What follows belongs to an exercise in optimizing a design on an open flow for small area, a short achievable clock period and few clock cycles; a production flow would make more cautious choices.
RTL that was checked went through simulation tests only; none was proved equivalent to the original.
The series may have gaps, and a smaller design here may also do less where the tests do not look.
Only the layout flow was run in run 7; the RTL was not checked for function there.

`flow/config.mk`:
```
export PLATFORM = sky130hd
export DESIGN_NAME = calc_ops
export DESIGN_NICKNAME = calc_ops
export VERILOG_FILES = /design/flow/design.v
export SDC_FILE = /design/flow/constraint.sdc
export NUM_CORES = 4
export LEC_CHECK = 0
export CAP_MARGIN = 20
export CORE_MARGIN = 2
export CORE_UTILIZATION = 40
export SLEW_MARGIN = 20
```
`flow/constraint.sdc`:
```
create_clock -name core_clock -period 11.0 [get_ports {clk}]
set_input_delay 2.2000 -clock core_clock [delete_from_list [all_inputs] [get_ports {clk}]]
set_output_delay 2.2000 -clock core_clock [all_outputs]
set_load 0.01 [all_outputs]
```
`flow/design.v`:
```
module adder (
    input                               clk,
    input                               rst,
    input [RAH_PACKET_WIDTH-1:0]        a,
    input                               empty,
    output reg [RAH_PACKET_WIDTH-1:0]   c,
    output reg                          rden,
    output reg                          wren
);
parameter RAH_PACKET_WIDTH = 48;
localparam IDLE = 2'd0;
localparam NEXT = 2'd1;
localparam LB = 2'd2;
localparam ADD = 2'd3;
reg [RAH_PACKET_WIDTH-1:0] da;
reg [RAH_PACKET_WIDTH-1:0] db;
reg r_wait;
reg [1:0] state;
always @(posedge clk) begin
    if (rst) begin
        state <= IDLE;
        r_wait <= 0;
        rden <= 0;
        wren <= 0;
    end else
    case(state)
        IDLE:begin
            wren <= 0;
            if (~empty) begin
               rden <= 1;
               state <= NEXT;
            end else begin
               rden <= 0;
            end
        end
        NEXT:begin
            if (r_wait) begin
                da <= a;
                rden <= 0;
                state <= LB;
                r_wait <= 0;
            end else begin
                r_wait <= ~r_wait;
            end
        end
        LB: begin
            db <= a;
            rden <= 0;
            state <= ADD;
        end
        ADD: begin
            c <= da + db;
            wren <= 1;
            state <= IDLE;
        end
    endcase
end
endmodule
module shift (
    input                               clk,
    input                               rst,
    input [RAH_PACKET_WIDTH-1:0]        a,
    input                               empty,
    output reg [RAH_PACKET_WIDTH-1:0]   c,
    output reg                          rden,
    output reg                          wren
);
parameter RAH_PACKET_WIDTH = 48;
localparam IDLE = 2'd0;
localparam NEXT = 2'd1;
localparam LB = 2'd2;
localparam ADD = 2'd3;
reg [RAH_PACKET_WIDTH-1:0] da;
reg [RAH_PACKET_WIDTH-1:0] db;
reg r_wait;
reg [1:0] state;
always @(posedge clk) begin
    if (rst) begin
        state <= IDLE;
        r_wait <= 0;
        rden <= 0;
        wren <= 0;
    end else
    case (state)
        IDLE: begin
            wren <= 0;
            rden <= 0;
            if (!empty) begin
               rden <= 1;
               state <= NEXT;
            end
        end
        NEXT: begin
            if (r_wait) begin
                da <= a;
                rden <= 0;
                state <= LB;
                r_wait <= 0;
            end else begin
                r_wait <= ~r_wait;
            end
        end
        LB: begin
            db <= a;
            rden <= 0;
            state <= ADD;
        end
        ADD: begin
            c <= (da << db);
            wren <= 1;
            state <= IDLE;
        end
    endcase
end
endmodule
module mul (
    input                               clk,
    input                               rst,
    input [RAH_PACKET_WIDTH-1:0]        a,
    input                               empty,
    output reg [RAH_PACKET_WIDTH-1:0]   c,
    output reg                          rden,
    output reg                          wren
);
parameter RAH_PACKET_WIDTH = 48;
localparam IDLE = 3'd0;
localparam NEXT = 3'd1;
localparam LB = 3'd2;
localparam ADD = 3'd3;
localparam WRITE = 3'd4;
reg [RAH_PACKET_WIDTH-1:0] da;
reg [RAH_PACKET_WIDTH-1:0] db;
reg [(2*RAH_PACKET_WIDTH)-1:0] temp_a;
reg r_wait;
reg [1:0] i;
reg [2:0] state;
always @(posedge clk) begin
    if (rst) begin
        state <= IDLE;
        r_wait <= 0;
        i <= 2'd2;
        rden <= 0;
        wren <= 0;
    end else
    case(state)
        IDLE: begin
            wren <= 0;
            rden <= 0;
            if (~empty) begin
               rden <= 1;
               state <= NEXT;
            end
        end
        NEXT: begin
            if (r_wait) begin
                da <= a;
                rden <= 0;
                state <= LB;
                r_wait <= 0;
            end else begin
                r_wait <= ~r_wait;
            end
        end
        LB: begin
            db <= a;
            rden <= 0;
            state <= ADD;
        end
        ADD: begin
            temp_a <= da * db;
            state <= WRITE;
        end
        WRITE: begin
            c <= temp_a[(i * 48) - 1 -: 48];
            wren <= 1;
            if (i == 1) begin
                state <= IDLE;
                i <= 2'd2;
            end else begin
                i <= i - 1;
            end
        end
    endcase
end
endmodule
module calc_ops (
    input           clk,
    input           rst,
    input  [47:0]   add_a,
    input           add_empty,
    output          add_rden,
    output [47:0]   add_c,
    output          add_wren,
    input  [47:0]   shl_a,
    input           shl_empty,
    output          shl_rden,
    output [47:0]   shl_c,
    output          shl_wren,
    input  [47:0]   mul_a,
    input           mul_empty,
    output          mul_rden,
    output [47:0]   mul_c,
    output          mul_wren
);
adder #(
    .RAH_PACKET_WIDTH(48)
) u_adder (
    .clk    (clk),
    .rst    (rst),
    .a      (add_a),
    .empty  (add_empty),
    .c      (add_c),
    .rden   (add_rden),
    .wren   (add_wren)
);
shift #(
    .RAH_PACKET_WIDTH(48)
) u_shift (
    .clk    (clk),
    .rst    (rst),
    .a      (shl_a),
    .empty  (shl_empty),
    .c      (shl_c),
    .rden   (shl_rden),
    .wren   (shl_wren)
);
mul #(
    .RAH_PACKET_WIDTH(48)
) u_mul (
    .clk    (clk),
    .rst    (rst),
    .a      (mul_a),
    .empty  (mul_empty),
    .c      (mul_c),
    .rden   (mul_rden),
    .wren   (mul_wren)
);
endmodule
```
`flow/run.sh`:
```
#!/bin/bash
# synth_recipe.tcl (not shown) runs the flow's synth.tcl, then flattens the netlist and writes it again
# the make line also repeats each setting of config.mk as NAME=value (left out here)
make -C /OpenROAD-flow-scripts/flow DESIGN_CONFIG=/design/flow/config.mk WORK_HOME=/design/flow/orfs CLKGATE_MAP_FILE= SYNTH_SCRIPT=/design/flow/synth_recipe.tcl finish
```
run_1/m1.png
Cells faint in the background.
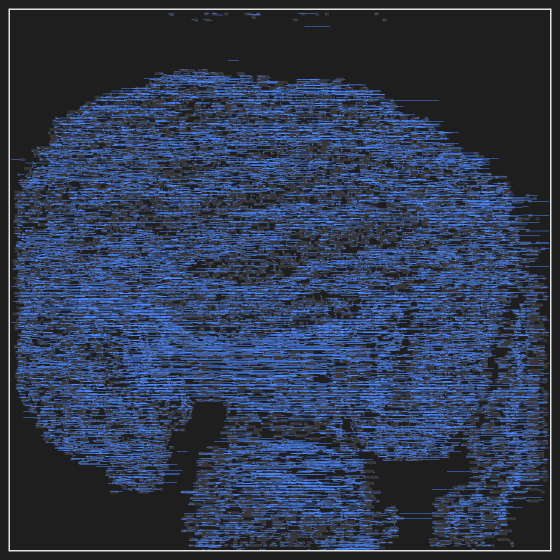
The longest straight run is 96.6 um. The layer carries 112 mm of wire. The layer holds 40% of the routed length.

run_1/m3.png
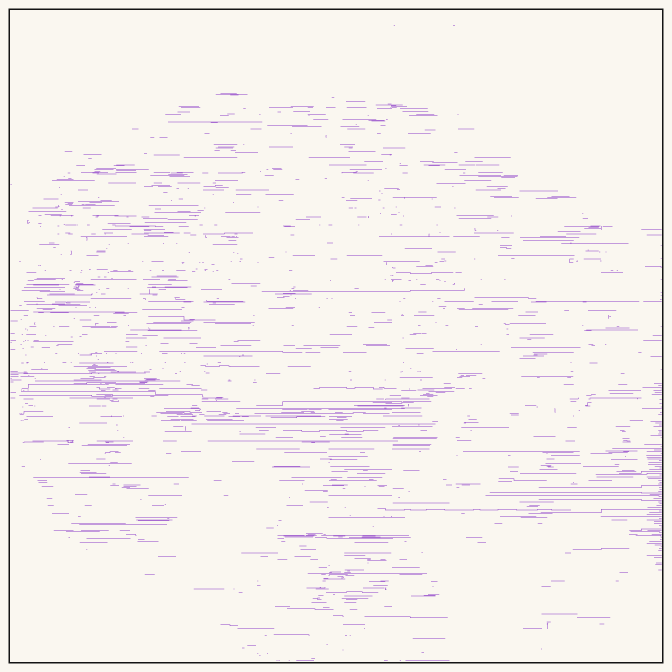
The layer holds 5.7% of the routed length. The wires run mostly horizontal. 744 nets have wire on it. The layer carries 15,900 um of wire. The longest straight run is 185 um.

==> metrics.sh, run 1 <==
SEQUENTIAL_CELL_AREA_SHARE=0.154
INSERTEDDIODECOUNT=3
DETAIL-ROUTE-ANTENNA-NETS=0
POSTSYNTH.ASYNCRESETSHARE=0
CRITICAL_REGISTER_TO_REGISTER_PATH_STARTPOINT='u_mul.db[8]'
DESIGN.DIE.AREA_UM2=245000
CHIPHEIGHT_UM=495
SYNTH_AREA_PER_CELL_UM2=9.87
YOSYS-MUX-AREA-FRACTION=0.0196
WORST_SETUP_PATH_START_KIND='flop'
FP-ROW-COUNT=180
DESIGN.CORE.AREA_UM2=240000
MIN_DELAY_PATH_CLASS='reg -> reg'
PORT_BUFFERS=298
FINALCOREUTILIZATION=0.438
REGTOREGSETUPSLACK_NS=0.70
LAYOUT_COMMON_CELLS='sky130_fd_sc_hd__inv_1, sky130_fd_sc_hd__fa_1, sky130_fd_sc_hd__nand2_1'
PATH_COMMON_CELL='sky130_fd_sc_hd__fa_1'
LAYOUT.CELLS.MOST_COMMON='sky130_fd_sc_hd__inv_1'
FINAL_DESIGN_AREA_NO_FILL_UM2=105000
CTS_MADE_BUFFERS=72
FIRST_GLOBAL_VIAS=74600
NETLIST_AREA_UM2=96300
DRV.MAX_CAP_VIOLATION_COUNT=0
DP.CELLS=12800
SYNTH_SEQ_AREA_SHARE=0.168
CRITICAL_PATH_CLASS='reg -> reg'
WL_MET1_UM=112000
SETUP_REPAIR_AFTER_GLOBAL_ROUTING_MISSED_ITS_MARGIN='no'
POST-PLACE-WS_NS=0.753
SYNTH-SEQ-CELLS=546
DETAILED_PLACE.AREA_UM2=102000
MULTI_INPUT_AREA_SHARE=0.664
DESIGN.SEQ.COUNT=546
PATH_CLK_SLEW_NS=0.07
HOLD_SLACK_NS=0.480
INSERTION_DELAY_NS=0.71
CTSHTREEMAXLEVEL=3
SIGNAL_BUFFER_AREA_FRACTION=0.0430
DETAIL_ROUTE.WL_PER_CELL_UM=21.8
HOLD-PATH-ENDPOINT='u_adder.rden'
DETAILROUTE.WIRELENGTH.MET3_UM=15900
CP-STARTPOINT='u_mul.db[8]'
MAX_FREQ_GHz=0.0971
SYNTH_TOP_CELLS_BY_AREA='sky130_fd_sc_hd__fa_1, sky130_fd_sc_hd__edfxtp_1, sky130_fd_sc_hd__inv_1'
DETAILED_PLACE_HPWL_UM=231000
MAX_FLOP_REGISTER='u_mul.temp_a'
FINALWORSTPATHREQUIREDPERIOD_NS=10.30
ROUTE.VIAS.TOTAL=67400
CTS_TREE='built'
NUM-FILL-CELLS=22900
OUTCOME='finished clean'
TIMING.CRITICAL_PATH.TO='u_mul.temp_a[94]'
RR_WORST_DEPTH=28
NETS_FINAL=12500
TIGHTESTPINTRANSITION_NS=1.20
MULTI_INPUT_COMB_AREA_UM2=69700
POST_LAYOUT_NONFILLER_INSTANCES=13000
TOPROUTINGLAYERUSED='met4'
GLOBALROUTE.BUSIESTLAYER='met2'
PLACE_CONGESTION=0.929
GRTUSAGEMET1=0.302
FINAL_MAX_SLEW_VIOL_COUNT=0
TRITONCTS_NUM_SINKS=546
FIRST_PASS_GRT_WIRE_LENGTH_UM=442000
TIMING.HOLD.WORST_PATH_DEPTH=2
FINCLKSKEW_NS=0.0613
SYNTH_COMPOUND_GATE_AREA_SHARE=0.0421
DETAILEDROUTE.FIRSTPASSITERATIONCOUNT=6
TAP_CELLS=3185
NUMBER_OF_ANTENNA_VIOLATIONS_AT_THE_FIRST_CHECK_IN_GLOBAL_ROUTING=8
CRITPATHREQUIREDTIME_NS=11.44
YS.WARNINGS.COUNT=3
MET3_USE_GR=0.0281
CTS-ROOT-TO-SINK-BUFFERS=3
SYNTH_TOP_AREA_SHARE=0.439
Testbench counts for the RTL of run 1, summed over its fixed seeds: cycles 12,726.
run_1/m2.png
The bar under the picture is 100 um long. Cells faint in the background.
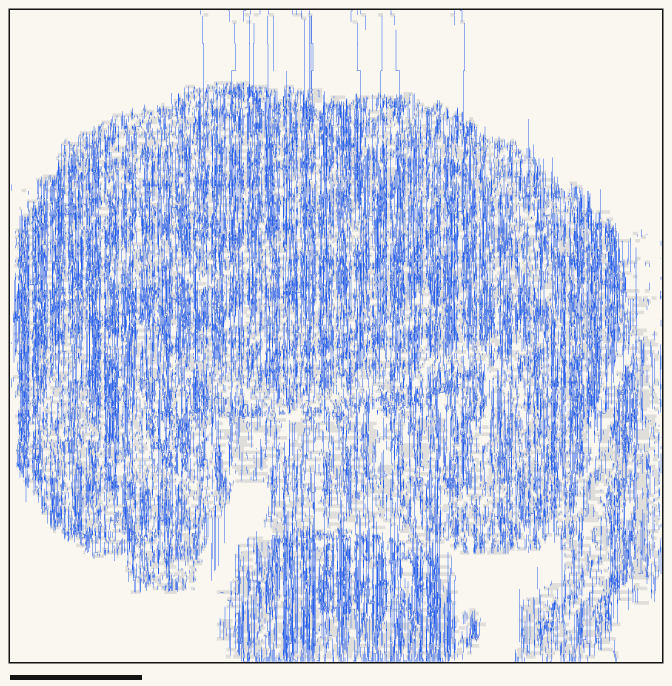
The longest straight run is 138 um. 11,033 nets have wire on it. The layer holds 50% of the routed length. The layer carries 141 mm of wire.

## run 1: cell usage after synthesis, drive strengths merged (6+ instances only)
| cell type | n |
|---|---|
| o22ai | 6 |
| nand3 | 34 |
| and2 | 1008 |
| a21boi | 6 |
| dfxtp | 18 |
| nor4 | 17 |
| inv | 2165 |
| and3 | 26 |
| clkbuf | 542 |
| nand2 | 1469 |
| a221oi | 9 |
| o21ai | 119 |
| o31ai | 7 |
| nor2 | 234 |
| mux2 | 12 |
| buf | 54 |
| mux4 | 31 |
| a31oi | 28 |
| xnor2 | 87 |
| a211oi | 29 |
| edfxtp | 528 |
| nor3 | 40 |
| a41oi | 7 |
| xor2 | 50 |
| and4 | 6 |
| ha | 492 |
| mux2i | 105 |
| nand4 | 35 |
| o211ai | 13 |
| fa | 2113 |
| a21oi | 232 |
| nor2b | 30 |
| or3 | 10 |
| nand2b | 16 |
| a21o | 82 |
| o21bai | 24 |
| o21a | 13 |
run_1/m4.png
Cells faint in the background.
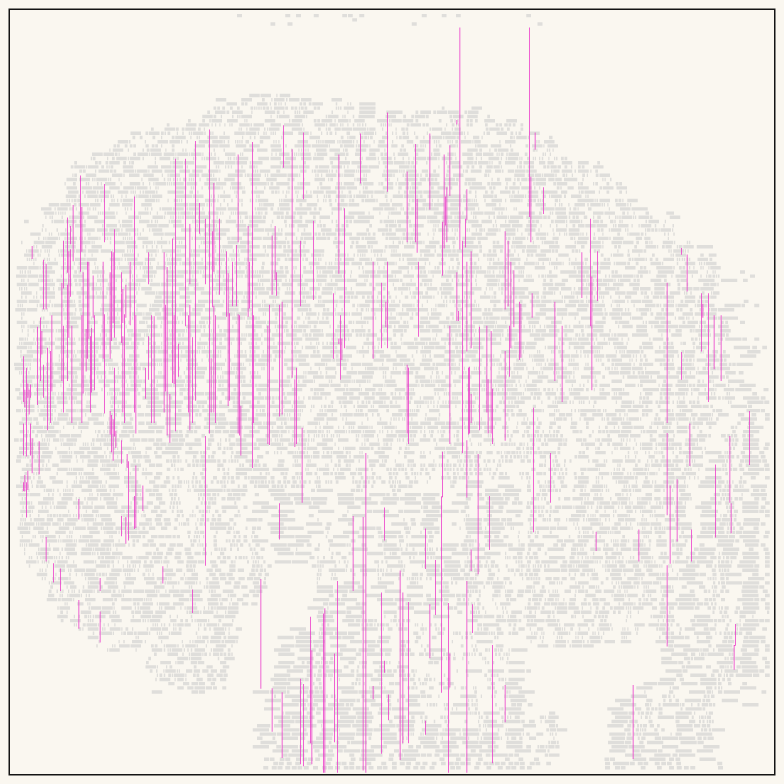

## Run 2: files that changed since run 1, shown whole
==> flow/design.v <==
module adder (
    input  [55:0] a,
    input  [55:0] b,
    input         ci,
    output [55:0] sum
);
    assign sum = a + b + {55'd0, ci};
endmodule
module shift (
    input  [47:0] a,
    input  [47:0] b,
    output [47:0] c
);
    wire big = (|b[47:6]) | (b[5] & b[4]);
    assign c = big ? 48'd0 : (a << b[5:0]);
endmodule
module mul (
    input  [47:0] x,         
    input  [9:0]  yd,        
    input         it0,       
    input         negp,      
    input  [51:0] s,
    input  [51:0] c,
    output [51:0] s_n,       
    output [51:0] c_n,
    output [7:0]  sb,        
    output [7:0]  cb,
    output        negp_n
);
    function [2:0] benc(input y2, input y1, input y0);
        benc = {y2 & ~(y1 & y0),                        
                (y2 & ~y1 & ~y0) | (~y2 & y1 & y0),     
                y1 ^ y0};                               
    endfunction
    function [49:0] brow(input [2:0] e, input [47:0] xx);
        brow = {~e[2], ({49{e[0]}} & {1'b0, xx} | {49{e[1]}} & {xx, 1'b0}) ^ {49{e[2]}}};
    endfunction
    wire [2:0] e0 = benc(yd[1], yd[0], 1'b0);
    wire [2:0] e1 = benc(yd[3], yd[2], yd[1]);
    wire [2:0] e2 = benc(yd[5], yd[4], yd[3]);
    wire [2:0] e3 = benc(yd[7], yd[6], yd[5]);
    wire [2:0] e4 = benc(yd[9], yd[8], yd[7]);
    wire [49:0] r0 = brow(e0, x);
    wire [49:0] r1 = brow(e1, x);
    wire [49:0] r2 = brow(e2, x);
    wire [49:0] r3 = brow(e3, x);
    wire [49:0] r4 = brow(e4, x);
    wire [51:0] a_s = it0 ? {2'b00, r0} : s;
    wire [51:0] b_s = it0 ? (52'd3 << 49) : c;
    wire nb0 = it0 ? e0[2] : negp;
    wire n1 = e1[2];
    wire n2 = e2[2];
    wire n3 = e3[2];
    assign negp_n = e4[2];
    wire hs0;
    wire hc0;
    wire hs1;
    wire hc1;
    wire fs2;
    wire fc2;
    wire hs3;
    wire hc3;
    wire fs4;
    wire fc4;
    wire hs5;
    wire hc5;
    wire fs6;
    wire fc6;
    wire fs7;
    wire fc7;
    wire fs8;
    wire fc8;
    wire fs9;
    wire fc9;
    wire fs10;
    wire fc10;
    wire fs11;
    wire fc11;
    wire fs12;
    wire fc12;
    wire fs13;
    wire fc13;
    wire fs14;
    wire fc14;
    wire fs15;
    wire fc15;
    wire fs16;
    wire fc16;
    wire fs17;
    wire fc17;
    wire fs18;
    wire fc18;
    wire fs19;
    wire fc19;
    wire fs20;
    wire fc20;
    wire fs21;
    wire fc21;
    wire fs22;
    wire fc22;
    wire fs23;
    wire fc23;
    wire fs24;
    wire fc24;
    wire fs25;
    wire fc25;
    wire fs26;
    wire fc26;
    wire fs27;
    wire fc27;
    wire fs28;
    wire fc28;
    wire fs29;
    wire fc29;
    wire fs30;
    wire fc30;
    wire fs31;
    wire fc31;
    wire fs32;
    wire fc32;
    wire fs33;
    wire fc33;
    wire fs34;
    wire fc34;
    wire fs35;
    wire fc35;
    wire fs36;
    wire fc36;
    wire fs37;
    wire fc37;
    wire fs38;
    wire fc38;
    wire fs39;
    wire fc39;
    wire fs40;
    wire fc40;
    wire fs41;
    wire fc41;
    wire fs42;
    wire fc42;
    wire fs43;
    wire fc43;
    wire fs44;
    wire fc44;
    wire fs45;
    wire fc45;
    wire fs46;
    wire fc46;
    wire fs47;
    wire fc47;
    wire fs48;
    wire fc48;
    wire fs49;
    wire fc49;
    wire fs50;
    wire fc50;
    wire fs51;
    wire fc51;
    wire fs52;
    wire fc52;
    wire fs53;
    wire fc53;
    wire fs54;
    wire fc54;
    wire fs55;
    wire fc55;
    wire fs56;
    wire fc56;
    wire fs57;
    wire fc57;
    wire fs58;
    wire fc58;
    wire fs59;
    wire fc59;
    wire fs60;
    wire fc60;
    wire fs61;
    wire fc61;
    wire fs62;
    wire fc62;
    wire fs63;
    wire fc63;
    wire fs64;
    wire fc64;
    wire fs65;
    wire fc65;
    wire fs66;
    wire fc66;
    wire fs67;
    wire fc67;
    wire fs68;
    wire fc68;
    wire fs69;
    wire fc69;
    wire fs70;
    wire fc70;
    wire fs71;
    wire fc71;
    wire fs72;
    wire fc72;
    wire fs73;
    wire fc73;
    wire fs74;
    wire fc74;
    wire fs75;
    wire fc75;
    wire fs76;
    wire fc76;
    wire fs77;
    wire fc77;
    wire fs78;
    wire fc78;
    wire fs79;
    wire fc79;
    wire fs80;
    wire fc80;
    wire fs81;
    wire fc81;
    wire fs82;
    wire fc82;
    wire fs83;
    wire fc83;
    wire fs84;
    wire fc84;
    wire fs85;
    wire fc85;
    wire fs86;
    wire fc86;
    wire fs87;
    wire fc87;
    wire fs88;
    wire fc88;
    wire fs89;
    wire fc89;
    wire fs90;
    wire fc90;
    wire fs91;
    wire fc91;
    wire fs92;
    wire fc92;
    wire fs93;
    wire fc93;
    wire fs94;
    wire fc94;
    wire hs95;
    wire hc95;
    wire hs96;
    wire hc96;
    wire fs97;
    wire fc97;
    wire fs98;
    wire fc98;
    wire fs99;
    wire fc99;
    wire fs100;
    wire fc100;
    wire fs101;
    wire fc101;
    wire fs102;
    wire fc102;
    wire fs103;
    wire fc103;
    wire fs104;
    wire fc104;
    wire fs105;
    wire fc105;
    wire fs106;
    wire fc106;
    wire fs107;
    wire fc107;
    wire fs108;
    wire fc108;
    wire fs109;
    wire fc109;
    wire fs110;
    wire fc110;
    wire fs111;
    wire fc111;
    wire fs112;
    wire fc112;
    wire fs113;
    wire fc113;
    wire fs114;
    wire fc114;
    wire fs115;
    wire fc115;
    wire fs116;
    wire fc116;
    wire fs117;
    wire fc117;
    wire fs118;
    wire fc118;
    wire fs119;
    wire fc119;
    wire fs120;
    wire fc120;
    wire fs121;
    wire fc121;
    wire fs122;
    wire fc122;
    wire fs123;
    wire fc123;
    wire fs124;
    wire fc124;
    wire fs125;
    wire fc125;
    wire fs126;
    wire fc126;
    wire fs127;
    wire fc127;
    wire fs128;
    wire fc128;
    wire fs129;
    wire fc129;
    wire fs130;
    wire fc130;
    wire fs131;
    wire fc131;
    wire fs132;
    wire fc132;
    wire fs133;
    wire fc133;
    wire fs134;
    wire fc134;
    wire fs135;
    wire fc135;
    wire fs136;
    wire fc136;
    wire fs137;
    wire fc137;
    wire fs138;
    wire fc138;
    wire fs139;
    wire fc139;
    wire fs140;
    wire fc140;
    wire fs141;
    wire fc141;
    wire fs142;
    wire fc142;
    wire fs143;
    wire fc143;
    wire fs144;
    wire fc144;
    wire fs145;
    wire fc145;
    wire fs146;
    wire fc146;
    wire hs147;
    wire hc147;
    wire hs148;
    wire hc148;
    wire hs149;
    wire hc149;
    wire fs150;
    wire fc150;
    wire fs151;
    wire fc151;
    wire fs152;
    wire fc152;
    wire fs153;
    wire fc153;
    wire fs154;
    wire fc154;
    wire fs155;
    wire fc155;
    wire fs156;
    wire fc156;
    wire fs157;
    wire fc157;
    wire fs158;
    wire fc158;
    wire fs159;
    wire fc159;
    wire fs160;
    wire fc160;
    wire fs161;
    wire fc161;
    wire fs162;
    wire fc162;
    wire fs163;
    wire fc163;
    wire fs164;
    wire fc164;
    wire fs165;
    wire fc165;
    wire fs166;
    wire fc166;
    wire fs167;
    wire fc167;
    wire fs168;
    wire fc168;
    wire fs169;
    wire fc169;
    wire fs170;
    wire fc170;
    wire fs171;
    wire fc171;
    wire fs172;
    wire fc172;
    wire fs173;
    wire fc173;
    wire fs174;
    wire fc174;
    wire fs175;
    wire fc175;
    wire fs176;
    wire fc176;
    wire fs177;
    wire fc177;
    wire fs178;
    wire fc178;
    wire fs179;
    wire fc179;
    wire fs180;
    wire fc180;
    wire fs181;
    wire fc181;
    wire fs182;
    wire fc182;
    wire fs183;
    wire fc183;
    wire fs184;
    wire fc184;
    wire fs185;
    wire fc185;
    wire fs186;
    wire fc186;
    wire fs187;
    wire fc187;
    wire fs188;
    wire fc188;
    wire fs189;
    wire fc189;
    wire fs190;
    wire fc190;
    wire fs191;
    wire fc191;
    wire fs192;
    wire fc192;
    wire fs193;
    wire fc193;
    wire fs194;
    wire fc194;
    wire fs195;
    wire fc195;
    wire fs196;
    wire fc196;
    wire fs197;
    wire fc197;
    wire fs198;
    wire fc198;
    wire fs199;
    wire fc199;
    wire fs200;
    wire fc200;
    wire fs201;
    wire fc201;
    wire fs202;
    wire fc202;
    wire fs203;
    wire fc203;
    wire hs204;
    wire hc204;
    assign hs0 = a_s[4] ^ b_s[4];
    assign hc0 = a_s[4] & b_s[4];
    assign hs1 = a_s[5] ^ b_s[5];
    assign hc1 = a_s[5] & b_s[5];
    assign fs2 = a_s[6] ^ b_s[6] ^ n3;
    assign fc2 = (a_s[6] & b_s[6]) | (a_s[6] & n3) | (b_s[6] & n3);
    assign hs3 = r1[4] ^ r2[2];
    assign hc3 = r1[4] & r2[2];
    assign fs4 = a_s[7] ^ b_s[7] ^ r1[5];
    assign fc4 = (a_s[7] & b_s[7]) | (a_s[7] & r1[5]) | (b_s[7] & r1[5]);
    assign hs5 = r2[3] ^ r3[1];
    assign hc5 = r2[3] & r3[1];
    assign fs6 = a_s[8] ^ b_s[8] ^ r1[6];
    assign fc6 = (a_s[8] & b_s[8]) | (a_s[8] & r1[6]) | (b_s[8] & r1[6]);
    assign fs7 = r2[4] ^ r3[2] ^ r4[0];
    assign fc7 = (r2[4] & r3[2]) | (r2[4] & r4[0]) | (r3[2] & r4[0]);
    assign fs8 = a_s[9] ^ b_s[9] ^ r1[7];
    assign fc8 = (a_s[9] & b_s[9]) | (a_s[9] & r1[7]) | (b_s[9] & r1[7]);
    assign fs9 = r2[5] ^ r3[3] ^ r4[1];
    assign fc9 = (r2[5] & r3[3]) | (r2[5] & r4[1]) | (r3[3] & r4[1]);
    assign fs10 = a_s[10] ^ b_s[10] ^ r1[8];
    assign fc10 = (a_s[10] & b_s[10]) | (a_s[10] & r1[8]) | (b_s[10] & r1[8]);
    assign fs11 = r2[6] ^ r3[4] ^ r4[2];
    assign fc11 = (r2[6] & r3[4]) | (r2[6] & r4[2]) | (r3[4] & r4[2]);
    assign fs12 = a_s[11] ^ b_s[11] ^ r1[9];
    assign fc12 = (a_s[11] & b_s[11]) | (a_s[11] & r1[9]) | (b_s[11] & r1[9]);
    assign fs13 = r2[7] ^ r3[5] ^ r4[3];
    assign fc13 = (r2[7] & r3[5]) | (r2[7] & r4[3]) | (r3[5] & r4[3]);
    assign fs14 = a_s[12] ^ b_s[12] ^ r1[10];
    assign fc14 = (a_s[12] & b_s[12]) | (a_s[12] & r1[10]) | (b_s[12] & r1[10]);
    assign fs15 = r2[8] ^ r3[6] ^ r4[4];
    assign fc15 = (r2[8] & r3[6]) | (r2[8] & r4[4]) | (r3[6] & r4[4]);
    assign fs16 = a_s[13] ^ b_s[13] ^ r1[11];
    assign fc16 = (a_s[13] & b_s[13]) | (a_s[13] & r1[11]) | (b_s[13] & r1[11]);
    assign fs17 = r2[9] ^ r3[7] ^ r4[5];
    assign fc17 = (r2[9] & r3[7]) | (r2[9] & r4[5]) | (r3[7] & r4[5]);
    assign fs18 = a_s[14] ^ b_s[14] ^ r1[12];
    assign fc18 = (a_s[14] & b_s[14]) | (a_s[14] & r1[12]) | (b_s[14] & r1[12]);
    assign fs19 = r2[10] ^ r3[8] ^ r4[6];
    assign fc19 = (r2[10] & r3[8]) | (r2[10] & r4[6]) | (r3[8] & r4[6]);
    assign fs20 = a_s[15] ^ b_s[15] ^ r1[13];
    assign fc20 = (a_s[15] & b_s[15]) | (a_s[15] & r1[13]) | (b_s[15] & r1[13]);
    assign fs21 = r2[11] ^ r3[9] ^ r4[7];
    assign fc21 = (r2[11] & r3[9]) | (r2[11] & r4[7]) | (r3[9] & r4[7]);
    assign fs22 = a_s[16] ^ b_s[16] ^ r1[14];
    assign fc22 = (a_s[16] & b_s[16]) | (a_s[16] & r1[14]) | (b_s[16] & r1[14]);
    assign fs23 = r2[12] ^ r3[10] ^ r4[8];
    assign fc23 = (r2[12] & r3[10]) | (r2[12] & r4[8]) | (r3[10] & r4[8]);
    assign fs24 = a_s[17] ^ b_s[17] ^ r1[15];
    assign fc24 = (a_s[17] & b_s[17]) | (a_s[17] & r1[15]) | (b_s[17] & r1[15]);
    assign fs25 = r2[13] ^ r3[11] ^ r4[9];
    assign fc25 = (r2[13] & r3[11]) | (r2[13] & r4[9]) | (r3[11] & r4[9]);
    assign fs26 = a_s[18] ^ b_s[18] ^ r1[16];
    assign fc26 = (a_s[18] & b_s[18]) | (a_s[18] & r1[16]) | (b_s[18] & r1[16]);
    assign fs27 = r2[14] ^ r3[12] ^ r4[10];
    assign fc27 = (r2[14] & r3[12]) | (r2[14] & r4[10]) | (r3[12] & r4[10]);
    assign fs28 = a_s[19] ^ b_s[19] ^ r1[17];
    assign fc28 = (a_s[19] & b_s[19]) | (a_s[19] & r1[17]) | (b_s[19] & r1[17]);
    assign fs29 = r2[15] ^ r3[13] ^ r4[11];
    assign fc29 = (r2[15] & r3[13]) | (r2[15] & r4[11]) | (r3[13] & r4[11]);
    assign fs30 = a_s[20] ^ b_s[20] ^ r1[18];
    assign fc30 = (a_s[20] & b_s[20]) | (a_s[20] & r1[18]) | (b_s[20] & r1[18]);
    assign fs31 = r2[16] ^ r3[14] ^ r4[12];
    assign fc31 = (r2[16] & r3[14]) | (r2[16] & r4[12]) | (r3[14] & r4[12]);
    assign fs32 = a_s[21] ^ b_s[21] ^ r1[19];
    assign fc32 = (a_s[21] & b_s[21]) | (a_s[21] & r1[19]) | (b_s[21] & r1[19]);
    assign fs33 = r2[17] ^ r3[15] ^ r4[13];
    assign fc33 = (r2[17] & r3[15]) | (r2[17] & r4[13]) | (r3[15] & r4[13]);
    assign fs34 = a_s[22] ^ b_s[22] ^ r1[20];
    assign fc34 = (a_s[22] & b_s[22]) | (a_s[22] & r1[20]) | (b_s[22] & r1[20]);
    assign fs35 = r2[18] ^ r3[16] ^ r4[14];
    assign fc35 = (r2[18] & r3[16]) | (r2[18] & r4[14]) | (r3[16] & r4[14]);
    assign fs36 = a_s[23] ^ b_s[23] ^ r1[21];
    assign fc36 = (a_s[23] & b_s[23]) | (a_s[23] & r1[21]) | (b_s[23] & r1[21]);
    assign fs37 = r2[19] ^ r3[17] ^ r4[15];
    assign fc37 = (r2[19] & r3[17]) | (r2[19] & r4[15]) | (r3[17] & r4[15]);
    assign fs38 = a_s[24] ^ b_s[24] ^ r1[22];
    assign fc38 = (a_s[24] & b_s[24]) | (a_s[24] & r1[22]) | (b_s[24] & r1[22]);
    assign fs39 = r2[20] ^ r3[18] ^ r4[16];
    assign fc39 = (r2[20] & r3[18]) | (r2[20] & r4[16]) | (r3[18] & r4[16]);
    assign fs40 = a_s[25] ^ b_s[25] ^ r1[23];
    assign fc40 = (a_s[25] & b_s[25]) | (a_s[25] & r1[23]) | (b_s[25] & r1[23]);
    assign fs41 = r2[21] ^ r3[19] ^ r4[17];
    assign fc41 = (r2[21] & r3[19]) | (r2[21] & r4[17]) | (r3[19] & r4[17]);
    assign fs42 = a_s[26] ^ b_s[26] ^ r1[24];
    assign fc42 = (a_s[26] & b_s[26]) | (a_s[26] & r1[24]) | (b_s[26] & r1[24]);
    assign fs43 = r2[22] ^ r3[20] ^ r4[18];
    assign fc43 = (r2[22] & r3[20]) | (r2[22] & r4[18]) | (r3[20] & r4[18]);
    assign fs44 = a_s[27] ^ b_s[27] ^ r1[25];
    assign fc44 = (a_s[27] & b_s[27]) | (a_s[27] & r1[25]) | (b_s[27] & r1[25]);
    assign fs45 = r2[23] ^ r3[21] ^ r4[19];
    assign fc45 = (r2[23] & r3[21]) | (r2[23] & r4[19]) | (r3[21] & r4[19]);
    assign fs46 = a_s[28] ^ b_s[28] ^ r1[26];
    assign fc46 = (a_s[28] & b_s[28]) | (a_s[28] & r1[26]) | (b_s[28] & r1[26]);
    assign fs47 = r2[24] ^ r3[22] ^ r4[20];
    assign fc47 = (r2[24] & r3[22]) | (r2[24] & r4[20]) | (r3[22] & r4[20]);
    assign fs48 = a_s[29] ^ b_s[29] ^ r1[27];
    assign fc48 = (a_s[29] & b_s[29]) | (a_s[29] & r1[27]) | (b_s[29] & r1[27]);
    assign fs49 = r2[25] ^ r3[23] ^ r4[21];
    assign fc49 = (r2[25] & r3[23]) | (r2[25] & r4[21]) | (r3[23] & r4[21]);
    assign fs50 = a_s[30] ^ b_s[30] ^ r1[28];
    assign fc50 = (a_s[30] & b_s[30]) | (a_s[30] & r1[28]) | (b_s[30] & r1[28]);
    assign fs51 = r2[26] ^ r3[24] ^ r4[22];
    assign fc51 = (r2[26] & r3[24]) | (r2[26] & r4[22]) | (r3[24] & r4[22]);
    assign fs52 = a_s[31] ^ b_s[31] ^ r1[29];
    assign fc52 = (a_s[31] & b_s[31]) | (a_s[31] & r1[29]) | (b_s[31] & r1[29]);
    assign fs53 = r2[27] ^ r3[25] ^ r4[23];
    assign fc53 = (r2[27] & r3[25]) | (r2[27] & r4[23]) | (r3[25] & r4[23]);
    assign fs54 = a_s[32] ^ b_s[32] ^ r1[30];
    assign fc54 = (a_s[32] & b_s[32]) | (a_s[32] & r1[30]) | (b_s[32] & r1[30]);
    assign fs55 = r2[28] ^ r3[26] ^ r4[24];
    assign fc55 = (r2[28] & r3[26]) | (r2[28] & r4[24]) | (r3[26] & r4[24]);
    assign fs56 = a_s[33] ^ b_s[33] ^ r1[31];
    assign fc56 = (a_s[33] & b_s[33]) | (a_s[33] & r1[31]) | (b_s[33] & r1[31]);
    assign fs57 = r2[29] ^ r3[27] ^ r4[25];
    assign fc57 = (r2[29] & r3[27]) | (r2[29] & r4[25]) | (r3[27] & r4[25]);
    assign fs58 = a_s[34] ^ b_s[34] ^ r1[32];
    assign fc58 = (a_s[34] & b_s[34]) | (a_s[34] & r1[32]) | (b_s[34] & r1[32]);
    assign fs59 = r2[30] ^ r3[28] ^ r4[26];
    assign fc59 = (r2[30] & r3[28]) | (r2[30] & r4[26]) | (r3[28] & r4[26]);
    assign fs60 = a_s[35] ^ b_s[35] ^ r1[33];
    assign fc60 = (a_s[35] & b_s[35]) | (a_s[35] & r1[33]) | (b_s[35] & r1[33]);
    assign fs61 = r2[31] ^ r3[29] ^ r4[27];
    assign fc61 = (r2[31] & r3[29]) | (r2[31] & r4[27]) | (r3[29] & r4[27]);
    assign fs62 = a_s[36] ^ b_s[36] ^ r1[34];
    assign fc62 = (a_s[36] & b_s[36]) | (a_s[36] & r1[34]) | (b_s[36] & r1[34]);
    assign fs63 = r2[32] ^ r3[30] ^ r4[28];
    assign fc63 = (r2[32] & r3[30]) | (r2[32] & r4[28]) | (r3[30] & r4[28]);
    assign fs64 = a_s[37] ^ b_s[37] ^ r1[35];
    assign fc64 = (a_s[37] & b_s[37]) | (a_s[37] & r1[35]) | (b_s[37] & r1[35]);
    assign fs65 = r2[33] ^ r3[31] ^ r4[29];
    assign fc65 = (r2[33] & r3[31]) | (r2[33] & r4[29]) | (r3[31] & r4[29]);
    assign fs66 = a_s[38] ^ b_s[38] ^ r1[36];
    assign fc66 = (a_s[38] & b_s[38]) | (a_s[38] & r1[36]) | (b_s[38] & r1[36]);
    assign fs67 = r2[34] ^ r3[32] ^ r4[30];
    assign fc67 = (r2[34] & r3[32]) | (r2[34] & r4[30]) | (r3[32] & r4[30]);
    assign fs68 = a_s[39] ^ b_s[39] ^ r1[37];
    assign fc68 = (a_s[39] & b_s[39]) | (a_s[39] & r1[37]) | (b_s[39] & r1[37]);
    assign fs69 = r2[35] ^ r3[33] ^ r4[31];
    assign fc69 = (r2[35] & r3[33]) | (r2[35] & r4[31]) | (r3[33] & r4[31]);
    assign fs70 = a_s[40] ^ b_s[40] ^ r1[38];
    assign fc70 = (a_s[40] & b_s[40]) | (a_s[40] & r1[38]) | (b_s[40] & r1[38]);
    assign fs71 = r2[36] ^ r3[34] ^ r4[32];
    assign fc71 = (r2[36] & r3[34]) | (r2[36] & r4[32]) | (r3[34] & r4[32]);
    assign fs72 = a_s[41] ^ b_s[41] ^ r1[39];
    assign fc72 = (a_s[41] & b_s[41]) | (a_s[41] & r1[39]) | (b_s[41] & r1[39]);
    assign fs73 = r2[37] ^ r3[35] ^ r4[33];
    assign fc73 = (r2[37] & r3[35]) | (r2[37] & r4[33]) | (r3[35] & r4[33]);
    assign fs74 = a_s[42] ^ b_s[42] ^ r1[40];
    assign fc74 = (a_s[42] & b_s[42]) | (a_s[42] & r1[40]) | (b_s[42] & r1[40]);
    assign fs75 = r2[38] ^ r3[36] ^ r4[34];
    assign fc75 = (r2[38] & r3[36]) | (r2[38] & r4[34]) | (r3[36] & r4[34]);
    assign fs76 = a_s[43] ^ b_s[43] ^ r1[41];
    assign fc76 = (a_s[43] & b_s[43]) | (a_s[43] & r1[41]) | (b_s[43] & r1[41]);
    assign fs77 = r2[39] ^ r3[37] ^ r4[35];
    assign fc77 = (r2[39] & r3[37]) | (r2[39] & r4[35]) | (r3[37] & r4[35]);
    assign fs78 = a_s[44] ^ b_s[44] ^ r1[42];
    assign fc78 = (a_s[44] & b_s[44]) | (a_s[44] & r1[42]) | (b_s[44] & r1[42]);
    assign fs79 = r2[40] ^ r3[38] ^ r4[36];
    assign fc79 = (r2[40] & r3[38]) | (r2[40] & r4[36]) | (r3[38] & r4[36]);
    assign fs80 = a_s[45] ^ b_s[45] ^ r1[43];
    assign fc80 = (a_s[45] & b_s[45]) | (a_s[45] & r1[43]) | (b_s[45] & r1[43]);
    assign fs81 = r2[41] ^ r3[39] ^ r4[37];
    assign fc81 = (r2[41] & r3[39]) | (r2[41] & r4[37]) | (r3[39] & r4[37]);
    assign fs82 = a_s[46] ^ b_s[46] ^ r1[44];
    assign fc82 = (a_s[46] & b_s[46]) | (a_s[46] & r1[44]) | (b_s[46] & r1[44]);
    assign fs83 = r2[42] ^ r3[40] ^ r4[38];
    assign fc83 = (r2[42] & r3[40]) | (r2[42] & r4[38]) | (r3[40] & r4[38]);
    assign fs84 = a_s[47] ^ b_s[47] ^ r1[45];
    assign fc84 = (a_s[47] & b_s[47]) | (a_s[47] & r1[45]) | (b_s[47] & r1[45]);
    assign fs85 = r2[43] ^ r3[41] ^ r4[39];
    assign fc85 = (r2[43] & r3[41]) | (r2[43] & r4[39]) | (r3[41] & r4[39]);
    assign fs86 = a_s[48] ^ b_s[48] ^ r1[46];
    assign fc86 = (a_s[48] & b_s[48]) | (a_s[48] & r1[46]) | (b_s[48] & r1[46]);
    assign fs87 = r2[44] ^ r3[42] ^ r4[40];
    assign fc87 = (r2[44] & r3[42]) | (r2[44] & r4[40]) | (r3[42] & r4[40]);
    assign fs88 = a_s[49] ^ b_s[49] ^ r1[47];
    assign fc88 = (a_s[49] & b_s[49]) | (a_s[49] & r1[47]) | (b_s[49] & r1[47]);
    assign fs89 = r2[45] ^ r3[43] ^ r4[41];
    assign fc89 = (r2[45] & r3[43]) | (r2[45] & r4[41]) | (r3[43] & r4[41]);
    assign fs90 = a_s[50] ^ b_s[50] ^ r1[48];
    assign fc90 = (a_s[50] & b_s[50]) | (a_s[50] & r1[48]) | (b_s[50] & r1[48]);
    assign fs91 = r2[46] ^ r3[44] ^ r4[42];
    assign fc91 = (r2[46] & r3[44]) | (r2[46] & r4[42]) | (r3[44] & r4[42]);
    assign fs92 = a_s[51] ^ b_s[51] ^ r1[49];
    assign fc92 = (a_s[51] & b_s[51]) | (a_s[51] & r1[49]) | (b_s[51] & r1[49]);
    assign fs93 = r2[47] ^ r3[45] ^ r4[43];
    assign fc93 = (r2[47] & r3[45]) | (r2[47] & r4[43]) | (r3[45] & r4[43]);
    assign fs94 = 1'b1 ^ r2[48] ^ r3[46];
    assign fc94 = (1'b1 & r2[48]) | (1'b1 & r3[46]) | (r2[48] & r3[46]);
    assign hs95 = a_s[2] ^ b_s[2];
    assign hc95 = a_s[2] & b_s[2];
    assign hs96 = a_s[3] ^ b_s[3];
    assign hc96 = a_s[3] & b_s[3];
    assign fs97 = n2 ^ hs0 ^ r1[2];
    assign fc97 = (n2 & hs0) | (n2 & r1[2]) | (hs0 & r1[2]);
    assign fs98 = hc0 ^ hs1 ^ r1[3];
    assign fc98 = (hc0 & hs1) | (hc0 & r1[3]) | (hs1 & r1[3]);
    assign fs99 = hc1 ^ r3[0] ^ fs2;
    assign fc99 = (hc1 & r3[0]) | (hc1 & fs2) | (r3[0] & fs2);
    assign fs100 = fc2 ^ hc3 ^ hs5;
    assign fc100 = (fc2 & hc3) | (fc2 & hs5) | (hc3 & hs5);
    assign fs101 = hc5 ^ fc4 ^ fs6;
    assign fc101 = (hc5 & fc4) | (hc5 & fs6) | (fc4 & fs6);
    assign fs102 = fc6 ^ fc7 ^ fs8;
    assign fc102 = (fc6 & fc7) | (fc6 & fs8) | (fc7 & fs8);
    assign fs103 = fc8 ^ fc9 ^ fs10;
    assign fc103 = (fc8 & fc9) | (fc8 & fs10) | (fc9 & fs10);
    assign fs104 = fc10 ^ fc11 ^ fs12;
    assign fc104 = (fc10 & fc11) | (fc10 & fs12) | (fc11 & fs12);
    assign fs105 = fc12 ^ fc13 ^ fs14;
    assign fc105 = (fc12 & fc13) | (fc12 & fs14) | (fc13 & fs14);
    assign fs106 = fc14 ^ fc15 ^ fs16;
    assign fc106 = (fc14 & fc15) | (fc14 & fs16) | (fc15 & fs16);
    assign fs107 = fc16 ^ fc17 ^ fs18;
    assign fc107 = (fc16 & fc17) | (fc16 & fs18) | (fc17 & fs18);
    assign fs108 = fc18 ^ fc19 ^ fs20;
    assign fc108 = (fc18 & fc19) | (fc18 & fs20) | (fc19 & fs20);
    assign fs109 = fc20 ^ fc21 ^ fs22;
    assign fc109 = (fc20 & fc21) | (fc20 & fs22) | (fc21 & fs22);
    assign fs110 = fc22 ^ fc23 ^ fs24;
    assign fc110 = (fc22 & fc23) | (fc22 & fs24) | (fc23 & fs24);
    assign fs111 = fc24 ^ fc25 ^ fs26;
    assign fc111 = (fc24 & fc25) | (fc24 & fs26) | (fc25 & fs26);
    assign fs112 = fc26 ^ fc27 ^ fs28;
    assign fc112 = (fc26 & fc27) | (fc26 & fs28) | (fc27 & fs28);
    assign fs113 = fc28 ^ fc29 ^ fs30;
    assign fc113 = (fc28 & fc29) | (fc28 & fs30) | (fc29 & fs30);
    assign fs114 = fc30 ^ fc31 ^ fs32;
    assign fc114 = (fc30 & fc31) | (fc30 & fs32) | (fc31 & fs32);
    assign fs115 = fc32 ^ fc33 ^ fs34;
    assign fc115 = (fc32 & fc33) | (fc32 & fs34) | (fc33 & fs34);
    assign fs116 = fc34 ^ fc35 ^ fs36;
    assign fc116 = (fc34 & fc35) | (fc34 & fs36) | (fc35 & fs36);
    assign fs117 = fc36 ^ fc37 ^ fs38;
    assign fc117 = (fc36 & fc37) | (fc36 & fs38) | (fc37 & fs38);
    assign fs118 = fc38 ^ fc39 ^ fs40;
    assign fc118 = (fc38 & fc39) | (fc38 & fs40) | (fc39 & fs40);
    assign fs119 = fc40 ^ fc41 ^ fs42;
    assign fc119 = (fc40 & fc41) | (fc40 & fs42) | (fc41 & fs42);
    assign fs120 = fc42 ^ fc43 ^ fs44;
    assign fc120 = (fc42 & fc43) | (fc42 & fs44) | (fc43 & fs44);
    assign fs121 = fc44 ^ fc45 ^ fs46;
    assign fc121 = (fc44 & fc45) | (fc44 & fs46) | (fc45 & fs46);
    assign fs122 = fc46 ^ fc47 ^ fs48;
    assign fc122 = (fc46 & fc47) | (fc46 & fs48) | (fc47 & fs48);
    assign fs123 = fc48 ^ fc49 ^ fs50;
    assign fc123 = (fc48 & fc49) | (fc48 & fs50) | (fc49 & fs50);
    assign fs124 = fc50 ^ fc51 ^ fs52;
    assign fc124 = (fc50 & fc51) | (fc50 & fs52) | (fc51 & fs52);
    assign fs125 = fc52 ^ fc53 ^ fs54;
    assign fc125 = (fc52 & fc53) | (fc52 & fs54) | (fc53 & fs54);
    assign fs126 = fc54 ^ fc55 ^ fs56;
    assign fc126 = (fc54 & fc55) | (fc54 & fs56) | (fc55 & fs56);
    assign fs127 = fc56 ^ fc57 ^ fs58;
    assign fc127 = (fc56 & fc57) | (fc56 & fs58) | (fc57 & fs58);
    assign fs128 = fc58 ^ fc59 ^ fs60;
    assign fc128 = (fc58 & fc59) | (fc58 & fs60) | (fc59 & fs60);
    assign fs129 = fc60 ^ fc61 ^ fs62;
    assign fc129 = (fc60 & fc61) | (fc60 & fs62) | (fc61 & fs62);
    assign fs130 = fc62 ^ fc63 ^ fs64;
    assign fc130 = (fc62 & fc63) | (fc62 & fs64) | (fc63 & fs64);
    assign fs131 = fc64 ^ fc65 ^ fs66;
    assign fc131 = (fc64 & fc65) | (fc64 & fs66) | (fc65 & fs66);
    assign fs132 = fc66 ^ fc67 ^ fs68;
    assign fc132 = (fc66 & fc67) | (fc66 & fs68) | (fc67 & fs68);
    assign fs133 = fc68 ^ fc69 ^ fs70;
    assign fc133 = (fc68 & fc69) | (fc68 & fs70) | (fc69 & fs70);
    assign fs134 = fc70 ^ fc71 ^ fs72;
    assign fc134 = (fc70 & fc71) | (fc70 & fs72) | (fc71 & fs72);
    assign fs135 = fc72 ^ fc73 ^ fs74;
    assign fc135 = (fc72 & fc73) | (fc72 & fs74) | (fc73 & fs74);
    assign fs136 = fc74 ^ fc75 ^ fs76;
    assign fc136 = (fc74 & fc75) | (fc74 & fs76) | (fc75 & fs76);
    assign fs137 = fc76 ^ fc77 ^ fs78;
    assign fc137 = (fc76 & fc77) | (fc76 & fs78) | (fc77 & fs78);
    assign fs138 = fc78 ^ fc79 ^ fs80;
    assign fc138 = (fc78 & fc79) | (fc78 & fs80) | (fc79 & fs80);
    assign fs139 = fc80 ^ fc81 ^ fs82;
    assign fc139 = (fc80 & fc81) | (fc80 & fs82) | (fc81 & fs82);
    assign fs140 = fc82 ^ fc83 ^ fs84;
    assign fc140 = (fc82 & fc83) | (fc82 & fs84) | (fc83 & fs84);
    assign fs141 = fc84 ^ fc85 ^ fs86;
    assign fc141 = (fc84 & fc85) | (fc84 & fs86) | (fc85 & fs86);
    assign fs142 = fc86 ^ fc87 ^ fs88;
    assign fc142 = (fc86 & fc87) | (fc86 & fs88) | (fc87 & fs88);
    assign fs143 = fc88 ^ fc89 ^ fs90;
    assign fc143 = (fc88 & fc89) | (fc88 & fs90) | (fc89 & fs90);
    assign fs144 = fc90 ^ fc91 ^ fs92;
    assign fc144 = (fc90 & fc91) | (fc90 & fs92) | (fc91 & fs92);
    assign fs145 = r4[44] ^ fc92 ^ fc93;
    assign fc145 = (r4[44] & fc92) | (r4[44] & fc93) | (fc92 & fc93);
    assign fs146 = r2[49] ^ r3[47] ^ r4[45];
    assign fc146 = (r2[49] & r3[47]) | (r2[49] & r4[45]) | (r3[47] & r4[45]);
    assign hs147 = 1'b1 ^ r3[48];
    assign hc147 = 1'b1 & r3[48];
    assign hs148 = a_s[0] ^ b_s[0];
    assign hc148 = a_s[0] & b_s[0];
    assign hs149 = a_s[1] ^ b_s[1];
    assign hc149 = a_s[1] & b_s[1];
    assign fs150 = n1 ^ hs95 ^ r1[0];
    assign fc150 = (n1 & hs95) | (n1 & r1[0]) | (hs95 & r1[0]);
    assign fs151 = hc95 ^ hs96 ^ r1[1];
    assign fc151 = (hc95 & hs96) | (hc95 & r1[1]) | (hs96 & r1[1]);
    assign fs152 = hc96 ^ r2[0] ^ fs97;
    assign fc152 = (hc96 & r2[0]) | (hc96 & fs97) | (r2[0] & fs97);
    assign fs153 = r2[1] ^ fc97 ^ fs98;
    assign fc153 = (r2[1] & fc97) | (r2[1] & fs98) | (fc97 & fs98);
    assign fs154 = hs3 ^ fc98 ^ fs99;
    assign fc154 = (hs3 & fc98) | (hs3 & fs99) | (fc98 & fs99);
    assign fs155 = fs4 ^ fc99 ^ fs100;
    assign fc155 = (fs4 & fc99) | (fs4 & fs100) | (fc99 & fs100);
    assign fs156 = fs7 ^ fc100 ^ fs101;
    assign fc156 = (fs7 & fc100) | (fs7 & fs101) | (fc100 & fs101);
    assign fs157 = fs9 ^ fc101 ^ fs102;
    assign fc157 = (fs9 & fc101) | (fs9 & fs102) | (fc101 & fs102);
    assign fs158 = fs11 ^ fc102 ^ fs103;
    assign fc158 = (fs11 & fc102) | (fs11 & fs103) | (fc102 & fs103);
    assign fs159 = fs13 ^ fc103 ^ fs104;
    assign fc159 = (fs13 & fc103) | (fs13 & fs104) | (fc103 & fs104);
    assign fs160 = fs15 ^ fc104 ^ fs105;
    assign fc160 = (fs15 & fc104) | (fs15 & fs105) | (fc104 & fs105);
    assign fs161 = fs17 ^ fc105 ^ fs106;
    assign fc161 = (fs17 & fc105) | (fs17 & fs106) | (fc105 & fs106);
    assign fs162 = fs19 ^ fc106 ^ fs107;
    assign fc162 = (fs19 & fc106) | (fs19 & fs107) | (fc106 & fs107);
    assign fs163 = fs21 ^ fc107 ^ fs108;
    assign fc163 = (fs21 & fc107) | (fs21 & fs108) | (fc107 & fs108);
    assign fs164 = fs23 ^ fc108 ^ fs109;
    assign fc164 = (fs23 & fc108) | (fs23 & fs109) | (fc108 & fs109);
    assign fs165 = fs25 ^ fc109 ^ fs110;
    assign fc165 = (fs25 & fc109) | (fs25 & fs110) | (fc109 & fs110);
    assign fs166 = fs27 ^ fc110 ^ fs111;
    assign fc166 = (fs27 & fc110) | (fs27 & fs111) | (fc110 & fs111);
    assign fs167 = fs29 ^ fc111 ^ fs112;
    assign fc167 = (fs29 & fc111) | (fs29 & fs112) | (fc111 & fs112);
    assign fs168 = fs31 ^ fc112 ^ fs113;
    assign fc168 = (fs31 & fc112) | (fs31 & fs113) | (fc112 & fs113);
    assign fs169 = fs33 ^ fc113 ^ fs114;
    assign fc169 = (fs33 & fc113) | (fs33 & fs114) | (fc113 & fs114);
    assign fs170 = fs35 ^ fc114 ^ fs115;
    assign fc170 = (fs35 & fc114) | (fs35 & fs115) | (fc114 & fs115);
    assign fs171 = fs37 ^ fc115 ^ fs116;
    assign fc171 = (fs37 & fc115) | (fs37 & fs116) | (fc115 & fs116);
    assign fs172 = fs39 ^ fc116 ^ fs117;
    assign fc172 = (fs39 & fc116) | (fs39 & fs117) | (fc116 & fs117);
    assign fs173 = fs41 ^ fc117 ^ fs118;
    assign fc173 = (fs41 & fc117) | (fs41 & fs118) | (fc117 & fs118);
    assign fs174 = fs43 ^ fc118 ^ fs119;
    assign fc174 = (fs43 & fc118) | (fs43 & fs119) | (fc118 & fs119);
    assign fs175 = fs45 ^ fc119 ^ fs120;
    assign fc175 = (fs45 & fc119) | (fs45 & fs120) | (fc119 & fs120);
    assign fs176 = fs47 ^ fc120 ^ fs121;
    assign fc176 = (fs47 & fc120) | (fs47 & fs121) | (fc120 & fs121);
    assign fs177 = fs49 ^ fc121 ^ fs122;
    assign fc177 = (fs49 & fc121) | (fs49 & fs122) | (fc121 & fs122);
    assign fs178 = fs51 ^ fc122 ^ fs123;
    assign fc178 = (fs51 & fc122) | (fs51 & fs123) | (fc122 & fs123);
    assign fs179 = fs53 ^ fc123 ^ fs124;
    assign fc179 = (fs53 & fc123) | (fs53 & fs124) | (fc123 & fs124);
    assign fs180 = fs55 ^ fc124 ^ fs125;
    assign fc180 = (fs55 & fc124) | (fs55 & fs125) | (fc124 & fs125);
    assign fs181 = fs57 ^ fc125 ^ fs126;
    assign fc181 = (fs57 & fc125) | (fs57 & fs126) | (fc125 & fs126);
    assign fs182 = fs59 ^ fc126 ^ fs127;
    assign fc182 = (fs59 & fc126) | (fs59 & fs127) | (fc126 & fs127);
    assign fs183 = fs61 ^ fc127 ^ fs128;
    assign fc183 = (fs61 & fc127) | (fs61 & fs128) | (fc127 & fs128);
    assign fs184 = fs63 ^ fc128 ^ fs129;
    assign fc184 = (fs63 & fc128) | (fs63 & fs129) | (fc128 & fs129);
    assign fs185 = fs65 ^ fc129 ^ fs130;
    assign fc185 = (fs65 & fc129) | (fs65 & fs130) | (fc129 & fs130);
    assign fs186 = fs67 ^ fc130 ^ fs131;
    assign fc186 = (fs67 & fc130) | (fs67 & fs131) | (fc130 & fs131);
    assign fs187 = fs69 ^ fc131 ^ fs132;
    assign fc187 = (fs69 & fc131) | (fs69 & fs132) | (fc131 & fs132);
    assign fs188 = fs71 ^ fc132 ^ fs133;
    assign fc188 = (fs71 & fc132) | (fs71 & fs133) | (fc132 & fs133);
    assign fs189 = fs73 ^ fc133 ^ fs134;
    assign fc189 = (fs73 & fc133) | (fs73 & fs134) | (fc133 & fs134);
    assign fs190 = fs75 ^ fc134 ^ fs135;
    assign fc190 = (fs75 & fc134) | (fs75 & fs135) | (fc134 & fs135);
    assign fs191 = fs77 ^ fc135 ^ fs136;
    assign fc191 = (fs77 & fc135) | (fs77 & fs136) | (fc135 & fs136);
    assign fs192 = fs79 ^ fc136 ^ fs137;
    assign fc192 = (fs79 & fc136) | (fs79 & fs137) | (fc136 & fs137);
    assign fs193 = fs81 ^ fc137 ^ fs138;
    assign fc193 = (fs81 & fc137) | (fs81 & fs138) | (fc137 & fs138);
    assign fs194 = fs83 ^ fc138 ^ fs139;
    assign fc194 = (fs83 & fc138) | (fs83 & fs139) | (fc138 & fs139);
    assign fs195 = fs85 ^ fc139 ^ fs140;
    assign fc195 = (fs85 & fc139) | (fs85 & fs140) | (fc139 & fs140);
    assign fs196 = fs87 ^ fc140 ^ fs141;
    assign fc196 = (fs87 & fc140) | (fs87 & fs141) | (fc140 & fs141);
    assign fs197 = fs89 ^ fc141 ^ fs142;
    assign fc197 = (fs89 & fc141) | (fs89 & fs142) | (fc141 & fs142);
    assign fs198 = fs91 ^ fc142 ^ fs143;
    assign fc198 = (fs91 & fc142) | (fs91 & fs143) | (fc142 & fs143);
    assign fs199 = fs93 ^ fc143 ^ fs144;
    assign fc199 = (fs93 & fc143) | (fs93 & fs144) | (fc143 & fs144);
    assign fs200 = fs94 ^ fc144 ^ fs145;
    assign fc200 = (fs94 & fc144) | (fs94 & fs145) | (fc144 & fs145);
    assign fs201 = fc94 ^ fs146 ^ fc145;
    assign fc201 = (fc94 & fs146) | (fc94 & fc145) | (fs146 & fc145);
    assign fs202 = r4[46] ^ hs147 ^ fc146;
    assign fc202 = (r4[46] & hs147) | (r4[46] & fc146) | (hs147 & fc146);
    assign fs203 = r3[49] ^ r4[47] ^ hc147;
    assign fc203 = (r3[49] & r4[47]) | (r3[49] & hc147) | (r4[47] & hc147);
    assign hs204 = 1'b1 ^ r4[48];
    assign hc204 = 1'b1 & r4[48];
    wire [59:0] so = {1'b0, 1'b1, r4[49], hs204, fs203, fs202, fc200, fc199, fc198, fc197, fc196, fc195, fc194, fc193, fc192, fc191, fc190, fc189, fc188, fc187, fc186, fc185, fc184, fc183, fc182, fc181, fc180, fc179, fc178, fc177, fc176, fc175, fc174, fc173, fc172, fc171, fc170, fc169, fc168, fc167, fc166, fc165, fc164, fc163, fc162, fc161, fc160, fc159, fc158, fc157, fc156, fc155, fc154, fc153, fc152, fc151, fc150, hc149, hc148, nb0};
    wire [59:0] co = {1'b0, 1'b0, hc204, fc203, fc202, fc201, fs201, fs200, fs199, fs198, fs197, fs196, fs195, fs194, fs193, fs192, fs191, fs190, fs189, fs188, fs187, fs186, fs185, fs184, fs183, fs182, fs181, fs180, fs179, fs178, fs177, fs176, fs175, fs174, fs173, fs172, fs171, fs170, fs169, fs168, fs167, fs166, fs165, fs164, fs163, fs162, fs161, fs160, fs159, fs158, fs157, fs156, fs155, fs154, fs153, fs152, fs151, fs150, hs149, hs148};
    assign s_n = so[59:8];
    assign c_n = co[59:8];
    assign sb = so[7:0];
    assign cb = co[7:0];
endmodule
module calc_ops (
    input           clk,
    input           rst,
    input  [47:0]   add_a,
    input           add_empty,
    output          add_rden,
    output [47:0]   add_c,
    output          add_wren,
    input  [47:0]   shl_a,
    input           shl_empty,
    output          shl_rden,
    output [47:0]   shl_c,
    output          shl_wren,
    input  [47:0]   mul_a,
    input           mul_empty,
    output          mul_rden,
    output [47:0]   mul_c,
    output          mul_wren
);
reg        st_idle, st_capx, st_capy, st_exec, st_iter, st_hi, st_lo;
reg  [2:0] cur;          
reg  [2:0] last;         
reg  [2:0] pend;         
reg  [2:0] rden;
reg  [2:0] wren;
reg  [2:0] it;           
wire [2:0] empty = {mul_empty, shl_empty, add_empty};
wire [2:0] popx = rden & ~empty & ~({3{st_capx}} & cur);
wire [2:0] req  = pend | popx;
wire [2:0] g_after0 = req[1] ? 3'b010 : req[2] ? 3'b100 : req[0] ? 3'b001 : 3'b000;
wire [2:0] g_after1 = req[2] ? 3'b100 : req[0] ? 3'b001 : req[1] ? 3'b010 : 3'b000;
wire [2:0] g_after2 = req[0] ? 3'b001 : req[1] ? 3'b010 : req[2] ? 3'b100 : 3'b000;
wire [2:0] gsel = last[0] ? g_after0 : last[1] ? g_after1 : g_after2;
wire [2:0] grant = st_idle ? gsel : 3'b000;
wire       go = |grant;
wire       it_last = (it == 3'd5);
always @(posedge clk) begin
    if (rst) begin
        st_idle <= 1'b1;
        st_capx <= 1'b0;
        st_capy <= 1'b0;
        st_exec <= 1'b0;
        st_iter <= 1'b0;
        st_hi   <= 1'b0;
        st_lo   <= 1'b0;
        cur     <= 3'b000;
        last    <= 3'b100;
        pend    <= 3'b000;
        rden    <= 3'b111;
        wren    <= 3'b000;
        it      <= 3'd0;
    end else begin
        st_idle <= (st_idle & ~go) | st_exec | st_lo;
        st_capx <= go;
        st_capy <= st_capx;
        st_exec <= st_capy & ~cur[2];
        st_iter <= (st_capy & cur[2]) | (st_iter & ~it_last);
        st_hi   <= st_iter & it_last;
        st_lo   <= st_hi;
        it      <= st_iter ? it + 3'd1 : 3'd0;
        if (go) begin
            cur  <= grant;
            last <= grant;
        end
        pend <= (pend | popx) & ~grant;
        rden <= ~((pend | popx) & ~grant);
        wren <= cur & {3{st_exec | st_hi | st_lo}};
    end
end
assign add_rden = rden[0];
assign shl_rden = rden[1];
assign mul_rden = rden[2];
assign add_wren = wren[0];
assign shl_wren = wren[1];
assign mul_wren = wren[2];
wire [47:0] a_sel = ({48{cur[0]}} & add_a) | ({48{cur[1]}} & shl_a) | ({48{cur[2]}} & mul_a);
reg  [47:0] x;           
reg  [47:0] y;           
reg  [51:0] s, c;        
reg  [7:0]  sb, cb;      
reg         cy;          
reg         negp;
reg  [47:0] acc;         
wire [51:0] s_n, c_n;
wire [7:0]  sb_n, cb_n;
wire        negp_n;
mul u_mul (
    .x      (x),
    .yd     (y[9:0]),
    .it0    (it == 3'd0),
    .negp   (negp),
    .s      (s),
    .c      (c),
    .s_n    (s_n),
    .c_n    (c_n),
    .sb     (sb_n),
    .cb     (cb_n),
    .negp_n (negp_n)
);
wire        is_add = cur[0];
wire [55:0] sum;
adder u_adder (
    .a   (is_add ? {y, 8'd0} : {s[47:0], sb}),
    .b   (is_add ? {x, 8'd0} : {c[47:0], cb}),
    .ci  (~is_add & cy),
    .sum (sum)
);
wire [8:0] lo_byte = {1'b0, sb} + {1'b0, cb} + {8'd0, cy};
wire [47:0] shl_res;
shift u_shift (
    .a (x),
    .b (y),
    .c (shl_res)
);
always @(posedge clk) begin
    if (st_capx)
        x <= a_sel;
    if (st_capy)
        y <= a_sel;
    else
        y <= {(st_iter & (it == 3'd0)) ? 8'd0 : lo_byte[7:0], y[47:8]};
    s    <= s_n;
    c    <= c_n;
    sb   <= sb_n;
    cb   <= cb_n;
    negp <= negp_n;
    cy   <= (st_iter & (it == 3'd0)) ? 1'b0 : lo_byte[8];
    if (st_lo)
        acc <= y;
    else if (st_exec & cur[1])
        acc <= shl_res;
    else
        acc <= sum[55:8];
end
assign add_c = acc;
assign shl_c = acc;
assign mul_c = acc;
endmodule
run_2/m4.png
Cells faint in the background.
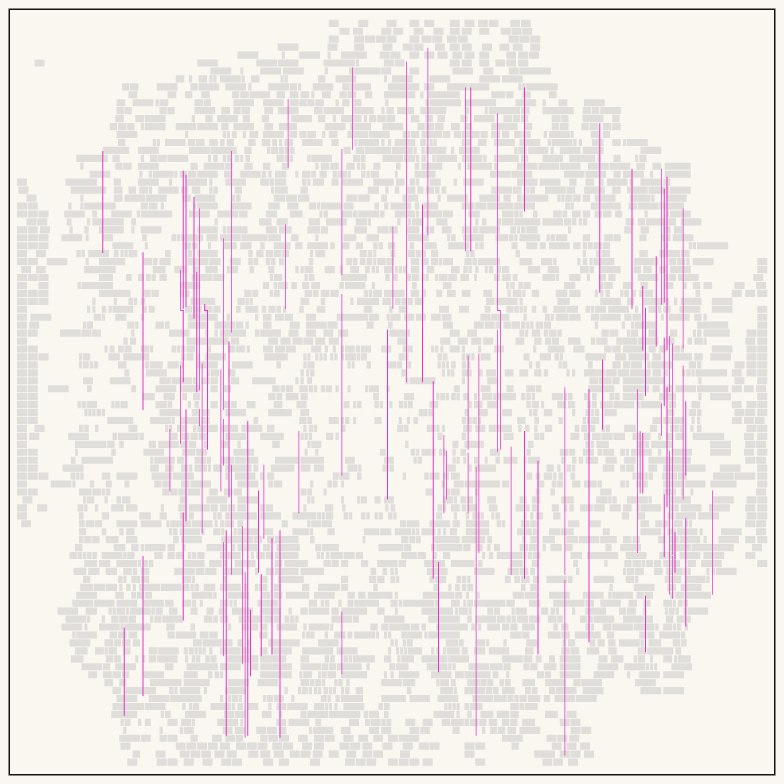
The layer carries 4,000 um of wire. The layer holds 4.0% of the routed length. 68 nets have wire on it.

==> run 2 against run 1 <==
Still clean on timing, DRC and antenna; via count down 65%; global-route usage up 5.3 points; cell count down 70%; critical endpoint is now acc[45].
==> metrics.sh, run 2 <==
REGTOREGSETUPSLACK_NS=5.89
CTS-ROOT-TO-SINK-BUFFERS=3
DETAILED_PLACE.AREA_UM2=29200
SYNTH_SIMPLE_GATE_AREA_SHARE=0.100
FINCLKSKEW_NS=0.0310
CTS_POST_SETUP_BUFFERS_INSERTED=0
FINAL_DESIGN_AREA_NO_FILL_UM2=30500
CP_SLOWEST_STAGE_DELAY_NS=0.85
SIGNAL_BUFFER_AREA_FRACTION=0.107
DESIGN.CORE.AREA_UM2=65700
GR-TOTAL-OVERFLOW=0
GRT_START_MAX_NET_PINS=85
CTS_ROOT_BUF='sky130_fd_sc_hd__clkbuf_16'
COMBINATIONAL_FAMILY_WITH_THE_MOST_AREA_AFTER_SYNTHESIS='compound AO/OA/AOI/OAI gates'
FINAL_MAX_SLEW_VIOL_COUNT=0
FLOORPLAN.INITIALDENSITY=0.404
RELSLEWSLACK=0.290
CP_NUM_CELLS=13
CRITPATHREQUIREDTIME_NS=11.44
SYNTHDOMINANTAREACELLTYPE='sky130_fd_sc_hd__dfxtp_1'
DRV.MAX_CAP_VIOLATION_COUNT=0
POST_LAYOUT_NONFILLER_INSTANCES=3923
SYNTH.NET_COUNT=3438
HOLD_VIOL_FINAL=0
DETAIL_ROUTE.VIAS_PER_CELL=5.93
WORST_EP_ARRIVAL_TIME_NS=5.55
HOLD-PATH-ENDPOINT='sb[0]'
OUTCOME='finished clean'
LAYOUT.CLOCK_BUFFERS=46
FINAL.SETUP.WORST_SLACK_NS=5.89
DIE_WIDTH_UM=262
CTS_HOLD_BUFFERS=0
MULTI_INPUT_AREA_SHARE=0.585
CP-STARTPOINT='cur[0]'
SYNTH-SEQ-CELLS=284
FINAL.SIGNAL_INVERTER_COUNT=239
CTS_TREE='built'
HOLD_PATH.STARTPOINT='negp'
TIGHTESTPINTRANSITION_NS=1.06
MULTI_INPUT_COMB_AREA_UM2=17800
CP_MAX_FO=76
NETS_FINAL=3451
DETAIL-ROUTE-ANTENNA-NETS=0
BUFFERS_EXCL_CLOCK=333
SYNTH_EDF_COUNT=48
LAYOUT.CLOCK.CELL_AREA_SHARE=0.0403
SETUP_VIOL=0
NUMBER_OF_ANTENNA_VIOLATIONS_AT_THE_FIRST_CHECK_IN_GLOBAL_ROUTING=1
MOST_USED_DFF_POST_SYNTH='sky130_fd_sc_hd__dfxtp_1'
YOSYS-MUX-AREA-FRACTION=0.0940
CRITPATHBUFINV=1
FIRST_GLOBAL_VIAS=23500
SYNTH_COMMON_CELLS='sky130_fd_sc_hd__a21oi_1, sky130_fd_sc_hd__dfxtp_1, sky130_fd_sc_hd__inv_1'
RR_WORST_DEPTH=13
PORT_BUFFERS=298
BIGGESTREGSBYFLOPS='c (50), s (50)'
R2R_END='acc[45]'
SEQUENTIAL_CELL_AREA_SHARE=0.203
SYNTH_TOP_AREA_SHARE=0.178
DETAILEDROUTE.FIRSTPASSITERATIONCOUNT=7
TRITONCTS_NUM_SINKS=284
DRT_FIRST_ITER_VIOLATIONS=2351
CRITICAL_REGISTER_TO_REGISTER_PATH_STARTPOINT='cur[0]'
CRITICAL_PATH.SLOWEST_CELL='sky130_fd_sc_hd__buf_4'
FF_LATCH_AREA_UM2=6190
FINAL_CLOCK_PERIOD_UTILIZATION_BY_THE_WORST_PATH=0.464
DESIGN.SEQ.COUNT=284
INSERTION_DELAY_NS=0.57
CTS.REPAIR.RESIZED=0
TIMING.HOLD.WORST_PATH_DEPTH=2
CTS_MADE_BUFFERS=36
ROUTE.VIAS.TOTAL=23300
CHIPHEIGHT_UM=262
DESIGN.DIE.AREA_UM2=68400
FINALCOREUTILIZATION=0.464
DP.CELLS=3856
SETUP_TOTAL_NEGATIVE_SLACK_NS=0
GRT_UTIL_ALL_LAYERS=0.289
PLACE_CONGESTION=0.946
POSTSYNTH.ASYNCRESETSHARE=0
DOMINANT_CELLS='multi-input gates'
CRITICAL_PATH_CLASS='reg -> reg'
FIRST_PASS_GRT_WIRE_LENGTH_UM=149000
SETUP_REPAIR_AFTER_GLOBAL_ROUTING_MISSED_ITS_MARGIN='no'
FP-ROW-COUNT=94
POST-PLACE-WS_NS=6.01
MAX_FREQ_GHz=0.196
INSERTEDDIODECOUNT=1
DRIVE_ABOVE_1_SHARE=0.0867
LAYOUT_COMMON_CELLS='sky130_fd_sc_hd__clkdlybuf4s50_1, sky130_fd_sc_hd__a21oi_1, sky130_fd_sc_hd__inv_1'
AREA.GROWTH.SYNTH_TO_FINAL_PCT=14.9
YS.WARNINGS.COUNT=2
SYNTH_MOST_COMMON_CELL='sky130_fd_sc_hd__a21oi_1'
HOLD_SLACK_NS=0.430
TIMING.CRITICAL_PATH.TO_TYPE='flop'
TIMING.CRITICAL_PATH.TO='acc[45]'
TIMING.CRITICAL_PATH.CELLS='buf_4, mux2_2, ha_1, nand2_1, nor2_1, a221oi_2, o22ai_2, a21oi_4, o31ai_4, a31oi_4, o31ai_1, xnor2_1, o21ai_1'
MULTIINPUTCOMBCELLCOUNT=2138
CRIT_FAMILY='compound AO/OA/AOI/OAI gates'
NETLIST_AREA_UM2=26500
PATH_CLK_SLEW_NS=0.06
TAP_CELLS=864
YS_TYPES=73
FINALWORSTPATHREQUIREDPERIOD_NS=5.11
SYNTH_XOR_AREA_FRAC=0.0980
ROUTED_WL_UM=99800
YOSYS.AREA_SHARE.ADDER=0.181
NUMBER_OF_DRC_VIOLATIONS_AFTER_DETAILED_ROUTING=0
LAYOUT.CELLS.MOST_COMMON='sky130_fd_sc_hd__clkdlybuf4s50_1'
TOP_LEVEL_PORTS=299
SYNTH_AREA_PER_CELL_UM2=8.79
MIN_DELAY_PATH_CLASS='reg -> reg'
DETAIL_ROUTE.WL_PER_CELL_UM=25.4
SYNTH_SEQ_AREA_SHARE=0.232
NUM-FILL-CELLS=6183
SYNTH_COMPOUND_GATE_AREA_SHARE=0.195
CTSHTREEMAXLEVEL=2
DETAILED_PLACE_HPWL_UM=72500
SYNTH_TOP_CELLS_BY_AREA='sky130_fd_sc_hd__dfxtp_1, sky130_fd_sc_hd__fa_1, sky130_fd_sc_hd__xor2_1'
WORST_SETUP_PATH_START_KIND='flop'
SYN-INSTANCE-COUNT=3019
Testbench counts for the RTL of run 2, summed over its fixed seeds: cycles 13,821.
run_2/m1.png
Cells faint in the background.
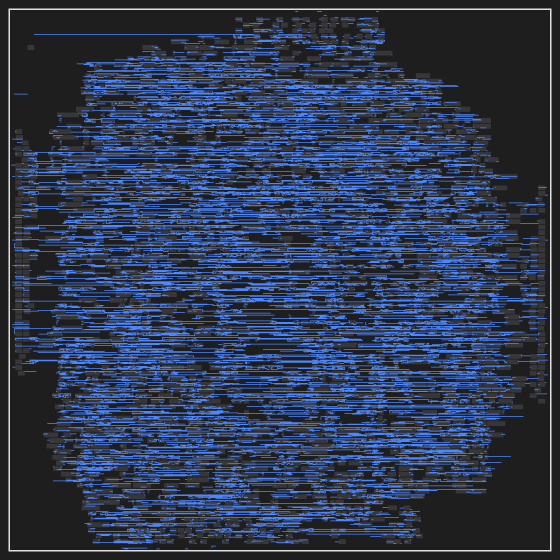
The layer carries 41.5 mm of wire. The wires run mostly horizontal. The layer holds 42% of the routed length.

-- run 2: changes by cell type after synthesis, moves of 42 or more --
| cell | before | now |
|---|---|---|
| sky130_fd_sc_hd__a222oi_1 | 0 | 42 |
| sky130_fd_sc_hd__a22oi_1 | 2 | 205 |
| sky130_fd_sc_hd__and2_1 | 1007 | 16 |
| sky130_fd_sc_hd__buf_4 | 1 | 96 |
| sky130_fd_sc_hd__clkbuf_1 | 541 | 207 |
| sky130_fd_sc_hd__dfxtp_1 | 18 | 236 |
| sky130_fd_sc_hd__edfxtp_1 | 528 | 48 |
| sky130_fd_sc_hd__fa_1 | 2113 | 191 |
| sky130_fd_sc_hd__ha_1 | 492 | 79 |
| sky130_fd_sc_hd__inv_1 | 2165 | 236 |
| sky130_fd_sc_hd__mux2_2 | 12 | 105 |
| sky130_fd_sc_hd__nand2_1 | 1468 | 175 |
| sky130_fd_sc_hd__xor2_1 | 50 | 200 |
-- run 2: per-layer routing --
metal	global-route usage	share of wire	vias to the layer above	wire length [um]
met1	0.385	0.42	11500	41500
met2	0.474	0.47	1174	46600
met4	0.113	0.040	0	4000
met5	0	0	-	0
li1	-	-	10400	-
met3	0.0395	0.077	204	7730
run_2/m3.png
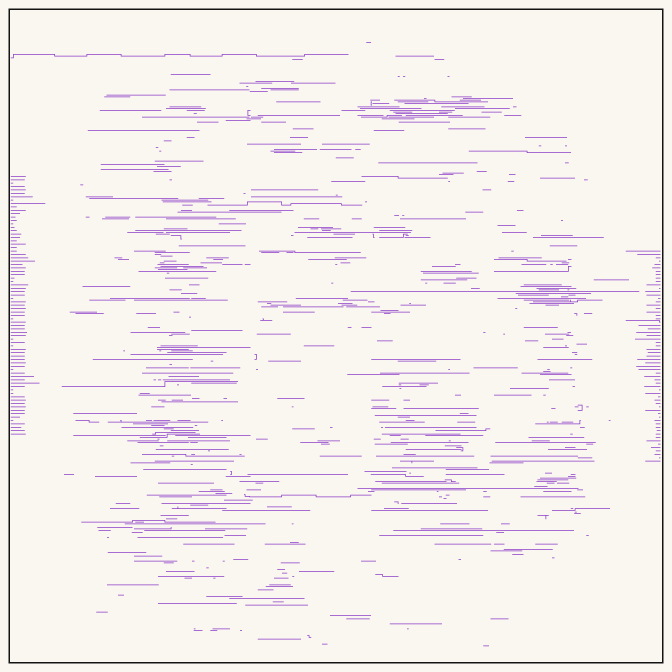

## Run 3: what changed since run 2
--- a/flow/design.v
+++ b/flow/design.v
@@ -17,5 +17,5 @@
 module mul (
     input  [47:0] x,         
-    input  [9:0]  yd,        
+    input  [14:0] bd,        
     input         it0,       
     input         negp,      
@@ -28,17 +28,12 @@
     output        negp_n
 );
-    function [2:0] benc(input y2, input y1, input y0);
-        benc = {y2 & ~(y1 & y0),                        
-                (y2 & ~y1 & ~y0) | (~y2 & y1 & y0),     
-                y1 ^ y0};                               
-    endfunction
     function [49:0] brow(input [2:0] e, input [47:0] xx);
         brow = {~e[2], ({49{e[0]}} & {1'b0, xx} | {49{e[1]}} & {xx, 1'b0}) ^ {49{e[2]}}};
     endfunction
-    wire [2:0] e0 = benc(yd[1], yd[0], 1'b0);
-    wire [2:0] e1 = benc(yd[3], yd[2], yd[1]);
-    wire [2:0] e2 = benc(yd[5], yd[4], yd[3]);
-    wire [2:0] e3 = benc(yd[7], yd[6], yd[5]);
-    wire [2:0] e4 = benc(yd[9], yd[8], yd[7]);
+    wire [2:0] e0 = bd[2:0];
+    wire [2:0] e1 = bd[5:3];
+    wire [2:0] e2 = bd[8:6];
+    wire [2:0] e3 = bd[11:9];
+    wire [2:0] e4 = bd[14:12];
     wire [49:0] r0 = brow(e0, x);
     wire [49:0] r1 = brow(e1, x);
@@ -962,5 +957,17 @@
 reg         cy;          
 reg         negp;
+reg  [14:0] bd;          
+reg         it0;         
+reg         sel_sh;      
 reg  [47:0] acc;         
+function [2:0] benc(input y2, input y1, input y0);
+    benc = {y2 & ~(y1 & y0),
+            (y2 & ~y1 & ~y0) | (~y2 & y1 & y0),
+            y1 ^ y0};
+endfunction
+function [14:0] bdig(input [9:0] v);
+    bdig = {benc(v[9], v[8], v[7]), benc(v[7], v[6], v[5]), benc(v[5], v[4], v[3]),
+            benc(v[3], v[2], v[1]), benc(v[1], v[0], 1'b0)};
+endfunction
 wire [51:0] s_n, c_n;
 wire [7:0]  sb_n, cb_n;
@@ -968,6 +975,6 @@
 mul u_mul (
     .x      (x),
-    .yd     (y[9:0]),
-    .it0    (it == 3'd0),
+    .bd     (bd),
+    .it0    (it0),
     .negp   (negp),
     .s      (s),
@@ -979,10 +986,9 @@
     .negp_n (negp_n)
 );
-wire        is_add = cur[0];
 wire [55:0] sum;
 adder u_adder (
-    .a   (is_add ? {y, 8'd0} : {s[47:0], sb}),
-    .b   (is_add ? {x, 8'd0} : {c[47:0], cb}),
-    .ci  (~is_add & cy),
+    .a   ({s[47:0], sb}),
+    .b   ({c[47:0], cb}),
+    .ci  (cy),
     .sum (sum)
 );
@@ -997,17 +1003,27 @@
     if (st_capx)
         x <= a_sel;
-    if (st_capy)
-        y <= a_sel;
-    else
-        y <= {(st_iter & (it == 3'd0)) ? 8'd0 : lo_byte[7:0], y[47:8]};
-    s    <= s_n;
-    c    <= c_n;
-    sb   <= sb_n;
-    cb   <= cb_n;
-    negp <= negp_n;
-    cy   <= (st_iter & (it == 3'd0)) ? 1'b0 : lo_byte[8];
+    if (st_capy) begin
+        y  <= a_sel;
+        bd <= bdig(a_sel[9:0]);
+        s  <= {4'd0, a_sel};
+        c  <= {4'd0, x};
+        sb <= 8'd0;
+        cb <= 8'd0;
+        cy <= 1'b0;
+    end else begin
+        y  <= {it0 ? 8'd0 : lo_byte[7:0], y[47:8]};
+        bd <= bdig(y[17:8]);
+        s  <= s_n;
+        c  <= c_n;
+        sb <= sb_n;
+        cb <= cb_n;
+        cy <= it0 ? 1'b0 : lo_byte[8];
+    end
+    negp   <= negp_n;
+    it0    <= st_capy;
+    sel_sh <= st_capy & cur[1];
     if (st_lo)
         acc <= y;
-    else if (st_exec & cur[1])
+    else if (sel_sh)
         acc <= shl_res;
     else
run_3/m3.png
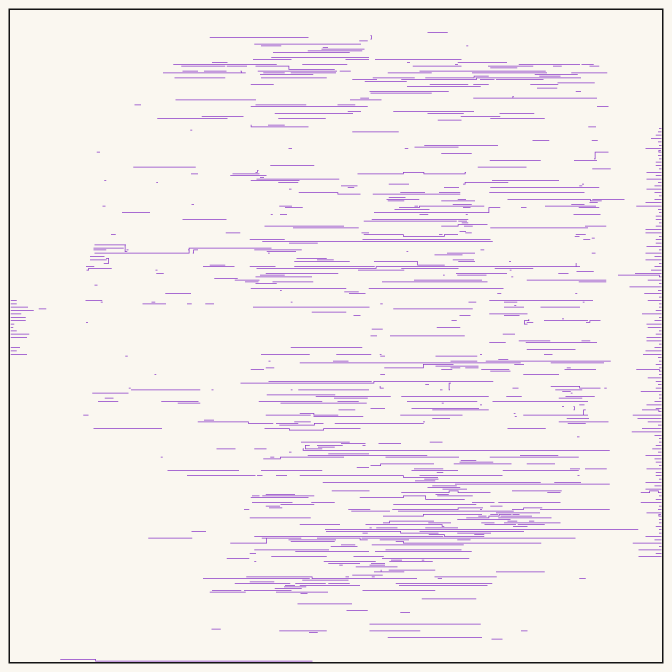
The longest straight run is 126 um. The wires run mostly horizontal. The layer carries 9,480 um of wire.

run_3/m4.png
Cells faint in the background.
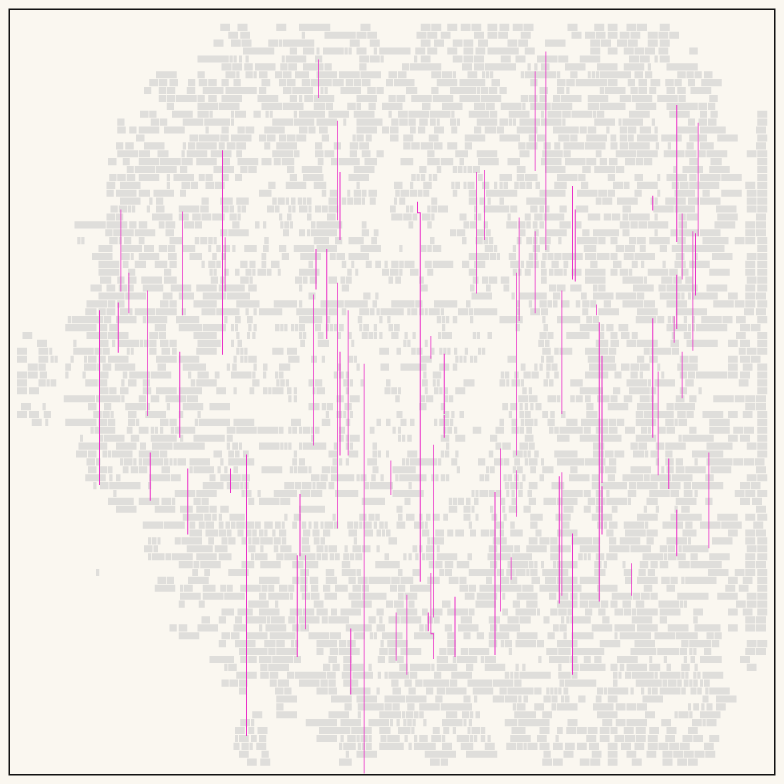
The layer carries 2,560 um of wire. 57 nets have wire on it. The wires run mostly vertical. The layer holds 2.5% of the routed length.

==> run 3 against run 2 <==
Still clean; hold slack improved by 0.022 ns; non-clock buffer count rose by 4; via count rose by 0.26%; cell area rose by 0.80%; clock skew fell by 0.0061 ns; setup slack improved by 0.80 ns; maximum frequency rose by 18%; cell count fell by 2.0%; critical path type unchanged; largest cell class unchanged; highest routed layer is now met5.
==> metrics.sh, run 3 <==
OUTCOME='finished clean'
SYNTH-SEQ-CELLS=300
FLOORPLAN.INITIALDENSITY=0.406
SYNTH_TOP_CELLS_BY_AREA='sky130_fd_sc_hd__dfxtp_1, sky130_fd_sc_hd__fa_1, sky130_fd_sc_hd__xnor2_1'
LAYOUT.CLOCK.CELL_AREA_SHARE=0.0409
CTS_ROOT_BUF='sky130_fd_sc_hd__clkbuf_16'
YS.WARNINGS.COUNT=2
SETUP_TOTAL_NEGATIVE_SLACK_NS=0
NETS_FINAL=3365
DRT_FIRST_ITER_VIOLATIONS=2514
SYNTH.NET_COUNT=3338
CRITICAL_PATH_CLASS='reg -> reg'
DESIGN.CORE.AREA_UM2=66100
CTS_HOLD_BUFFERS=0
GRT_START_MAX_NET_PINS=76
SYNTH_MOST_COMMON_CELL='sky130_fd_sc_hd__a22oi_1'
DETAIL-ROUTE-ANTENNA-NETS=0
CP_MAX_FO=52
ROUTE.VIAS.TOTAL=23300
FINAL_MAX_SLEW_VIOL_COUNT=0
SEQUENTIAL_CELL_AREA_SHARE=0.212
SETUP_REPAIR_AFTER_GLOBAL_ROUTING_MISSED_ITS_MARGIN='no'
GRT_UTIL_MET2=0.459
SIGNAL_BUFFER_AREA_FRACTION=0.107
SETUP_VIOL=0
GLOBALROUTE.BUSIESTLAYER='met2'
TIMING.CRITICAL_PATH.TO_TYPE='flop'
CTS.REPAIR.RESIZED=0
NUMBER_OF_DRC_VIOLATIONS_AFTER_DETAILED_ROUTING=0
PLACE_CONGESTION=0.962
INSERTION_DELAY_NS=0.58
CP-STARTPOINT='bd[2]'
HOLD_SLACK_NS=0.452
DRV.MAX_CAP_VIOLATION_COUNT=0
TRITONCTS_NUM_SINKS=300
TIMING.CRITICAL_PATH.TO='c[40]'
DETAILROUTE.WIRELENGTH.MET3_UM=9480
FINCLKSKEW_NS=0.0248
CTS_TREE='built'
CTS_POST_SETUP_BUFFERS_INSERTED=0
NUM-FILL-CELLS=6248
HOLD_VIOL_FINAL=0
FINAL_CLOCK_PERIOD_UTILIZATION_BY_THE_WORST_PATH=0.392
SYNTH_COMMON_CELLS='sky130_fd_sc_hd__a22oi_1, sky130_fd_sc_hd__dfxtp_1, sky130_fd_sc_hd__nand2_1'
RR_WORST_DEPTH=10
MAX_FLOP_REGISTER='s'
TAP_CELLS=864
SYNTHDOMINANTAREACELLTYPE='sky130_fd_sc_hd__dfxtp_1'
CTS_MADE_BUFFERS=36
HOLD_PATH.STARTPOINT='st_lo'
DIE_WIDTH_UM=263
FF_LATCH_AREA_UM2=6520
REGTOREGSETUPSLACK_NS=6.69
TOPROUTINGLAYERUSED='met5'
SYNTH_AREA_PER_CELL_UM2=9.18
WL_MET1_UM=44600
MULTIINPUTCOMBCELLCOUNT=2095
DESIGN.DIE.AREA_UM2=69200
CTSHTREEMAXLEVEL=2
AREA.GROWTH.SYNTH_TO_FINAL_PCT=14.6
GR-TOTAL-OVERFLOW=0
FINAL.SIGNAL_INVERTER_COUNT=181
FINALWORSTPATHREQUIREDPERIOD_NS=4.31
BIGGESTREGSBYFLOPS='s (51), c (50)'
LAYOUT_COMMON_CELLS='sky130_fd_sc_hd__clkdlybuf4s50_1, sky130_fd_sc_hd__a22oi_1, sky130_fd_sc_hd__nand2_1'
SYNTH_XOR_AREA_FRAC=0.0950
PORT_BUFFERS=298
HOLD-PATH-ENDPOINT='st_idle'
Testbench counts for the RTL of run 3, summed over its fixed seeds: cycles 13,821.
## run 3: worst max-delay path: stages (launching register included)
cell	delay (ns)
sky130_fd_sc_hd__dfxtp_4	0.87
sky130_fd_sc_hd__buf_4	0.75
sky130_fd_sc_hd__inv_1	0.32
sky130_fd_sc_hd__xnor2_1	0.21
sky130_fd_sc_hd__nand2_1	0.06
sky130_fd_sc_hd__o21ai_0	0.11
sky130_fd_sc_hd__fa_1	0.52
sky130_fd_sc_hd__inv_1	0.06
sky130_fd_sc_hd__fa_1	0.51
sky130_fd_sc_hd__fa_1	0.48
sky130_fd_sc_hd__mux2_2	0.27
## run 3: logic make-up after synthesis
logic type | count (synthesis)
AOI/OAI and AO/OA | 771
xor gates and xnor gates | 291
adders and majority gates | 265
buffers and inverters | 529
DFF | 300
muxes | 195
and+or+nand+nor | 573
## run 3: per-stage QoR
| step | instances | worst slack (ns) |
|---|---|---|
| after floorplan | 2924 | 7.17 |
| after global placement | 3776 | 6.60 |
| after detailed placement | 3776 | 6.57 |
| after CTS | 3842 | 6.62 |
| after global routing | 3843 | 6.44 |
| final | 3844 | 6.69 |
run_3/m2.png
The bar under the picture is 100 um long. Cells faint in the background.
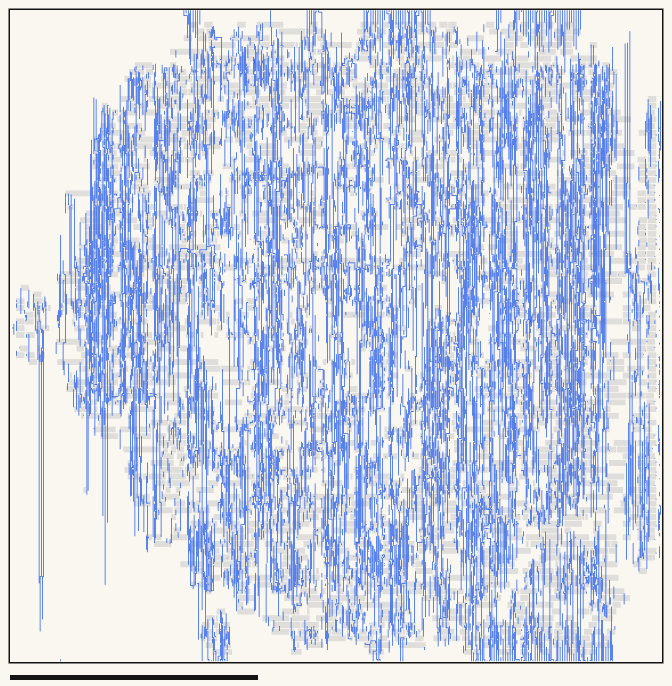

## Run 4: what changed since run 3
==> flow/flow/run.sh (new file) <==
#!/bin/bash
# Own layout flow: the standard ORFS flow, with the port buffers made of
# sky130_fd_sc_hd__buf_2 and timing repair aimed below the clock period (the
# SDC and the clock period are unchanged).  make's full output goes to
# flow_make.log; ORFS keeps each step's log under orfs/logs.
set -euo pipefail
MARGIN=${MARGIN:-7.5}
bash standard.sh \
  "BUFFER_PORTS_ARGS=-buffer_cell sky130_fd_sc_hd__buf_2" \
  "SETUP_SLACK_MARGIN=$MARGIN" \
  finish > flow_make.log 2>&1
==> flow/standard.sh (new file) <==
#!/bin/bash
# synth_recipe.tcl (not shown) runs the flow's synth.tcl, then flattens the netlist and writes it again
# the make line also repeats each setting of config.mk as NAME=value (left out here)
make -C /OpenROAD-flow-scripts/flow DESIGN_CONFIG=/design/flow/config.mk WORK_HOME=/design/flow/orfs CLKGATE_MAP_FILE= SYNTH_SCRIPT=/design/flow/synth_recipe.tcl "${@:-finish}"
removed: flow/run.sh
run_4/m2.png
The bar under the picture is 100 um long. Cells faint in the background.
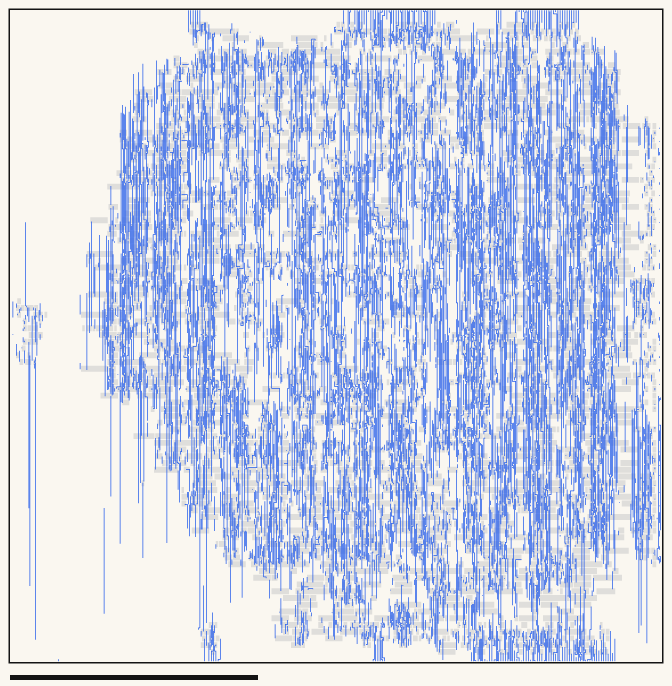
The layer carries 46.2 mm of wire. The longest straight run is 112 um. The wires run mostly vertical. 2,891 nets have wire on it. The layer holds 45% of the routed length.

run_4/m4.png
Cells faint in the background.
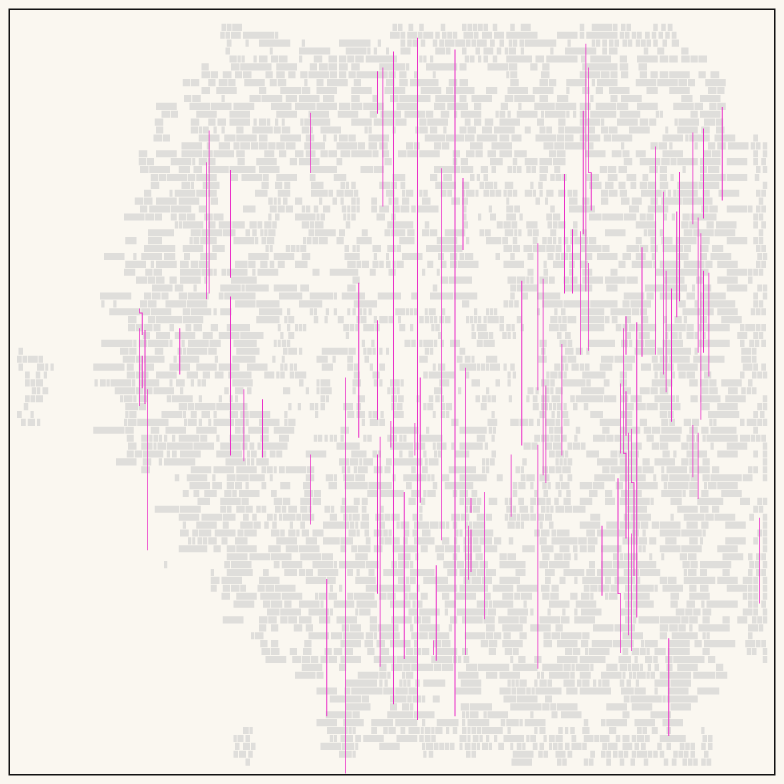
The layer carries 3,900 um of wire. 66 nets have wire on it.

==> run 4 against run 3 <==
Area after synthesis is the same; still clean on timing, DRC and antenna; clock-buffer cell count grew 7; critical endpoint is now acc[2]; register-to-register slack gained 0.73 ns; cell area shrank 3.7%.
==> metrics.sh, run 4 <==
OUTCOME='finished clean'
BUFFERS_EXCL_CLOCK=360
AREA.GROWTH.SYNTH_TO_FINAL_PCT=10.3
CP_MAX_FO=27
CTS.REPAIR.RESIZED=19
INSERTEDDIODECOUNT=1
CRITICAL_PATH_CLASS='reg -> reg'
CRITPATHREQUIREDTIME_NS=11.40
LAYOUT.CLOCK_BUFFERS=58
CHIPHEIGHT_UM=263
GRT_UTIL_ALL_LAYERS=0.289
SYN-INSTANCE-COUNT=2924
DESIGN.SEQ.COUNT=300
FINALWORSTPATHREQUIREDPERIOD_NS=3.58
NUMBER_OF_ANTENNA_VIOLATIONS_AT_THE_FIRST_CHECK_IN_GLOBAL_ROUTING=6
SYNTH_TOP_AREA_SHARE=0.188
CTSHTREEMAXLEVEL=2
SETUP_REPAIR_AFTER_GLOBAL_ROUTING_MISSED_ITS_MARGIN='yes'
SETUP_TOTAL_NEGATIVE_SLACK_NS=0
NETLIST_AREA_UM2=26800
DOMINANT_CELLS='multi-input gates'
SYNTH_SIMPLE_GATE_AREA_SHARE=0.0979
SYNTH_COMMON_CELLS='sky130_fd_sc_hd__a22oi_1, sky130_fd_sc_hd__dfxtp_1, sky130_fd_sc_hd__nand2_1'
SYNTH.NET_COUNT=3338
CTS_MADE_BUFFERS=37
GR-TOTAL-OVERFLOW=0
SYNTH_SEQ_AREA_SHARE=0.242
TIMING.CRITICAL_PATH.CELLS='buf_4, inv_1, nor4_1, nand4_1, or3_1, nor2_2, nand2_1, o22ai_1, nor2_1, a21oi_1'
TRITONCTS_NUM_SINKS=300
FINAL.SIGNAL_INVERTER_COUNT=181
SYNTHDOMINANTAREACELLTYPE='sky130_fd_sc_hd__dfxtp_1'
TAP_CELLS=864
CTS_POST_SETUP_BUFFERS_INSERTED=6
LAYOUT.CLOCK.CELL_AREA_SHARE=0.0401
DRT_FIRST_ITER_VIOLATIONS=3204
ROUTE.VIAS.TOTAL=23900
DRV.MAX_CAP_VIOLATION_COUNT=0
LAYOUT_COMMON_CELLS='sky130_fd_sc_hd__buf_2, sky130_fd_sc_hd__a22oi_1, sky130_fd_sc_hd__nand2_1'
YS_TYPES=82
ROUTED_WL_UM=104000
SYNTH_TOP_CELLS_BY_AREA='sky130_fd_sc_hd__dfxtp_1, sky130_fd_sc_hd__fa_1, sky130_fd_sc_hd__xnor2_1'
WORST_EP_ARRIVAL_TIME_NS=3.98
SYNTH_EDF_COUNT=48
DETAILED_PLACE_HPWL_UM=74300
LAYOUT.CELLS.MOST_COMMON='sky130_fd_sc_hd__buf_2'
GRT_START_MAX_NET_PINS=79
COMBINATIONAL_FAMILY_WITH_THE_MOST_AREA_AFTER_SYNTHESIS='compound AO/OA/AOI/OAI gates'
MIN_DELAY_PATH_CLASS='reg -> reg'
MOST_USED_DFF_POST_SYNTH='sky130_fd_sc_hd__dfxtp_1'
FINCLKSKEW_NS=0.0268
DETAIL_ROUTE.WL_PER_CELL_UM=26.8
DETAIL_ROUTE.VIAS_PER_CELL=6.16
NUM-FILL-CELLS=6282
MULTI_INPUT_AREA_SHARE=0.609
CTS_HOLD_BUFFERS=0
SYNTH_COMPOUND_GATE_AREA_SHARE=0.200
NUMBER_OF_DRC_VIOLATIONS_AFTER_DETAILED_ROUTING=0
SYNTH_AREA_PER_CELL_UM2=9.18
CRITPATHBUFINV=2
FINAL_CLOCK_PERIOD_UTILIZATION_BY_THE_WORST_PATH=0.325
FF_LATCH_AREA_UM2=6520
TIMING.CRITICAL_PATH.TO_TYPE='flop'
MAX_FLOP_REGISTER='s'
HOLD_VIOL_FINAL=0
SETUP_VIOL=0
DRIVE_ABOVE_1_SHARE=0.194
POSTSYNTH.ASYNCRESETSHARE=0
PATH_CLK_SLEW_NS=0.06
SYNTH-SEQ-CELLS=300
PLACE_CONGESTION=1.03
PORT_BUFFERS=298
CTS-ROOT-TO-SINK-BUFFERS=3
DESIGN.DIE.AREA_UM2=69200
DIE_WIDTH_UM=263
NETS_FINAL=3389
YOSYS.AREA_SHARE.ADDER=0.177
RELSLEWSLACK=0.265
YOSYS-MUX-AREA-FRACTION=0.0983
CRITICAL_PATH.SLOWEST_CELL='sky130_fd_sc_hd__a21oi_1'
FIRST_GLOBAL_VIAS=22800
FP-ROW-COUNT=94
FLOORPLAN.INITIALDENSITY=0.406
FINAL.SETUP.WORST_SLACK_NS=7.42
SEQUENTIAL_CELL_AREA_SHARE=0.220
TIGHTESTPINTRANSITION_NS=1.10
POST-PLACE-WS_NS=6.65
SYNTH_MOST_COMMON_CELL='sky130_fd_sc_hd__a22oi_1'
SIGNAL_BUFFER_AREA_FRACTION=0.0714
CTS_ROOT_BUF='sky130_fd_sc_hd__clkbuf_16'
TOP_LEVEL_PORTS=299
MAX_FREQ_GHz=0.279
HOLD_SLACK_NS=0.450
DESIGN.CORE.AREA_UM2=66100
run 4: cell types whose count changed in the layout (fill, tap and decap cells not counted), sizes merged:
cell / previous run / this run
clkdlybuf4s50: 298 / 0
clkbuf: 52 / 59
buf: 38 / 359
clkinv: 12 / 7
run 4: logic make-up (layout without fill, tap and decap cells):
family          Yosys count  count (layout)
compound gates          771             771
xor+xnor                291             291
fa+ha+maj               265             265
buf+inv                 529             609
flops                   300             300
mux                     195             195
other cells               0               1
simple gates            573             573
run 4: stage by stage:
stage          area [um2]  cells
2_1_floorplan       26900   2924
3_3_place_gp        27900   3770
3_5_place_dp        27900   3771
4_1_cts             29300   3845
5_1_grt             29600   3868
6_report            29600   3869
run 4: worst paths after layout:
check | startpoint | to | slack [ns] | depth (start not counted)
worst max-delay path | sel_sh | acc[2] | 7.42 | 10
worst min-delay path | st_exec | st_idle | 0.45 | 1
worst max register to register | sel_sh | acc[2] | 7.42 | 10
worst min register to register | st_exec | st_idle | 0.45 | 1
run 4: metal layers:
layer,wire length (um),up-vias,GRT usage,share of wire
li1,-,10300,-,-
met1,43300,11800,0.412,0.42
met2,46200,1559,0.445,0.45
met3,10300,186,0.0462,0.099
met4,3900,2,0.0992,0.038
met5,13,-,0,0.00013
run_4/m3.png
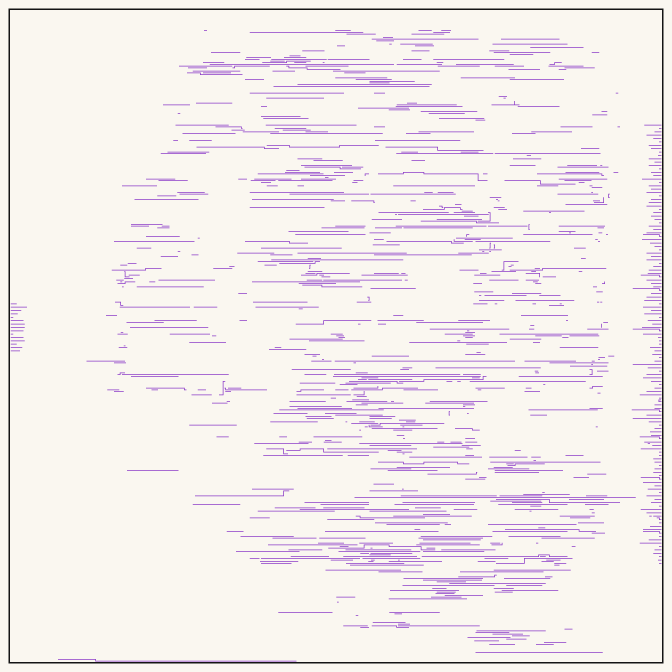

## Run 5: what changed since run 4
--- a/flow/flow/run.sh
+++ b/flow/flow/run.sh
@@ -5,5 +5,5 @@
 # flow_make.log; ORFS keeps each step's log under orfs/logs.
 set -euo pipefail
-MARGIN=${MARGIN:-7.5}
+MARGIN=${MARGIN:-8.0}
 bash standard.sh \
   "BUFFER_PORTS_ARGS=-buffer_cell sky130_fd_sc_hd__buf_2" \
run_5/m3.png
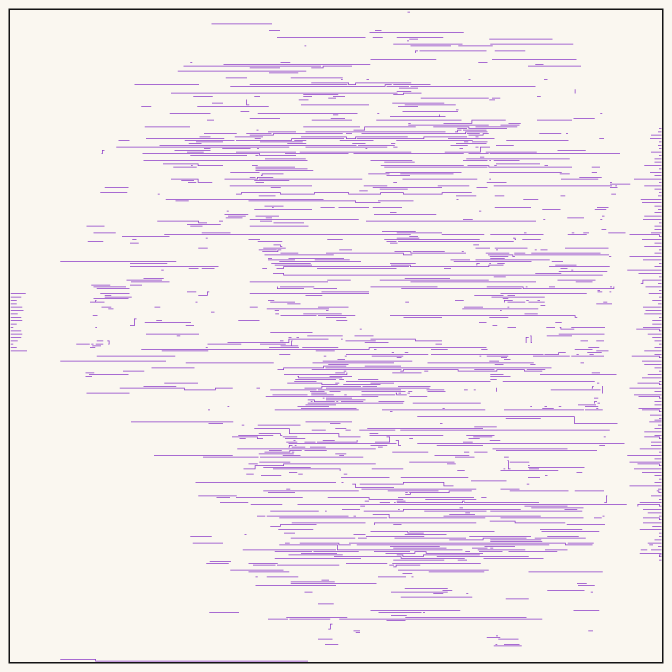
605 nets have wire on it. The layer carries 13,900 um of wire.

run_5/m4.png
Cells faint in the background.
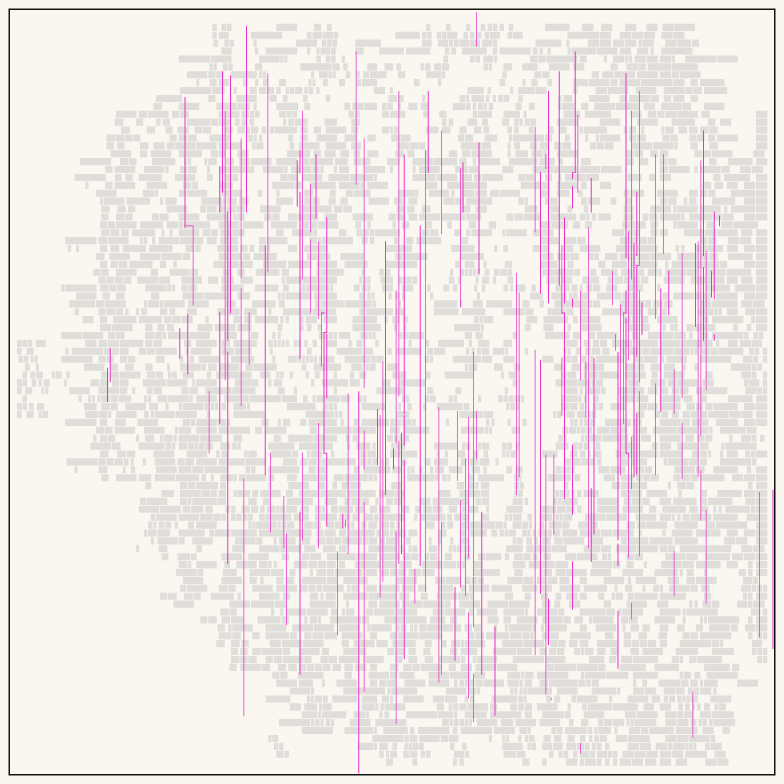
The wires run mostly vertical. The layer holds 5.4% of the routed length.

==> run 5 against run 4 <==
Maximum frequency grew 6.8%; utilization grew 7.5 points; register-to-register slack gained 0.36 ns; via count grew 7.2%; area after synthesis is the same; critical endpoint is now mul_c[43].
==> metrics.sh, run 5 <==
COMBINATIONAL_FAMILY_WITH_THE_MOST_AREA_AFTER_SYNTHESIS='compound AO/OA/AOI/OAI gates'
DRIVE_ABOVE_1_SHARE=0.333
DESIGN.CORE.AREA_UM2=66100
INSERTION_DELAY_NS=0.59
MIN_DELAY_PATH_CLASS='reg -> reg'
DETAILED_PLACE_HPWL_UM=79000
CTS-ROOT-TO-SINK-BUFFERS=3
DETAILED_PLACE.AREA_UM2=28400
CP_SLOWEST_STAGE_DELAY_NS=0.43
TRITONCTS_NUM_SINKS=300
DETAILEDROUTE.FIRSTPASSITERATIONCOUNT=7
FINAL_CLOCK_PERIOD_UTILIZATION_BY_THE_WORST_PATH=0.305
CRITPATHBUFINV=1
NUMBER_OF_DRC_VIOLATIONS_AFTER_DETAILED_ROUTING=0
ROUTE.VIAS.TOTAL=25600
FINALWORSTPATHREQUIREDPERIOD_NS=3.35
YOSYS-MUX-AREA-FRACTION=0.0983
NETS_FINAL=3595
SYNTH_AREA_PER_CELL_UM2=9.18
SYNTH_SEQ_AREA_SHARE=0.242
DRT_FIRST_ITER_VIOLATIONS=3069
TIMING.CRITICAL_PATH.TO_TYPE='output port'
MOST_USED_DFF_POST_SYNTH='sky130_fd_sc_hd__dfxtp_1'
MAX_FLOP_REGISTER='s'
OUTCOME='finished clean'
SYNTH_TOP_CELLS_BY_AREA='sky130_fd_sc_hd__dfxtp_1, sky130_fd_sc_hd__fa_1, sky130_fd_sc_hd__xnor2_1'
SYNTH_TOP_AREA_SHARE=0.188
DETAIL-ROUTE-ANTENNA-NETS=0
CRIT_FAMILY='flip-flops'
SYNTH_SIMPLE_GATE_AREA_SHARE=0.0979
SYNTH-SEQ-CELLS=300
GRT_START_MAX_NET_PINS=74
GRT_UTIL_ALL_LAYERS=0.327
SETUP_REPAIR_AFTER_GLOBAL_ROUTING_MISSED_ITS_MARGIN='yes'
POST-PLACE-WS_NS=6.71
DRV.MAX_CAP_VIOLATION_COUNT=0
CRITICAL_PATH_CLASS='reg -> out'
CTS_TREE='built'
TIMING.CRITICAL_PATH.CELLS='buf_6'
SETUP_VIOL=0
CTSHTREEMAXLEVEL=2
PORT_BUFFERS=298
FINAL.SETUP.WORST_SLACK_NS=7.65
GR-TOTAL-OVERFLOW=0
YS.WARNINGS.COUNT=2
RELSLEWSLACK=0.240
LAYOUT_COMMON_CELLS='sky130_fd_sc_hd__nand2_1, sky130_fd_sc_hd__xnor2_1, sky130_fd_sc_hd__a22oi_1'
DESIGN.DIE.AREA_UM2=69200
FINALCOREUTILIZATION=0.523
DIE_WIDTH_UM=263
SYNTH_EDF_COUNT=48
DETAIL_ROUTE.VIAS_PER_CELL=6.27
SYNTH_COMMON_CELLS='sky130_fd_sc_hd__a22oi_1, sky130_fd_sc_hd__dfxtp_1, sky130_fd_sc_hd__nand2_1'
TIGHTESTPINTRANSITION_NS=1.14
FINCLKSKEW_NS=0.0335
FIRST_GLOBAL_VIAS=24900
HOLD_VIOL_FINAL=0
YS_TYPES=82
DETAIL_ROUTE.WL_PER_CELL_UM=29.5
SETUP_TOTAL_NEGATIVE_SLACK_NS=0
MAX_FREQ_GHz=0.298
TOP_LEVEL_PORTS=299
CHIPHEIGHT_UM=263
CTS_ROOT_BUF='sky130_fd_sc_hd__clkbuf_16'
PATH_CLK_SLEW_NS=0.06
PLACE_CONGESTION=0.974
WORST_EP_ARRIVAL_TIME_NS=1.15
POSTSYNTH.ASYNCRESETSHARE=0
HOLD_SLACK_NS=0.461
YOSYS.AREA_SHARE.ADDER=0.177
SYNTH_XOR_AREA_FRAC=0.0950
POST_LAYOUT_NONFILLER_INSTANCES=4079
SYNTHDOMINANTAREACELLTYPE='sky130_fd_sc_hd__dfxtp_1'
SYN-INSTANCE-COUNT=2924
FINAL_DESIGN_AREA_NO_FILL_UM2=34600
NETLIST_AREA_UM2=26800
SYNTH.NET_COUNT=3338
FIRST_PASS_GRT_WIRE_LENGTH_UM=169000
FP-ROW-COUNT=94
FLOORPLAN.INITIALDENSITY=0.406
CTS_MADE_BUFFERS=39
CP_MAX_FO=3
NUMBER_OF_ANTENNA_VIOLATIONS_AT_THE_FIRST_CHECK_IN_GLOBAL_ROUTING=4
DP.CELLS=3775
WORST_SETUP_PATH_START_KIND='flop'
FINAL_MAX_SLEW_VIOL_COUNT=0
CRITICAL_PATH.SLOWEST_CELL='sky130_fd_sc_hd__dfxtp_4'
AREA.GROWTH.SYNTH_TO_FINAL_PCT=28.8
BIGGESTREGSBYFLOPS='s (51), c (50)'
ROUTED_WL_UM=120000
SYNTH_MOST_COMMON_CELL='sky130_fd_sc_hd__a22oi_1'
LARGEST_REG_FLOPS=51
CRITPATHREQUIREDTIME_NS=8.80
LAYOUT.CELLS.MOST_COMMON='sky130_fd_sc_hd__nand2_1'
SYNTH_COMPOUND_GATE_AREA_SHARE=0.200
==> run 5: cell counts after synthesis <==
Identical to the previous run, type by type.
==> run 5: layer usage <==
layer | wire, um | vias up | global-route usage
met5 | 13 | - | 0
met4 | 6500 | 2 | 0.137
met3 | 13900 | 341 | 0.0771
met2 | 52700 | 1768 | 0.504
met1 | 47000 | 12700 | 0.438
li1 | - | 10700 | -
==> run 5: path summary, 6_finish.rpt <==
check / start / end / slack [ns] / depth (start not counted)
worst min-delay path: it[0] / it[0] / 0.46 / 1
worst max-delay path: acc[43] / mul_c[43] / 7.65 / 1
worst min register to register: it[0] / it[0] / 0.46 / 1
worst max register to register: cy / acc[46] / 7.78 / 13
==> run 5: repair_timing <==
action,CTS,global route
resized for setup,376,157
buffers inserted,176,36
setup endpoints to repair,320,262
cloned,7,10
pin swaps,61,82
hold buffers,0,0
==> run 5: area by class of cell <==
type	count	area (um2)
Timing Repair Buffer	564	5600
Inverter	181	689
Antenna cell	3	7.51
Clock inverter	20	200
Tap cell	864	1080
Clock buffer	52	1070
Sequential cell	300	6720
Multi-Input combinational cell	2095	19200
Fill cell	5835	31500
run_5/m2.png
The bar under the picture is 100 um long. Cells faint in the background.
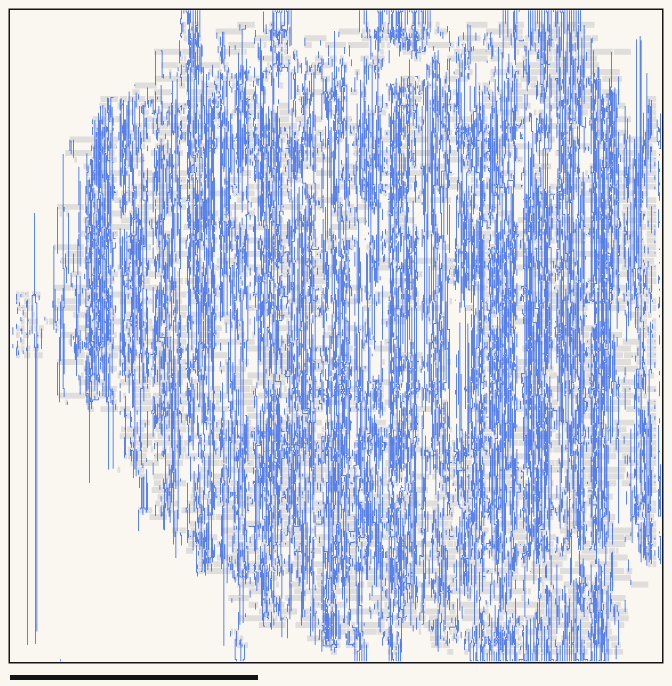

## Run 6: what changed since run 5
--- a/flow/flow/run.sh
+++ b/flow/flow/run.sh
@@ -5,7 +5,7 @@
 # flow_make.log; ORFS keeps each step's log under orfs/logs.
 set -euo pipefail
-MARGIN=${MARGIN:-8.0}
+MARGIN=${MARGIN:-7.5}
 bash standard.sh \
-  "BUFFER_PORTS_ARGS=-buffer_cell sky130_fd_sc_hd__buf_2" \
+  "BUFFER_PORTS_ARGS=-buffer_cell sky130_fd_sc_hd__buf_1" \
   "SETUP_SLACK_MARGIN=$MARGIN" \
   finish > flow_make.log 2>&1
--- a/flow/config.mk
+++ b/flow/config.mk
@@ -9,3 +9,4 @@
 export CORE_MARGIN = 2
 export CORE_UTILIZATION = 40
+export CTS_BUF_LIST = sky130_fd_sc_hd__clkbuf_8
 export SLEW_MARGIN = 20
run_6/m2.png
The bar under the picture is 100 um long. Cells faint in the background.
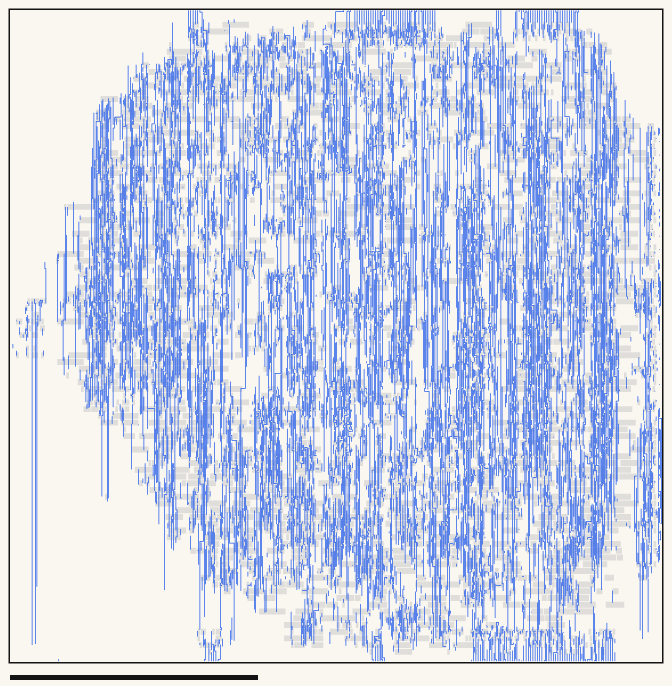
The layer carries 47.7 mm of wire. The longest straight run is 138 um. The wires run mostly vertical.

==> run 6 against run 5 <==
Critical endpoint is now acc[2]; sequential share of layout area up 3.1 points; synthesized cell count unchanged; maximum frequency down 4.6%; still clean on timing, DRC and antenna; hold slack worse by 0.017 ns; global-route usage down 2.6 points; cell count down 4.4%; critical path depth up 7; first-iteration DRC count down 5.8%; clock-buffer cell count up 17.
==> metrics.sh, run 6 <==
DRV.MAX_CAP_VIOLATION_COUNT=0
DETAILED_PLACE.AREA_UM2=27600
FINAL_DESIGN_AREA_NO_FILL_UM2=29100
CRITICAL_PATH_CLASS='reg -> reg'
DETAIL-ROUTE-ANTENNA-NETS=0
TIMING.CRITICAL_PATH.TO='acc[2]'
MAX_FREQ_GHz=0.285
FINAL_MAX_SLEW_VIOL_COUNT=0
SIGNAL_BUFFER_AREA_FRACTION=0.0547
DIE_WIDTH_UM=263
HOLD_SLACK_NS=0.444
CP-STARTPOINT='y[14]'
SYNTH-SEQ-CELLS=300
SYNTH_AREA_PER_CELL_UM2=9.18
CTS_ROOT_BUF='sky130_fd_sc_hd__clkbuf_8'
SETUP_VIOL=0
GR-TOTAL-OVERFLOW=0
DESIGN.DIE.AREA_UM2=69200
POST_LAYOUT_NONFILLER_INSTANCES=3898
FIRST_GLOBAL_VIAS=23300
PLACE_CONGESTION=0.969
WORST_SETUP_PATH_START_KIND='flop'
LAYOUT_COMMON_CELLS='sky130_fd_sc_hd__buf_1, sky130_fd_sc_hd__a22oi_1, sky130_fd_sc_hd__nand2_1'
DRIVE_ABOVE_1_SHARE=0.106
CRITPATHBUFINV=0
YS_TYPES=82
MULTI_INPUT_COMB_AREA_UM2=18000
SYNTH_EDF_COUNT=48
CTS_HOLD_BUFFERS=0
SYNTH_SEQ_AREA_SHARE=0.242
HOLD_PATH.STARTPOINT='st_exec'
CP_NUM_CELLS=8
CTS_MADE_BUFFERS=58
R2R_END='acc[2]'
NUM-FILL-CELLS=6566
SYNTH.NET_COUNT=3338
DOMINANT_CELLS='multi-input gates'
CTS-ROOT-TO-SINK-BUFFERS=3
SYNTHDOMINANTAREACELLTYPE='sky130_fd_sc_hd__dfxtp_1'
TOPROUTINGLAYERUSED='met5'
DETAILROUTE.WIRELENGTH.MET3_UM=10300
FIRST_PASS_GRT_WIRE_LENGTH_UM=157000
NETS_FINAL=3395
TIMING.HOLD.WORST_PATH_DEPTH=1
SETUP_REPAIR_AFTER_GLOBAL_ROUTING_MISSED_ITS_MARGIN='yes'
SYNTH_TOP_CELLS_BY_AREA='sky130_fd_sc_hd__dfxtp_1, sky130_fd_sc_hd__fa_1, sky130_fd_sc_hd__xnor2_1'
NUMBER_OF_DRC_VIOLATIONS_AFTER_DETAILED_ROUTING=0
CTSHTREEMAXLEVEL=2
MULTI_INPUT_AREA_SHARE=0.619
SYNTH_MOST_COMMON_CELL='sky130_fd_sc_hd__a22oi_1'
DETAILED_PLACE_HPWL_UM=76400
WORST_EP_ARRIVAL_TIME_NS=4.06
FINAL_CLOCK_PERIOD_UTILIZATION_BY_THE_WORST_PATH=0.319
LARGEST_REG_FLOPS=51
DETAIL_ROUTE.WL_PER_CELL_UM=27.6
SEQUENTIAL_CELL_AREA_SHARE=0.225
FLOORPLAN.INITIALDENSITY=0.406
GRT_START_MAX_NET_PINS=69
TIMING.CRITICAL_PATH.CELLS='nor4_2, nand4_1, or3_1, nor2_2, nand2_1, o22ai_1, nor2_1, a21oi_1'
BUFFERS_EXCL_CLOCK=345
CP_MAX_FO=7
FINCLKSKEW_NS=0.0536
LAYOUT.CLOCK_BUFFERS=69
REGTOREGSETUPSLACK_NS=7.49
MET3_USE_GR=0.0590
DESIGN.SEQ.COUNT=300
GRTUSAGEMET1=0.422
SYN-INSTANCE-COUNT=2924
DRT_FIRST_ITER_VIOLATIONS=2892
RELSLEWSLACK=0.229
TAP_CELLS=864
CTS_TREE='built'
BIGGESTREGSBYFLOPS='s (51), c (50)'
AREA.GROWTH.SYNTH_TO_FINAL_PCT=8.51
NUMBER_OF_ANTENNA_VIOLATIONS_AT_THE_FIRST_CHECK_IN_GLOBAL_ROUTING=7
SYNTH_TOP_AREA_SHARE=0.188
OUTCOME='finished clean'
TRITONCTS_NUM_SINKS=300
DESIGN.CORE.AREA_UM2=66100
DETAIL_ROUTE.VIAS_PER_CELL=6.15
FP-ROW-COUNT=94
run_6/m1.png
Cells faint in the background.
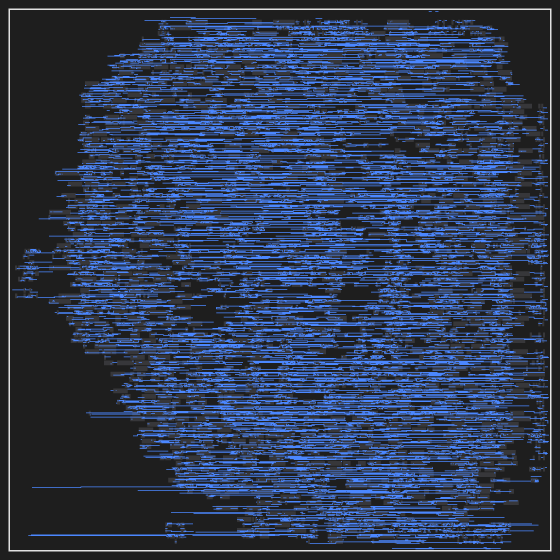
The wires run mostly horizontal. The layer carries 45.7 mm of wire. 3,062 nets have wire on it. The layer holds 43% of the routed length.

==> run 6: cell types whose count changed in the layout (fill, tap and decap cells not counted), moves of 45 or more <==
| cell | previous run | this run |
|---|---|---|
| sky130_fd_sc_hd__dfxtp_4 | 56 | 11 |
| sky130_fd_sc_hd__buf_6 | 158 | 5 |
| sky130_fd_sc_hd__fa_2 | 53 | 1 |
| sky130_fd_sc_hd__fa_1 | 138 | 190 |
| sky130_fd_sc_hd__buf_1 | 0 | 292 |
| sky130_fd_sc_hd__clkbuf_16 | 50 | 0 |
| sky130_fd_sc_hd__buf_4 | 176 | 32 |
| sky130_fd_sc_hd__clkbuf_8 | 5 | 69 |
| sky130_fd_sc_hd__buf_2 | 150 | 5 |
==> run 6: kinds of logic after synthesis <==
logic type | Yosys count | synth area share
compound gates | 771 | 0.200
xor+xnor | 291 | 0.0950
fa+ha+maj | 265 | 0.177
buf+inv | 529 | 0.0902
flops | 300 | 0.242
mux | 195 | 0.0983
simple gates | 573 | 0.0979
run_6/m3.png
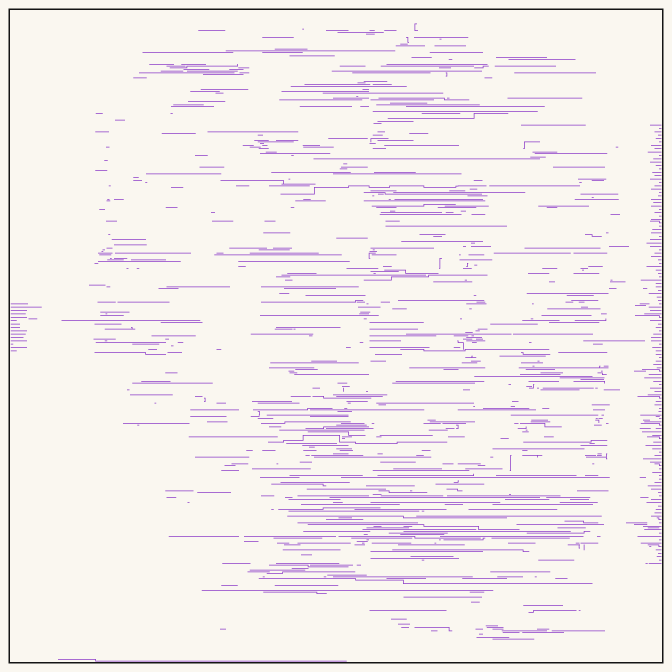

## Run 7: what changed since run 6
--- a/flow/design.v
+++ b/flow/design.v
@@ -9,9 +9,8 @@
 module shift (
     input  [47:0] a,
-    input  [47:0] b,
+    input  [5:0]  b,
     output [47:0] c
 );
-    wire big = (|b[47:6]) | (b[5] & b[4]);
-    assign c = big ? 48'd0 : (a << b[5:0]);
+    assign c = a << b;
 endmodule
 module mul (
@@ -42,5 +41,5 @@
     wire [49:0] r4 = brow(e4, x);
     wire [51:0] a_s = it0 ? {2'b00, r0} : s;
-    wire [51:0] b_s = it0 ? (52'd3 << 49) : c;
+    wire [51:0] b_s = c;        
     wire nb0 = it0 ? e0[2] : negp;
     wire n1 = e1[2];
@@ -960,4 +959,6 @@
 reg         it0;         
 reg         sel_sh;      
+reg         sel_lo;      
+reg         sel_sum;     
 reg  [47:0] acc;         
 function [2:0] benc(input y2, input y1, input y0);
@@ -997,7 +998,8 @@
 shift u_shift (
     .a (x),
-    .b (y),
+    .b (y[5:0]),
     .c (shl_res)
 );
+wire shl_big = (|a_sel[47:6]) | (a_sel[5] & a_sel[4]);    
 always @(posedge clk) begin
     if (st_capx)
@@ -1007,5 +1009,5 @@
         bd <= bdig(a_sel[9:0]);
         s  <= {4'd0, a_sel};
-        c  <= {4'd0, x};
+        c  <= cur[2] ? (52'd3 << 49) : {4'd0, x};
         sb <= 8'd0;
         cb <= 8'd0;
@@ -1022,11 +1024,8 @@
     negp   <= negp_n;
     it0    <= st_capy;
-    sel_sh <= st_capy & cur[1];
-    if (st_lo)
-        acc <= y;
-    else if (sel_sh)
-        acc <= shl_res;
-    else
-        acc <= sum[55:8];
+    sel_sh  <= st_capy & cur[1] & ~shl_big;
+    sel_lo  <= st_hi;
+    sel_sum <= ~(st_capy & cur[1]) & ~st_hi;
+    acc <= ({48{sel_lo}} & y) | ({48{sel_sh}} & shl_res) | ({48{sel_sum}} & sum[55:8]);
 end
 assign add_c = acc;
--- a/flow/flow/run.sh
+++ b/flow/flow/run.sh
@@ -1,5 +1,5 @@
 #!/bin/bash
 # Own layout flow: the standard ORFS flow, with the port buffers made of
-# sky130_fd_sc_hd__buf_2 and timing repair aimed below the clock period (the
+# sky130_fd_sc_hd__buf_1 and timing repair aimed below the clock period (the
 # SDC and the clock period are unchanged).  make's full output goes to
 # flow_make.log; ORFS keeps each step's log under orfs/logs.
run_7/m3.png
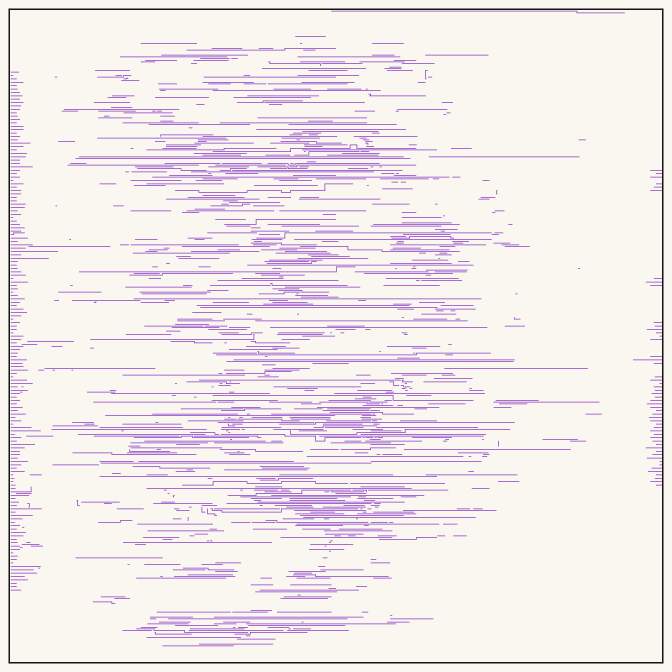
The longest straight run is 139 um. 603 nets have wire on it. The layer carries 15,100 um of wire. The wires run mostly horizontal.

run_7/m4.png
Cells faint in the background.
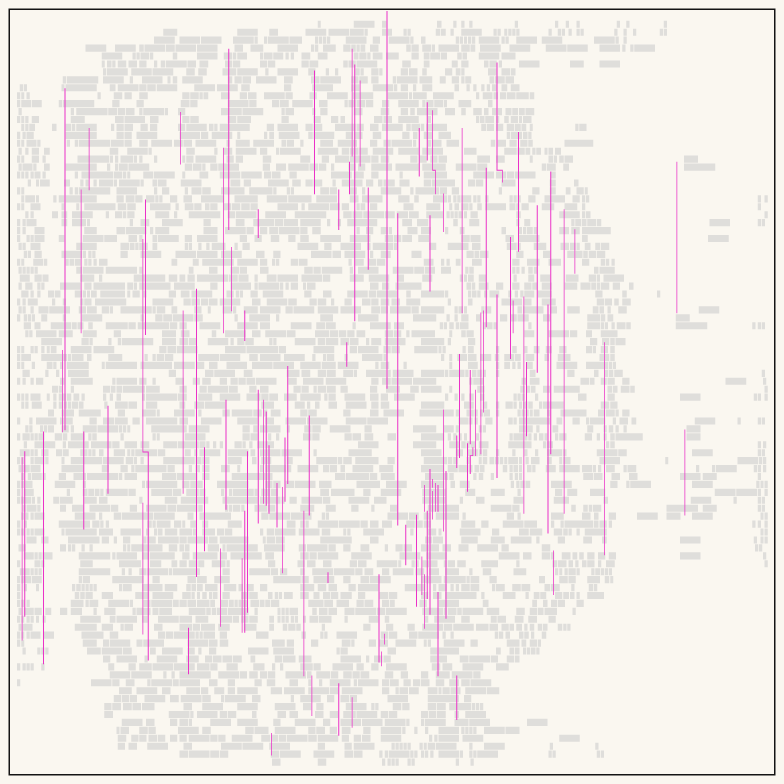
76 nets have wire on it. The layer holds 3.6% of the routed length. The wires run mostly vertical. The layer carries 3,780 um of wire. The longest straight run is 129 um.

==> run 7 against run 6 <==
Still clean; synthesized cell count shrank 0.14%; sequential cell count grew 3; die area shrank 0.81%; critical path depth grew 3; cell area grew 1.1%.
==> metrics.sh, run 7 <==
OUTCOME='finished clean'
DIE_WIDTH_UM=262
DESIGN.CORE.AREA_UM2=65900
SYNTH_COMPOUND_GATE_AREA_SHARE=0.215
NETS_FINAL=3417
SYNTH-SEQ-CELLS=303
GLOBALROUTE.BUSIESTLAYER='met2'
CHIPHEIGHT_UM=262
GR-TOTAL-OVERFLOW=0
FINAL_CLOCK_PERIOD_UTILIZATION_BY_THE_WORST_PATH=0.321
POST-PLACE-WS_NS=6.44
CP_MAX_FO=7
YOSYS-MUX-AREA-FRACTION=0.0719
FINALWORSTPATHREQUIREDPERIOD_NS=3.53
MOST_USED_DFF_POST_SYNTH='sky130_fd_sc_hd__dfxtp_1'
CTS_MADE_BUFFERS=58
HOLD_SLACK_NS=0.382
DRV.MAX_CAP_VIOLATION_COUNT=0
PLACE_CONGESTION=0.994
NUMBER_OF_DRC_VIOLATIONS_AFTER_DETAILED_ROUTING=0
SYNTH_COMMON_CELLS='sky130_fd_sc_hd__a22oi_1, sky130_fd_sc_hd__dfxtp_1, sky130_fd_sc_hd__nand2_1'
WORST_EP_ARRIVAL_TIME_NS=4.05
FIRST_PASS_GRT_WIRE_LENGTH_UM=155000
CTS.REPAIR.RESIZED=25
SETUP_TOTAL_NEGATIVE_SLACK_NS=0
LAYOUT_COMMON_CELLS='sky130_fd_sc_hd__buf_1, sky130_fd_sc_hd__nand2_1, sky130_fd_sc_hd__a22oi_1'
FINAL_DESIGN_AREA_NO_FILL_UM2=29400
YS.WARNINGS.COUNT=2
SYNTH.NET_COUNT=3335
CTS_TREE='built'
CRITICAL_PATH_CLASS='reg -> reg'
DETAILED_PLACE_HPWL_UM=76200
FINAL.SETUP.WORST_SLACK_NS=7.47
SETUP_REPAIR_AFTER_GLOBAL_ROUTING_MISSED_ITS_MARGIN='yes'
DETAILEDROUTE.FIRSTPASSITERATIONCOUNT=9
TOPROUTINGLAYERUSED='met4'
CTSHTREEMAXLEVEL=2
WORST_SETUP_PATH_START_KIND='flop'
POSTSYNTH.ASYNCRESETSHARE=0
NUMBER_OF_ANTENNA_VIOLATIONS_AT_THE_FIRST_CHECK_IN_GLOBAL_ROUTING=3
PATH_CLK_SLEW_NS=0.06
HOLD_VIOL_FINAL=0
WL_MET2_UM=46600
DETAIL_ROUTE.WL_PER_CELL_UM=27.2
PORT_BUFFERS=298
CTS-ROOT-TO-SINK-BUFFERS=3
DETAILED_PLACE.AREA_UM2=27400
HOLD_PATH.STARTPOINT='st_hi'
TIMING.CRITICAL_PATH.TO_TYPE='flop'
FINALCOREUTILIZATION=0.447
ROUTE.VIAS.TOTAL=24100
DRT_FIRST_ITER_VIOLATIONS=3045
DP.CELLS=3762
TIGHTESTPINTRANSITION_NS=1.15
SYNTH_XOR_AREA_FRAC=0.0971
TOP_LEVEL_PORTS=299
SYNTH_TOP_AREA_SHARE=0.192
GRT_UTIL_ALL_LAYERS=0.305
-- run 7: critical path: stages (launching register included) --
cell	delay, ns
sky130_fd_sc_hd__dfxtp_1	0.42
sky130_fd_sc_hd__ha_2	0.50
sky130_fd_sc_hd__nand4_4	0.16
sky130_fd_sc_hd__nor4_2	0.41
sky130_fd_sc_hd__nand4_1	0.21
sky130_fd_sc_hd__nor3_4	0.40
sky130_fd_sc_hd__o21ai_4	0.13
sky130_fd_sc_hd__a2111oi_4	0.40
sky130_fd_sc_hd__o31ai_1	0.14
sky130_fd_sc_hd__a21oi_2	0.24
sky130_fd_sc_hd__o21a_1	0.17
sky130_fd_sc_hd__o211ai_1	0.14
-- run 7: layout make-up --
class / instances / area, um2
fillers: 6406 / 36400
multi-input cells: 2033 / 17700
flip-flops and latches: 303 / 6570
repair buffers: 377 / 1820
well taps: 864 / 1080
clock buffers: 74 / 1020
inverters: 229 / 860
clock inverters: 35 / 408
diodes: 1 / 2.50
-- run 7: worst paths after layout --
kind | slack (ns) | depth (start not counted) | end
worst max-delay path | 7.47 | 11 | acc[46]
worst min-delay path | 0.38 | 0 | sel_lo
worst max register to register | 7.47 | 11 | acc[46]
worst min register to register | 0.38 | 0 | sel_lo

-- what the ideal ports hide --
How much do the figures lean on ideal ports? The routed layouts below were timed once more, with nothing changed but the port constraints.
Step 1: set_driving_cell puts a clkbuf_16 on clk and a buf_2 on each other input, an assumption about the parent block.
Step 2 times the ports against the registers' clock, not the clock port: input delays grow and output delays shrink by t, the midpoint of the rising clock arrivals with the driver on.
Three values: no drivers, after step 1, after step 2; two values: the first two.
run	t (ns)	setup WS [ns]	hold slack, ns
run 1	0.753	0.697 / 0.697 / 0.697	0.480 / 0.480 / 0.480
run 2	0.619	5.892 / 5.892 / 5.892	0.430 / 0.430 / 0.430
run 3	0.627	6.689 / 6.689 / 6.563	0.452 / 0.452 / 0.452
run 4	0.625	7.420 / 7.420 / 7.161	0.450 / 0.450 / 0.450
run 5	0.631	7.647 / 7.588 / 7.438	0.461 / 0.461 / 0.461
run 6	0.758	7.487 / 7.458 / 6.947	0.444 / 0.444 / 0.444
run 7	0.748	7.474 / 7.474 / 6.858	0.382 / 0.382 / 0.382
After both steps every run listed still meets setup and hold. For run 7, which loses most, drivers alone change the setup slack by 0.000 ns; drivers and shift together by -0.616 ns.
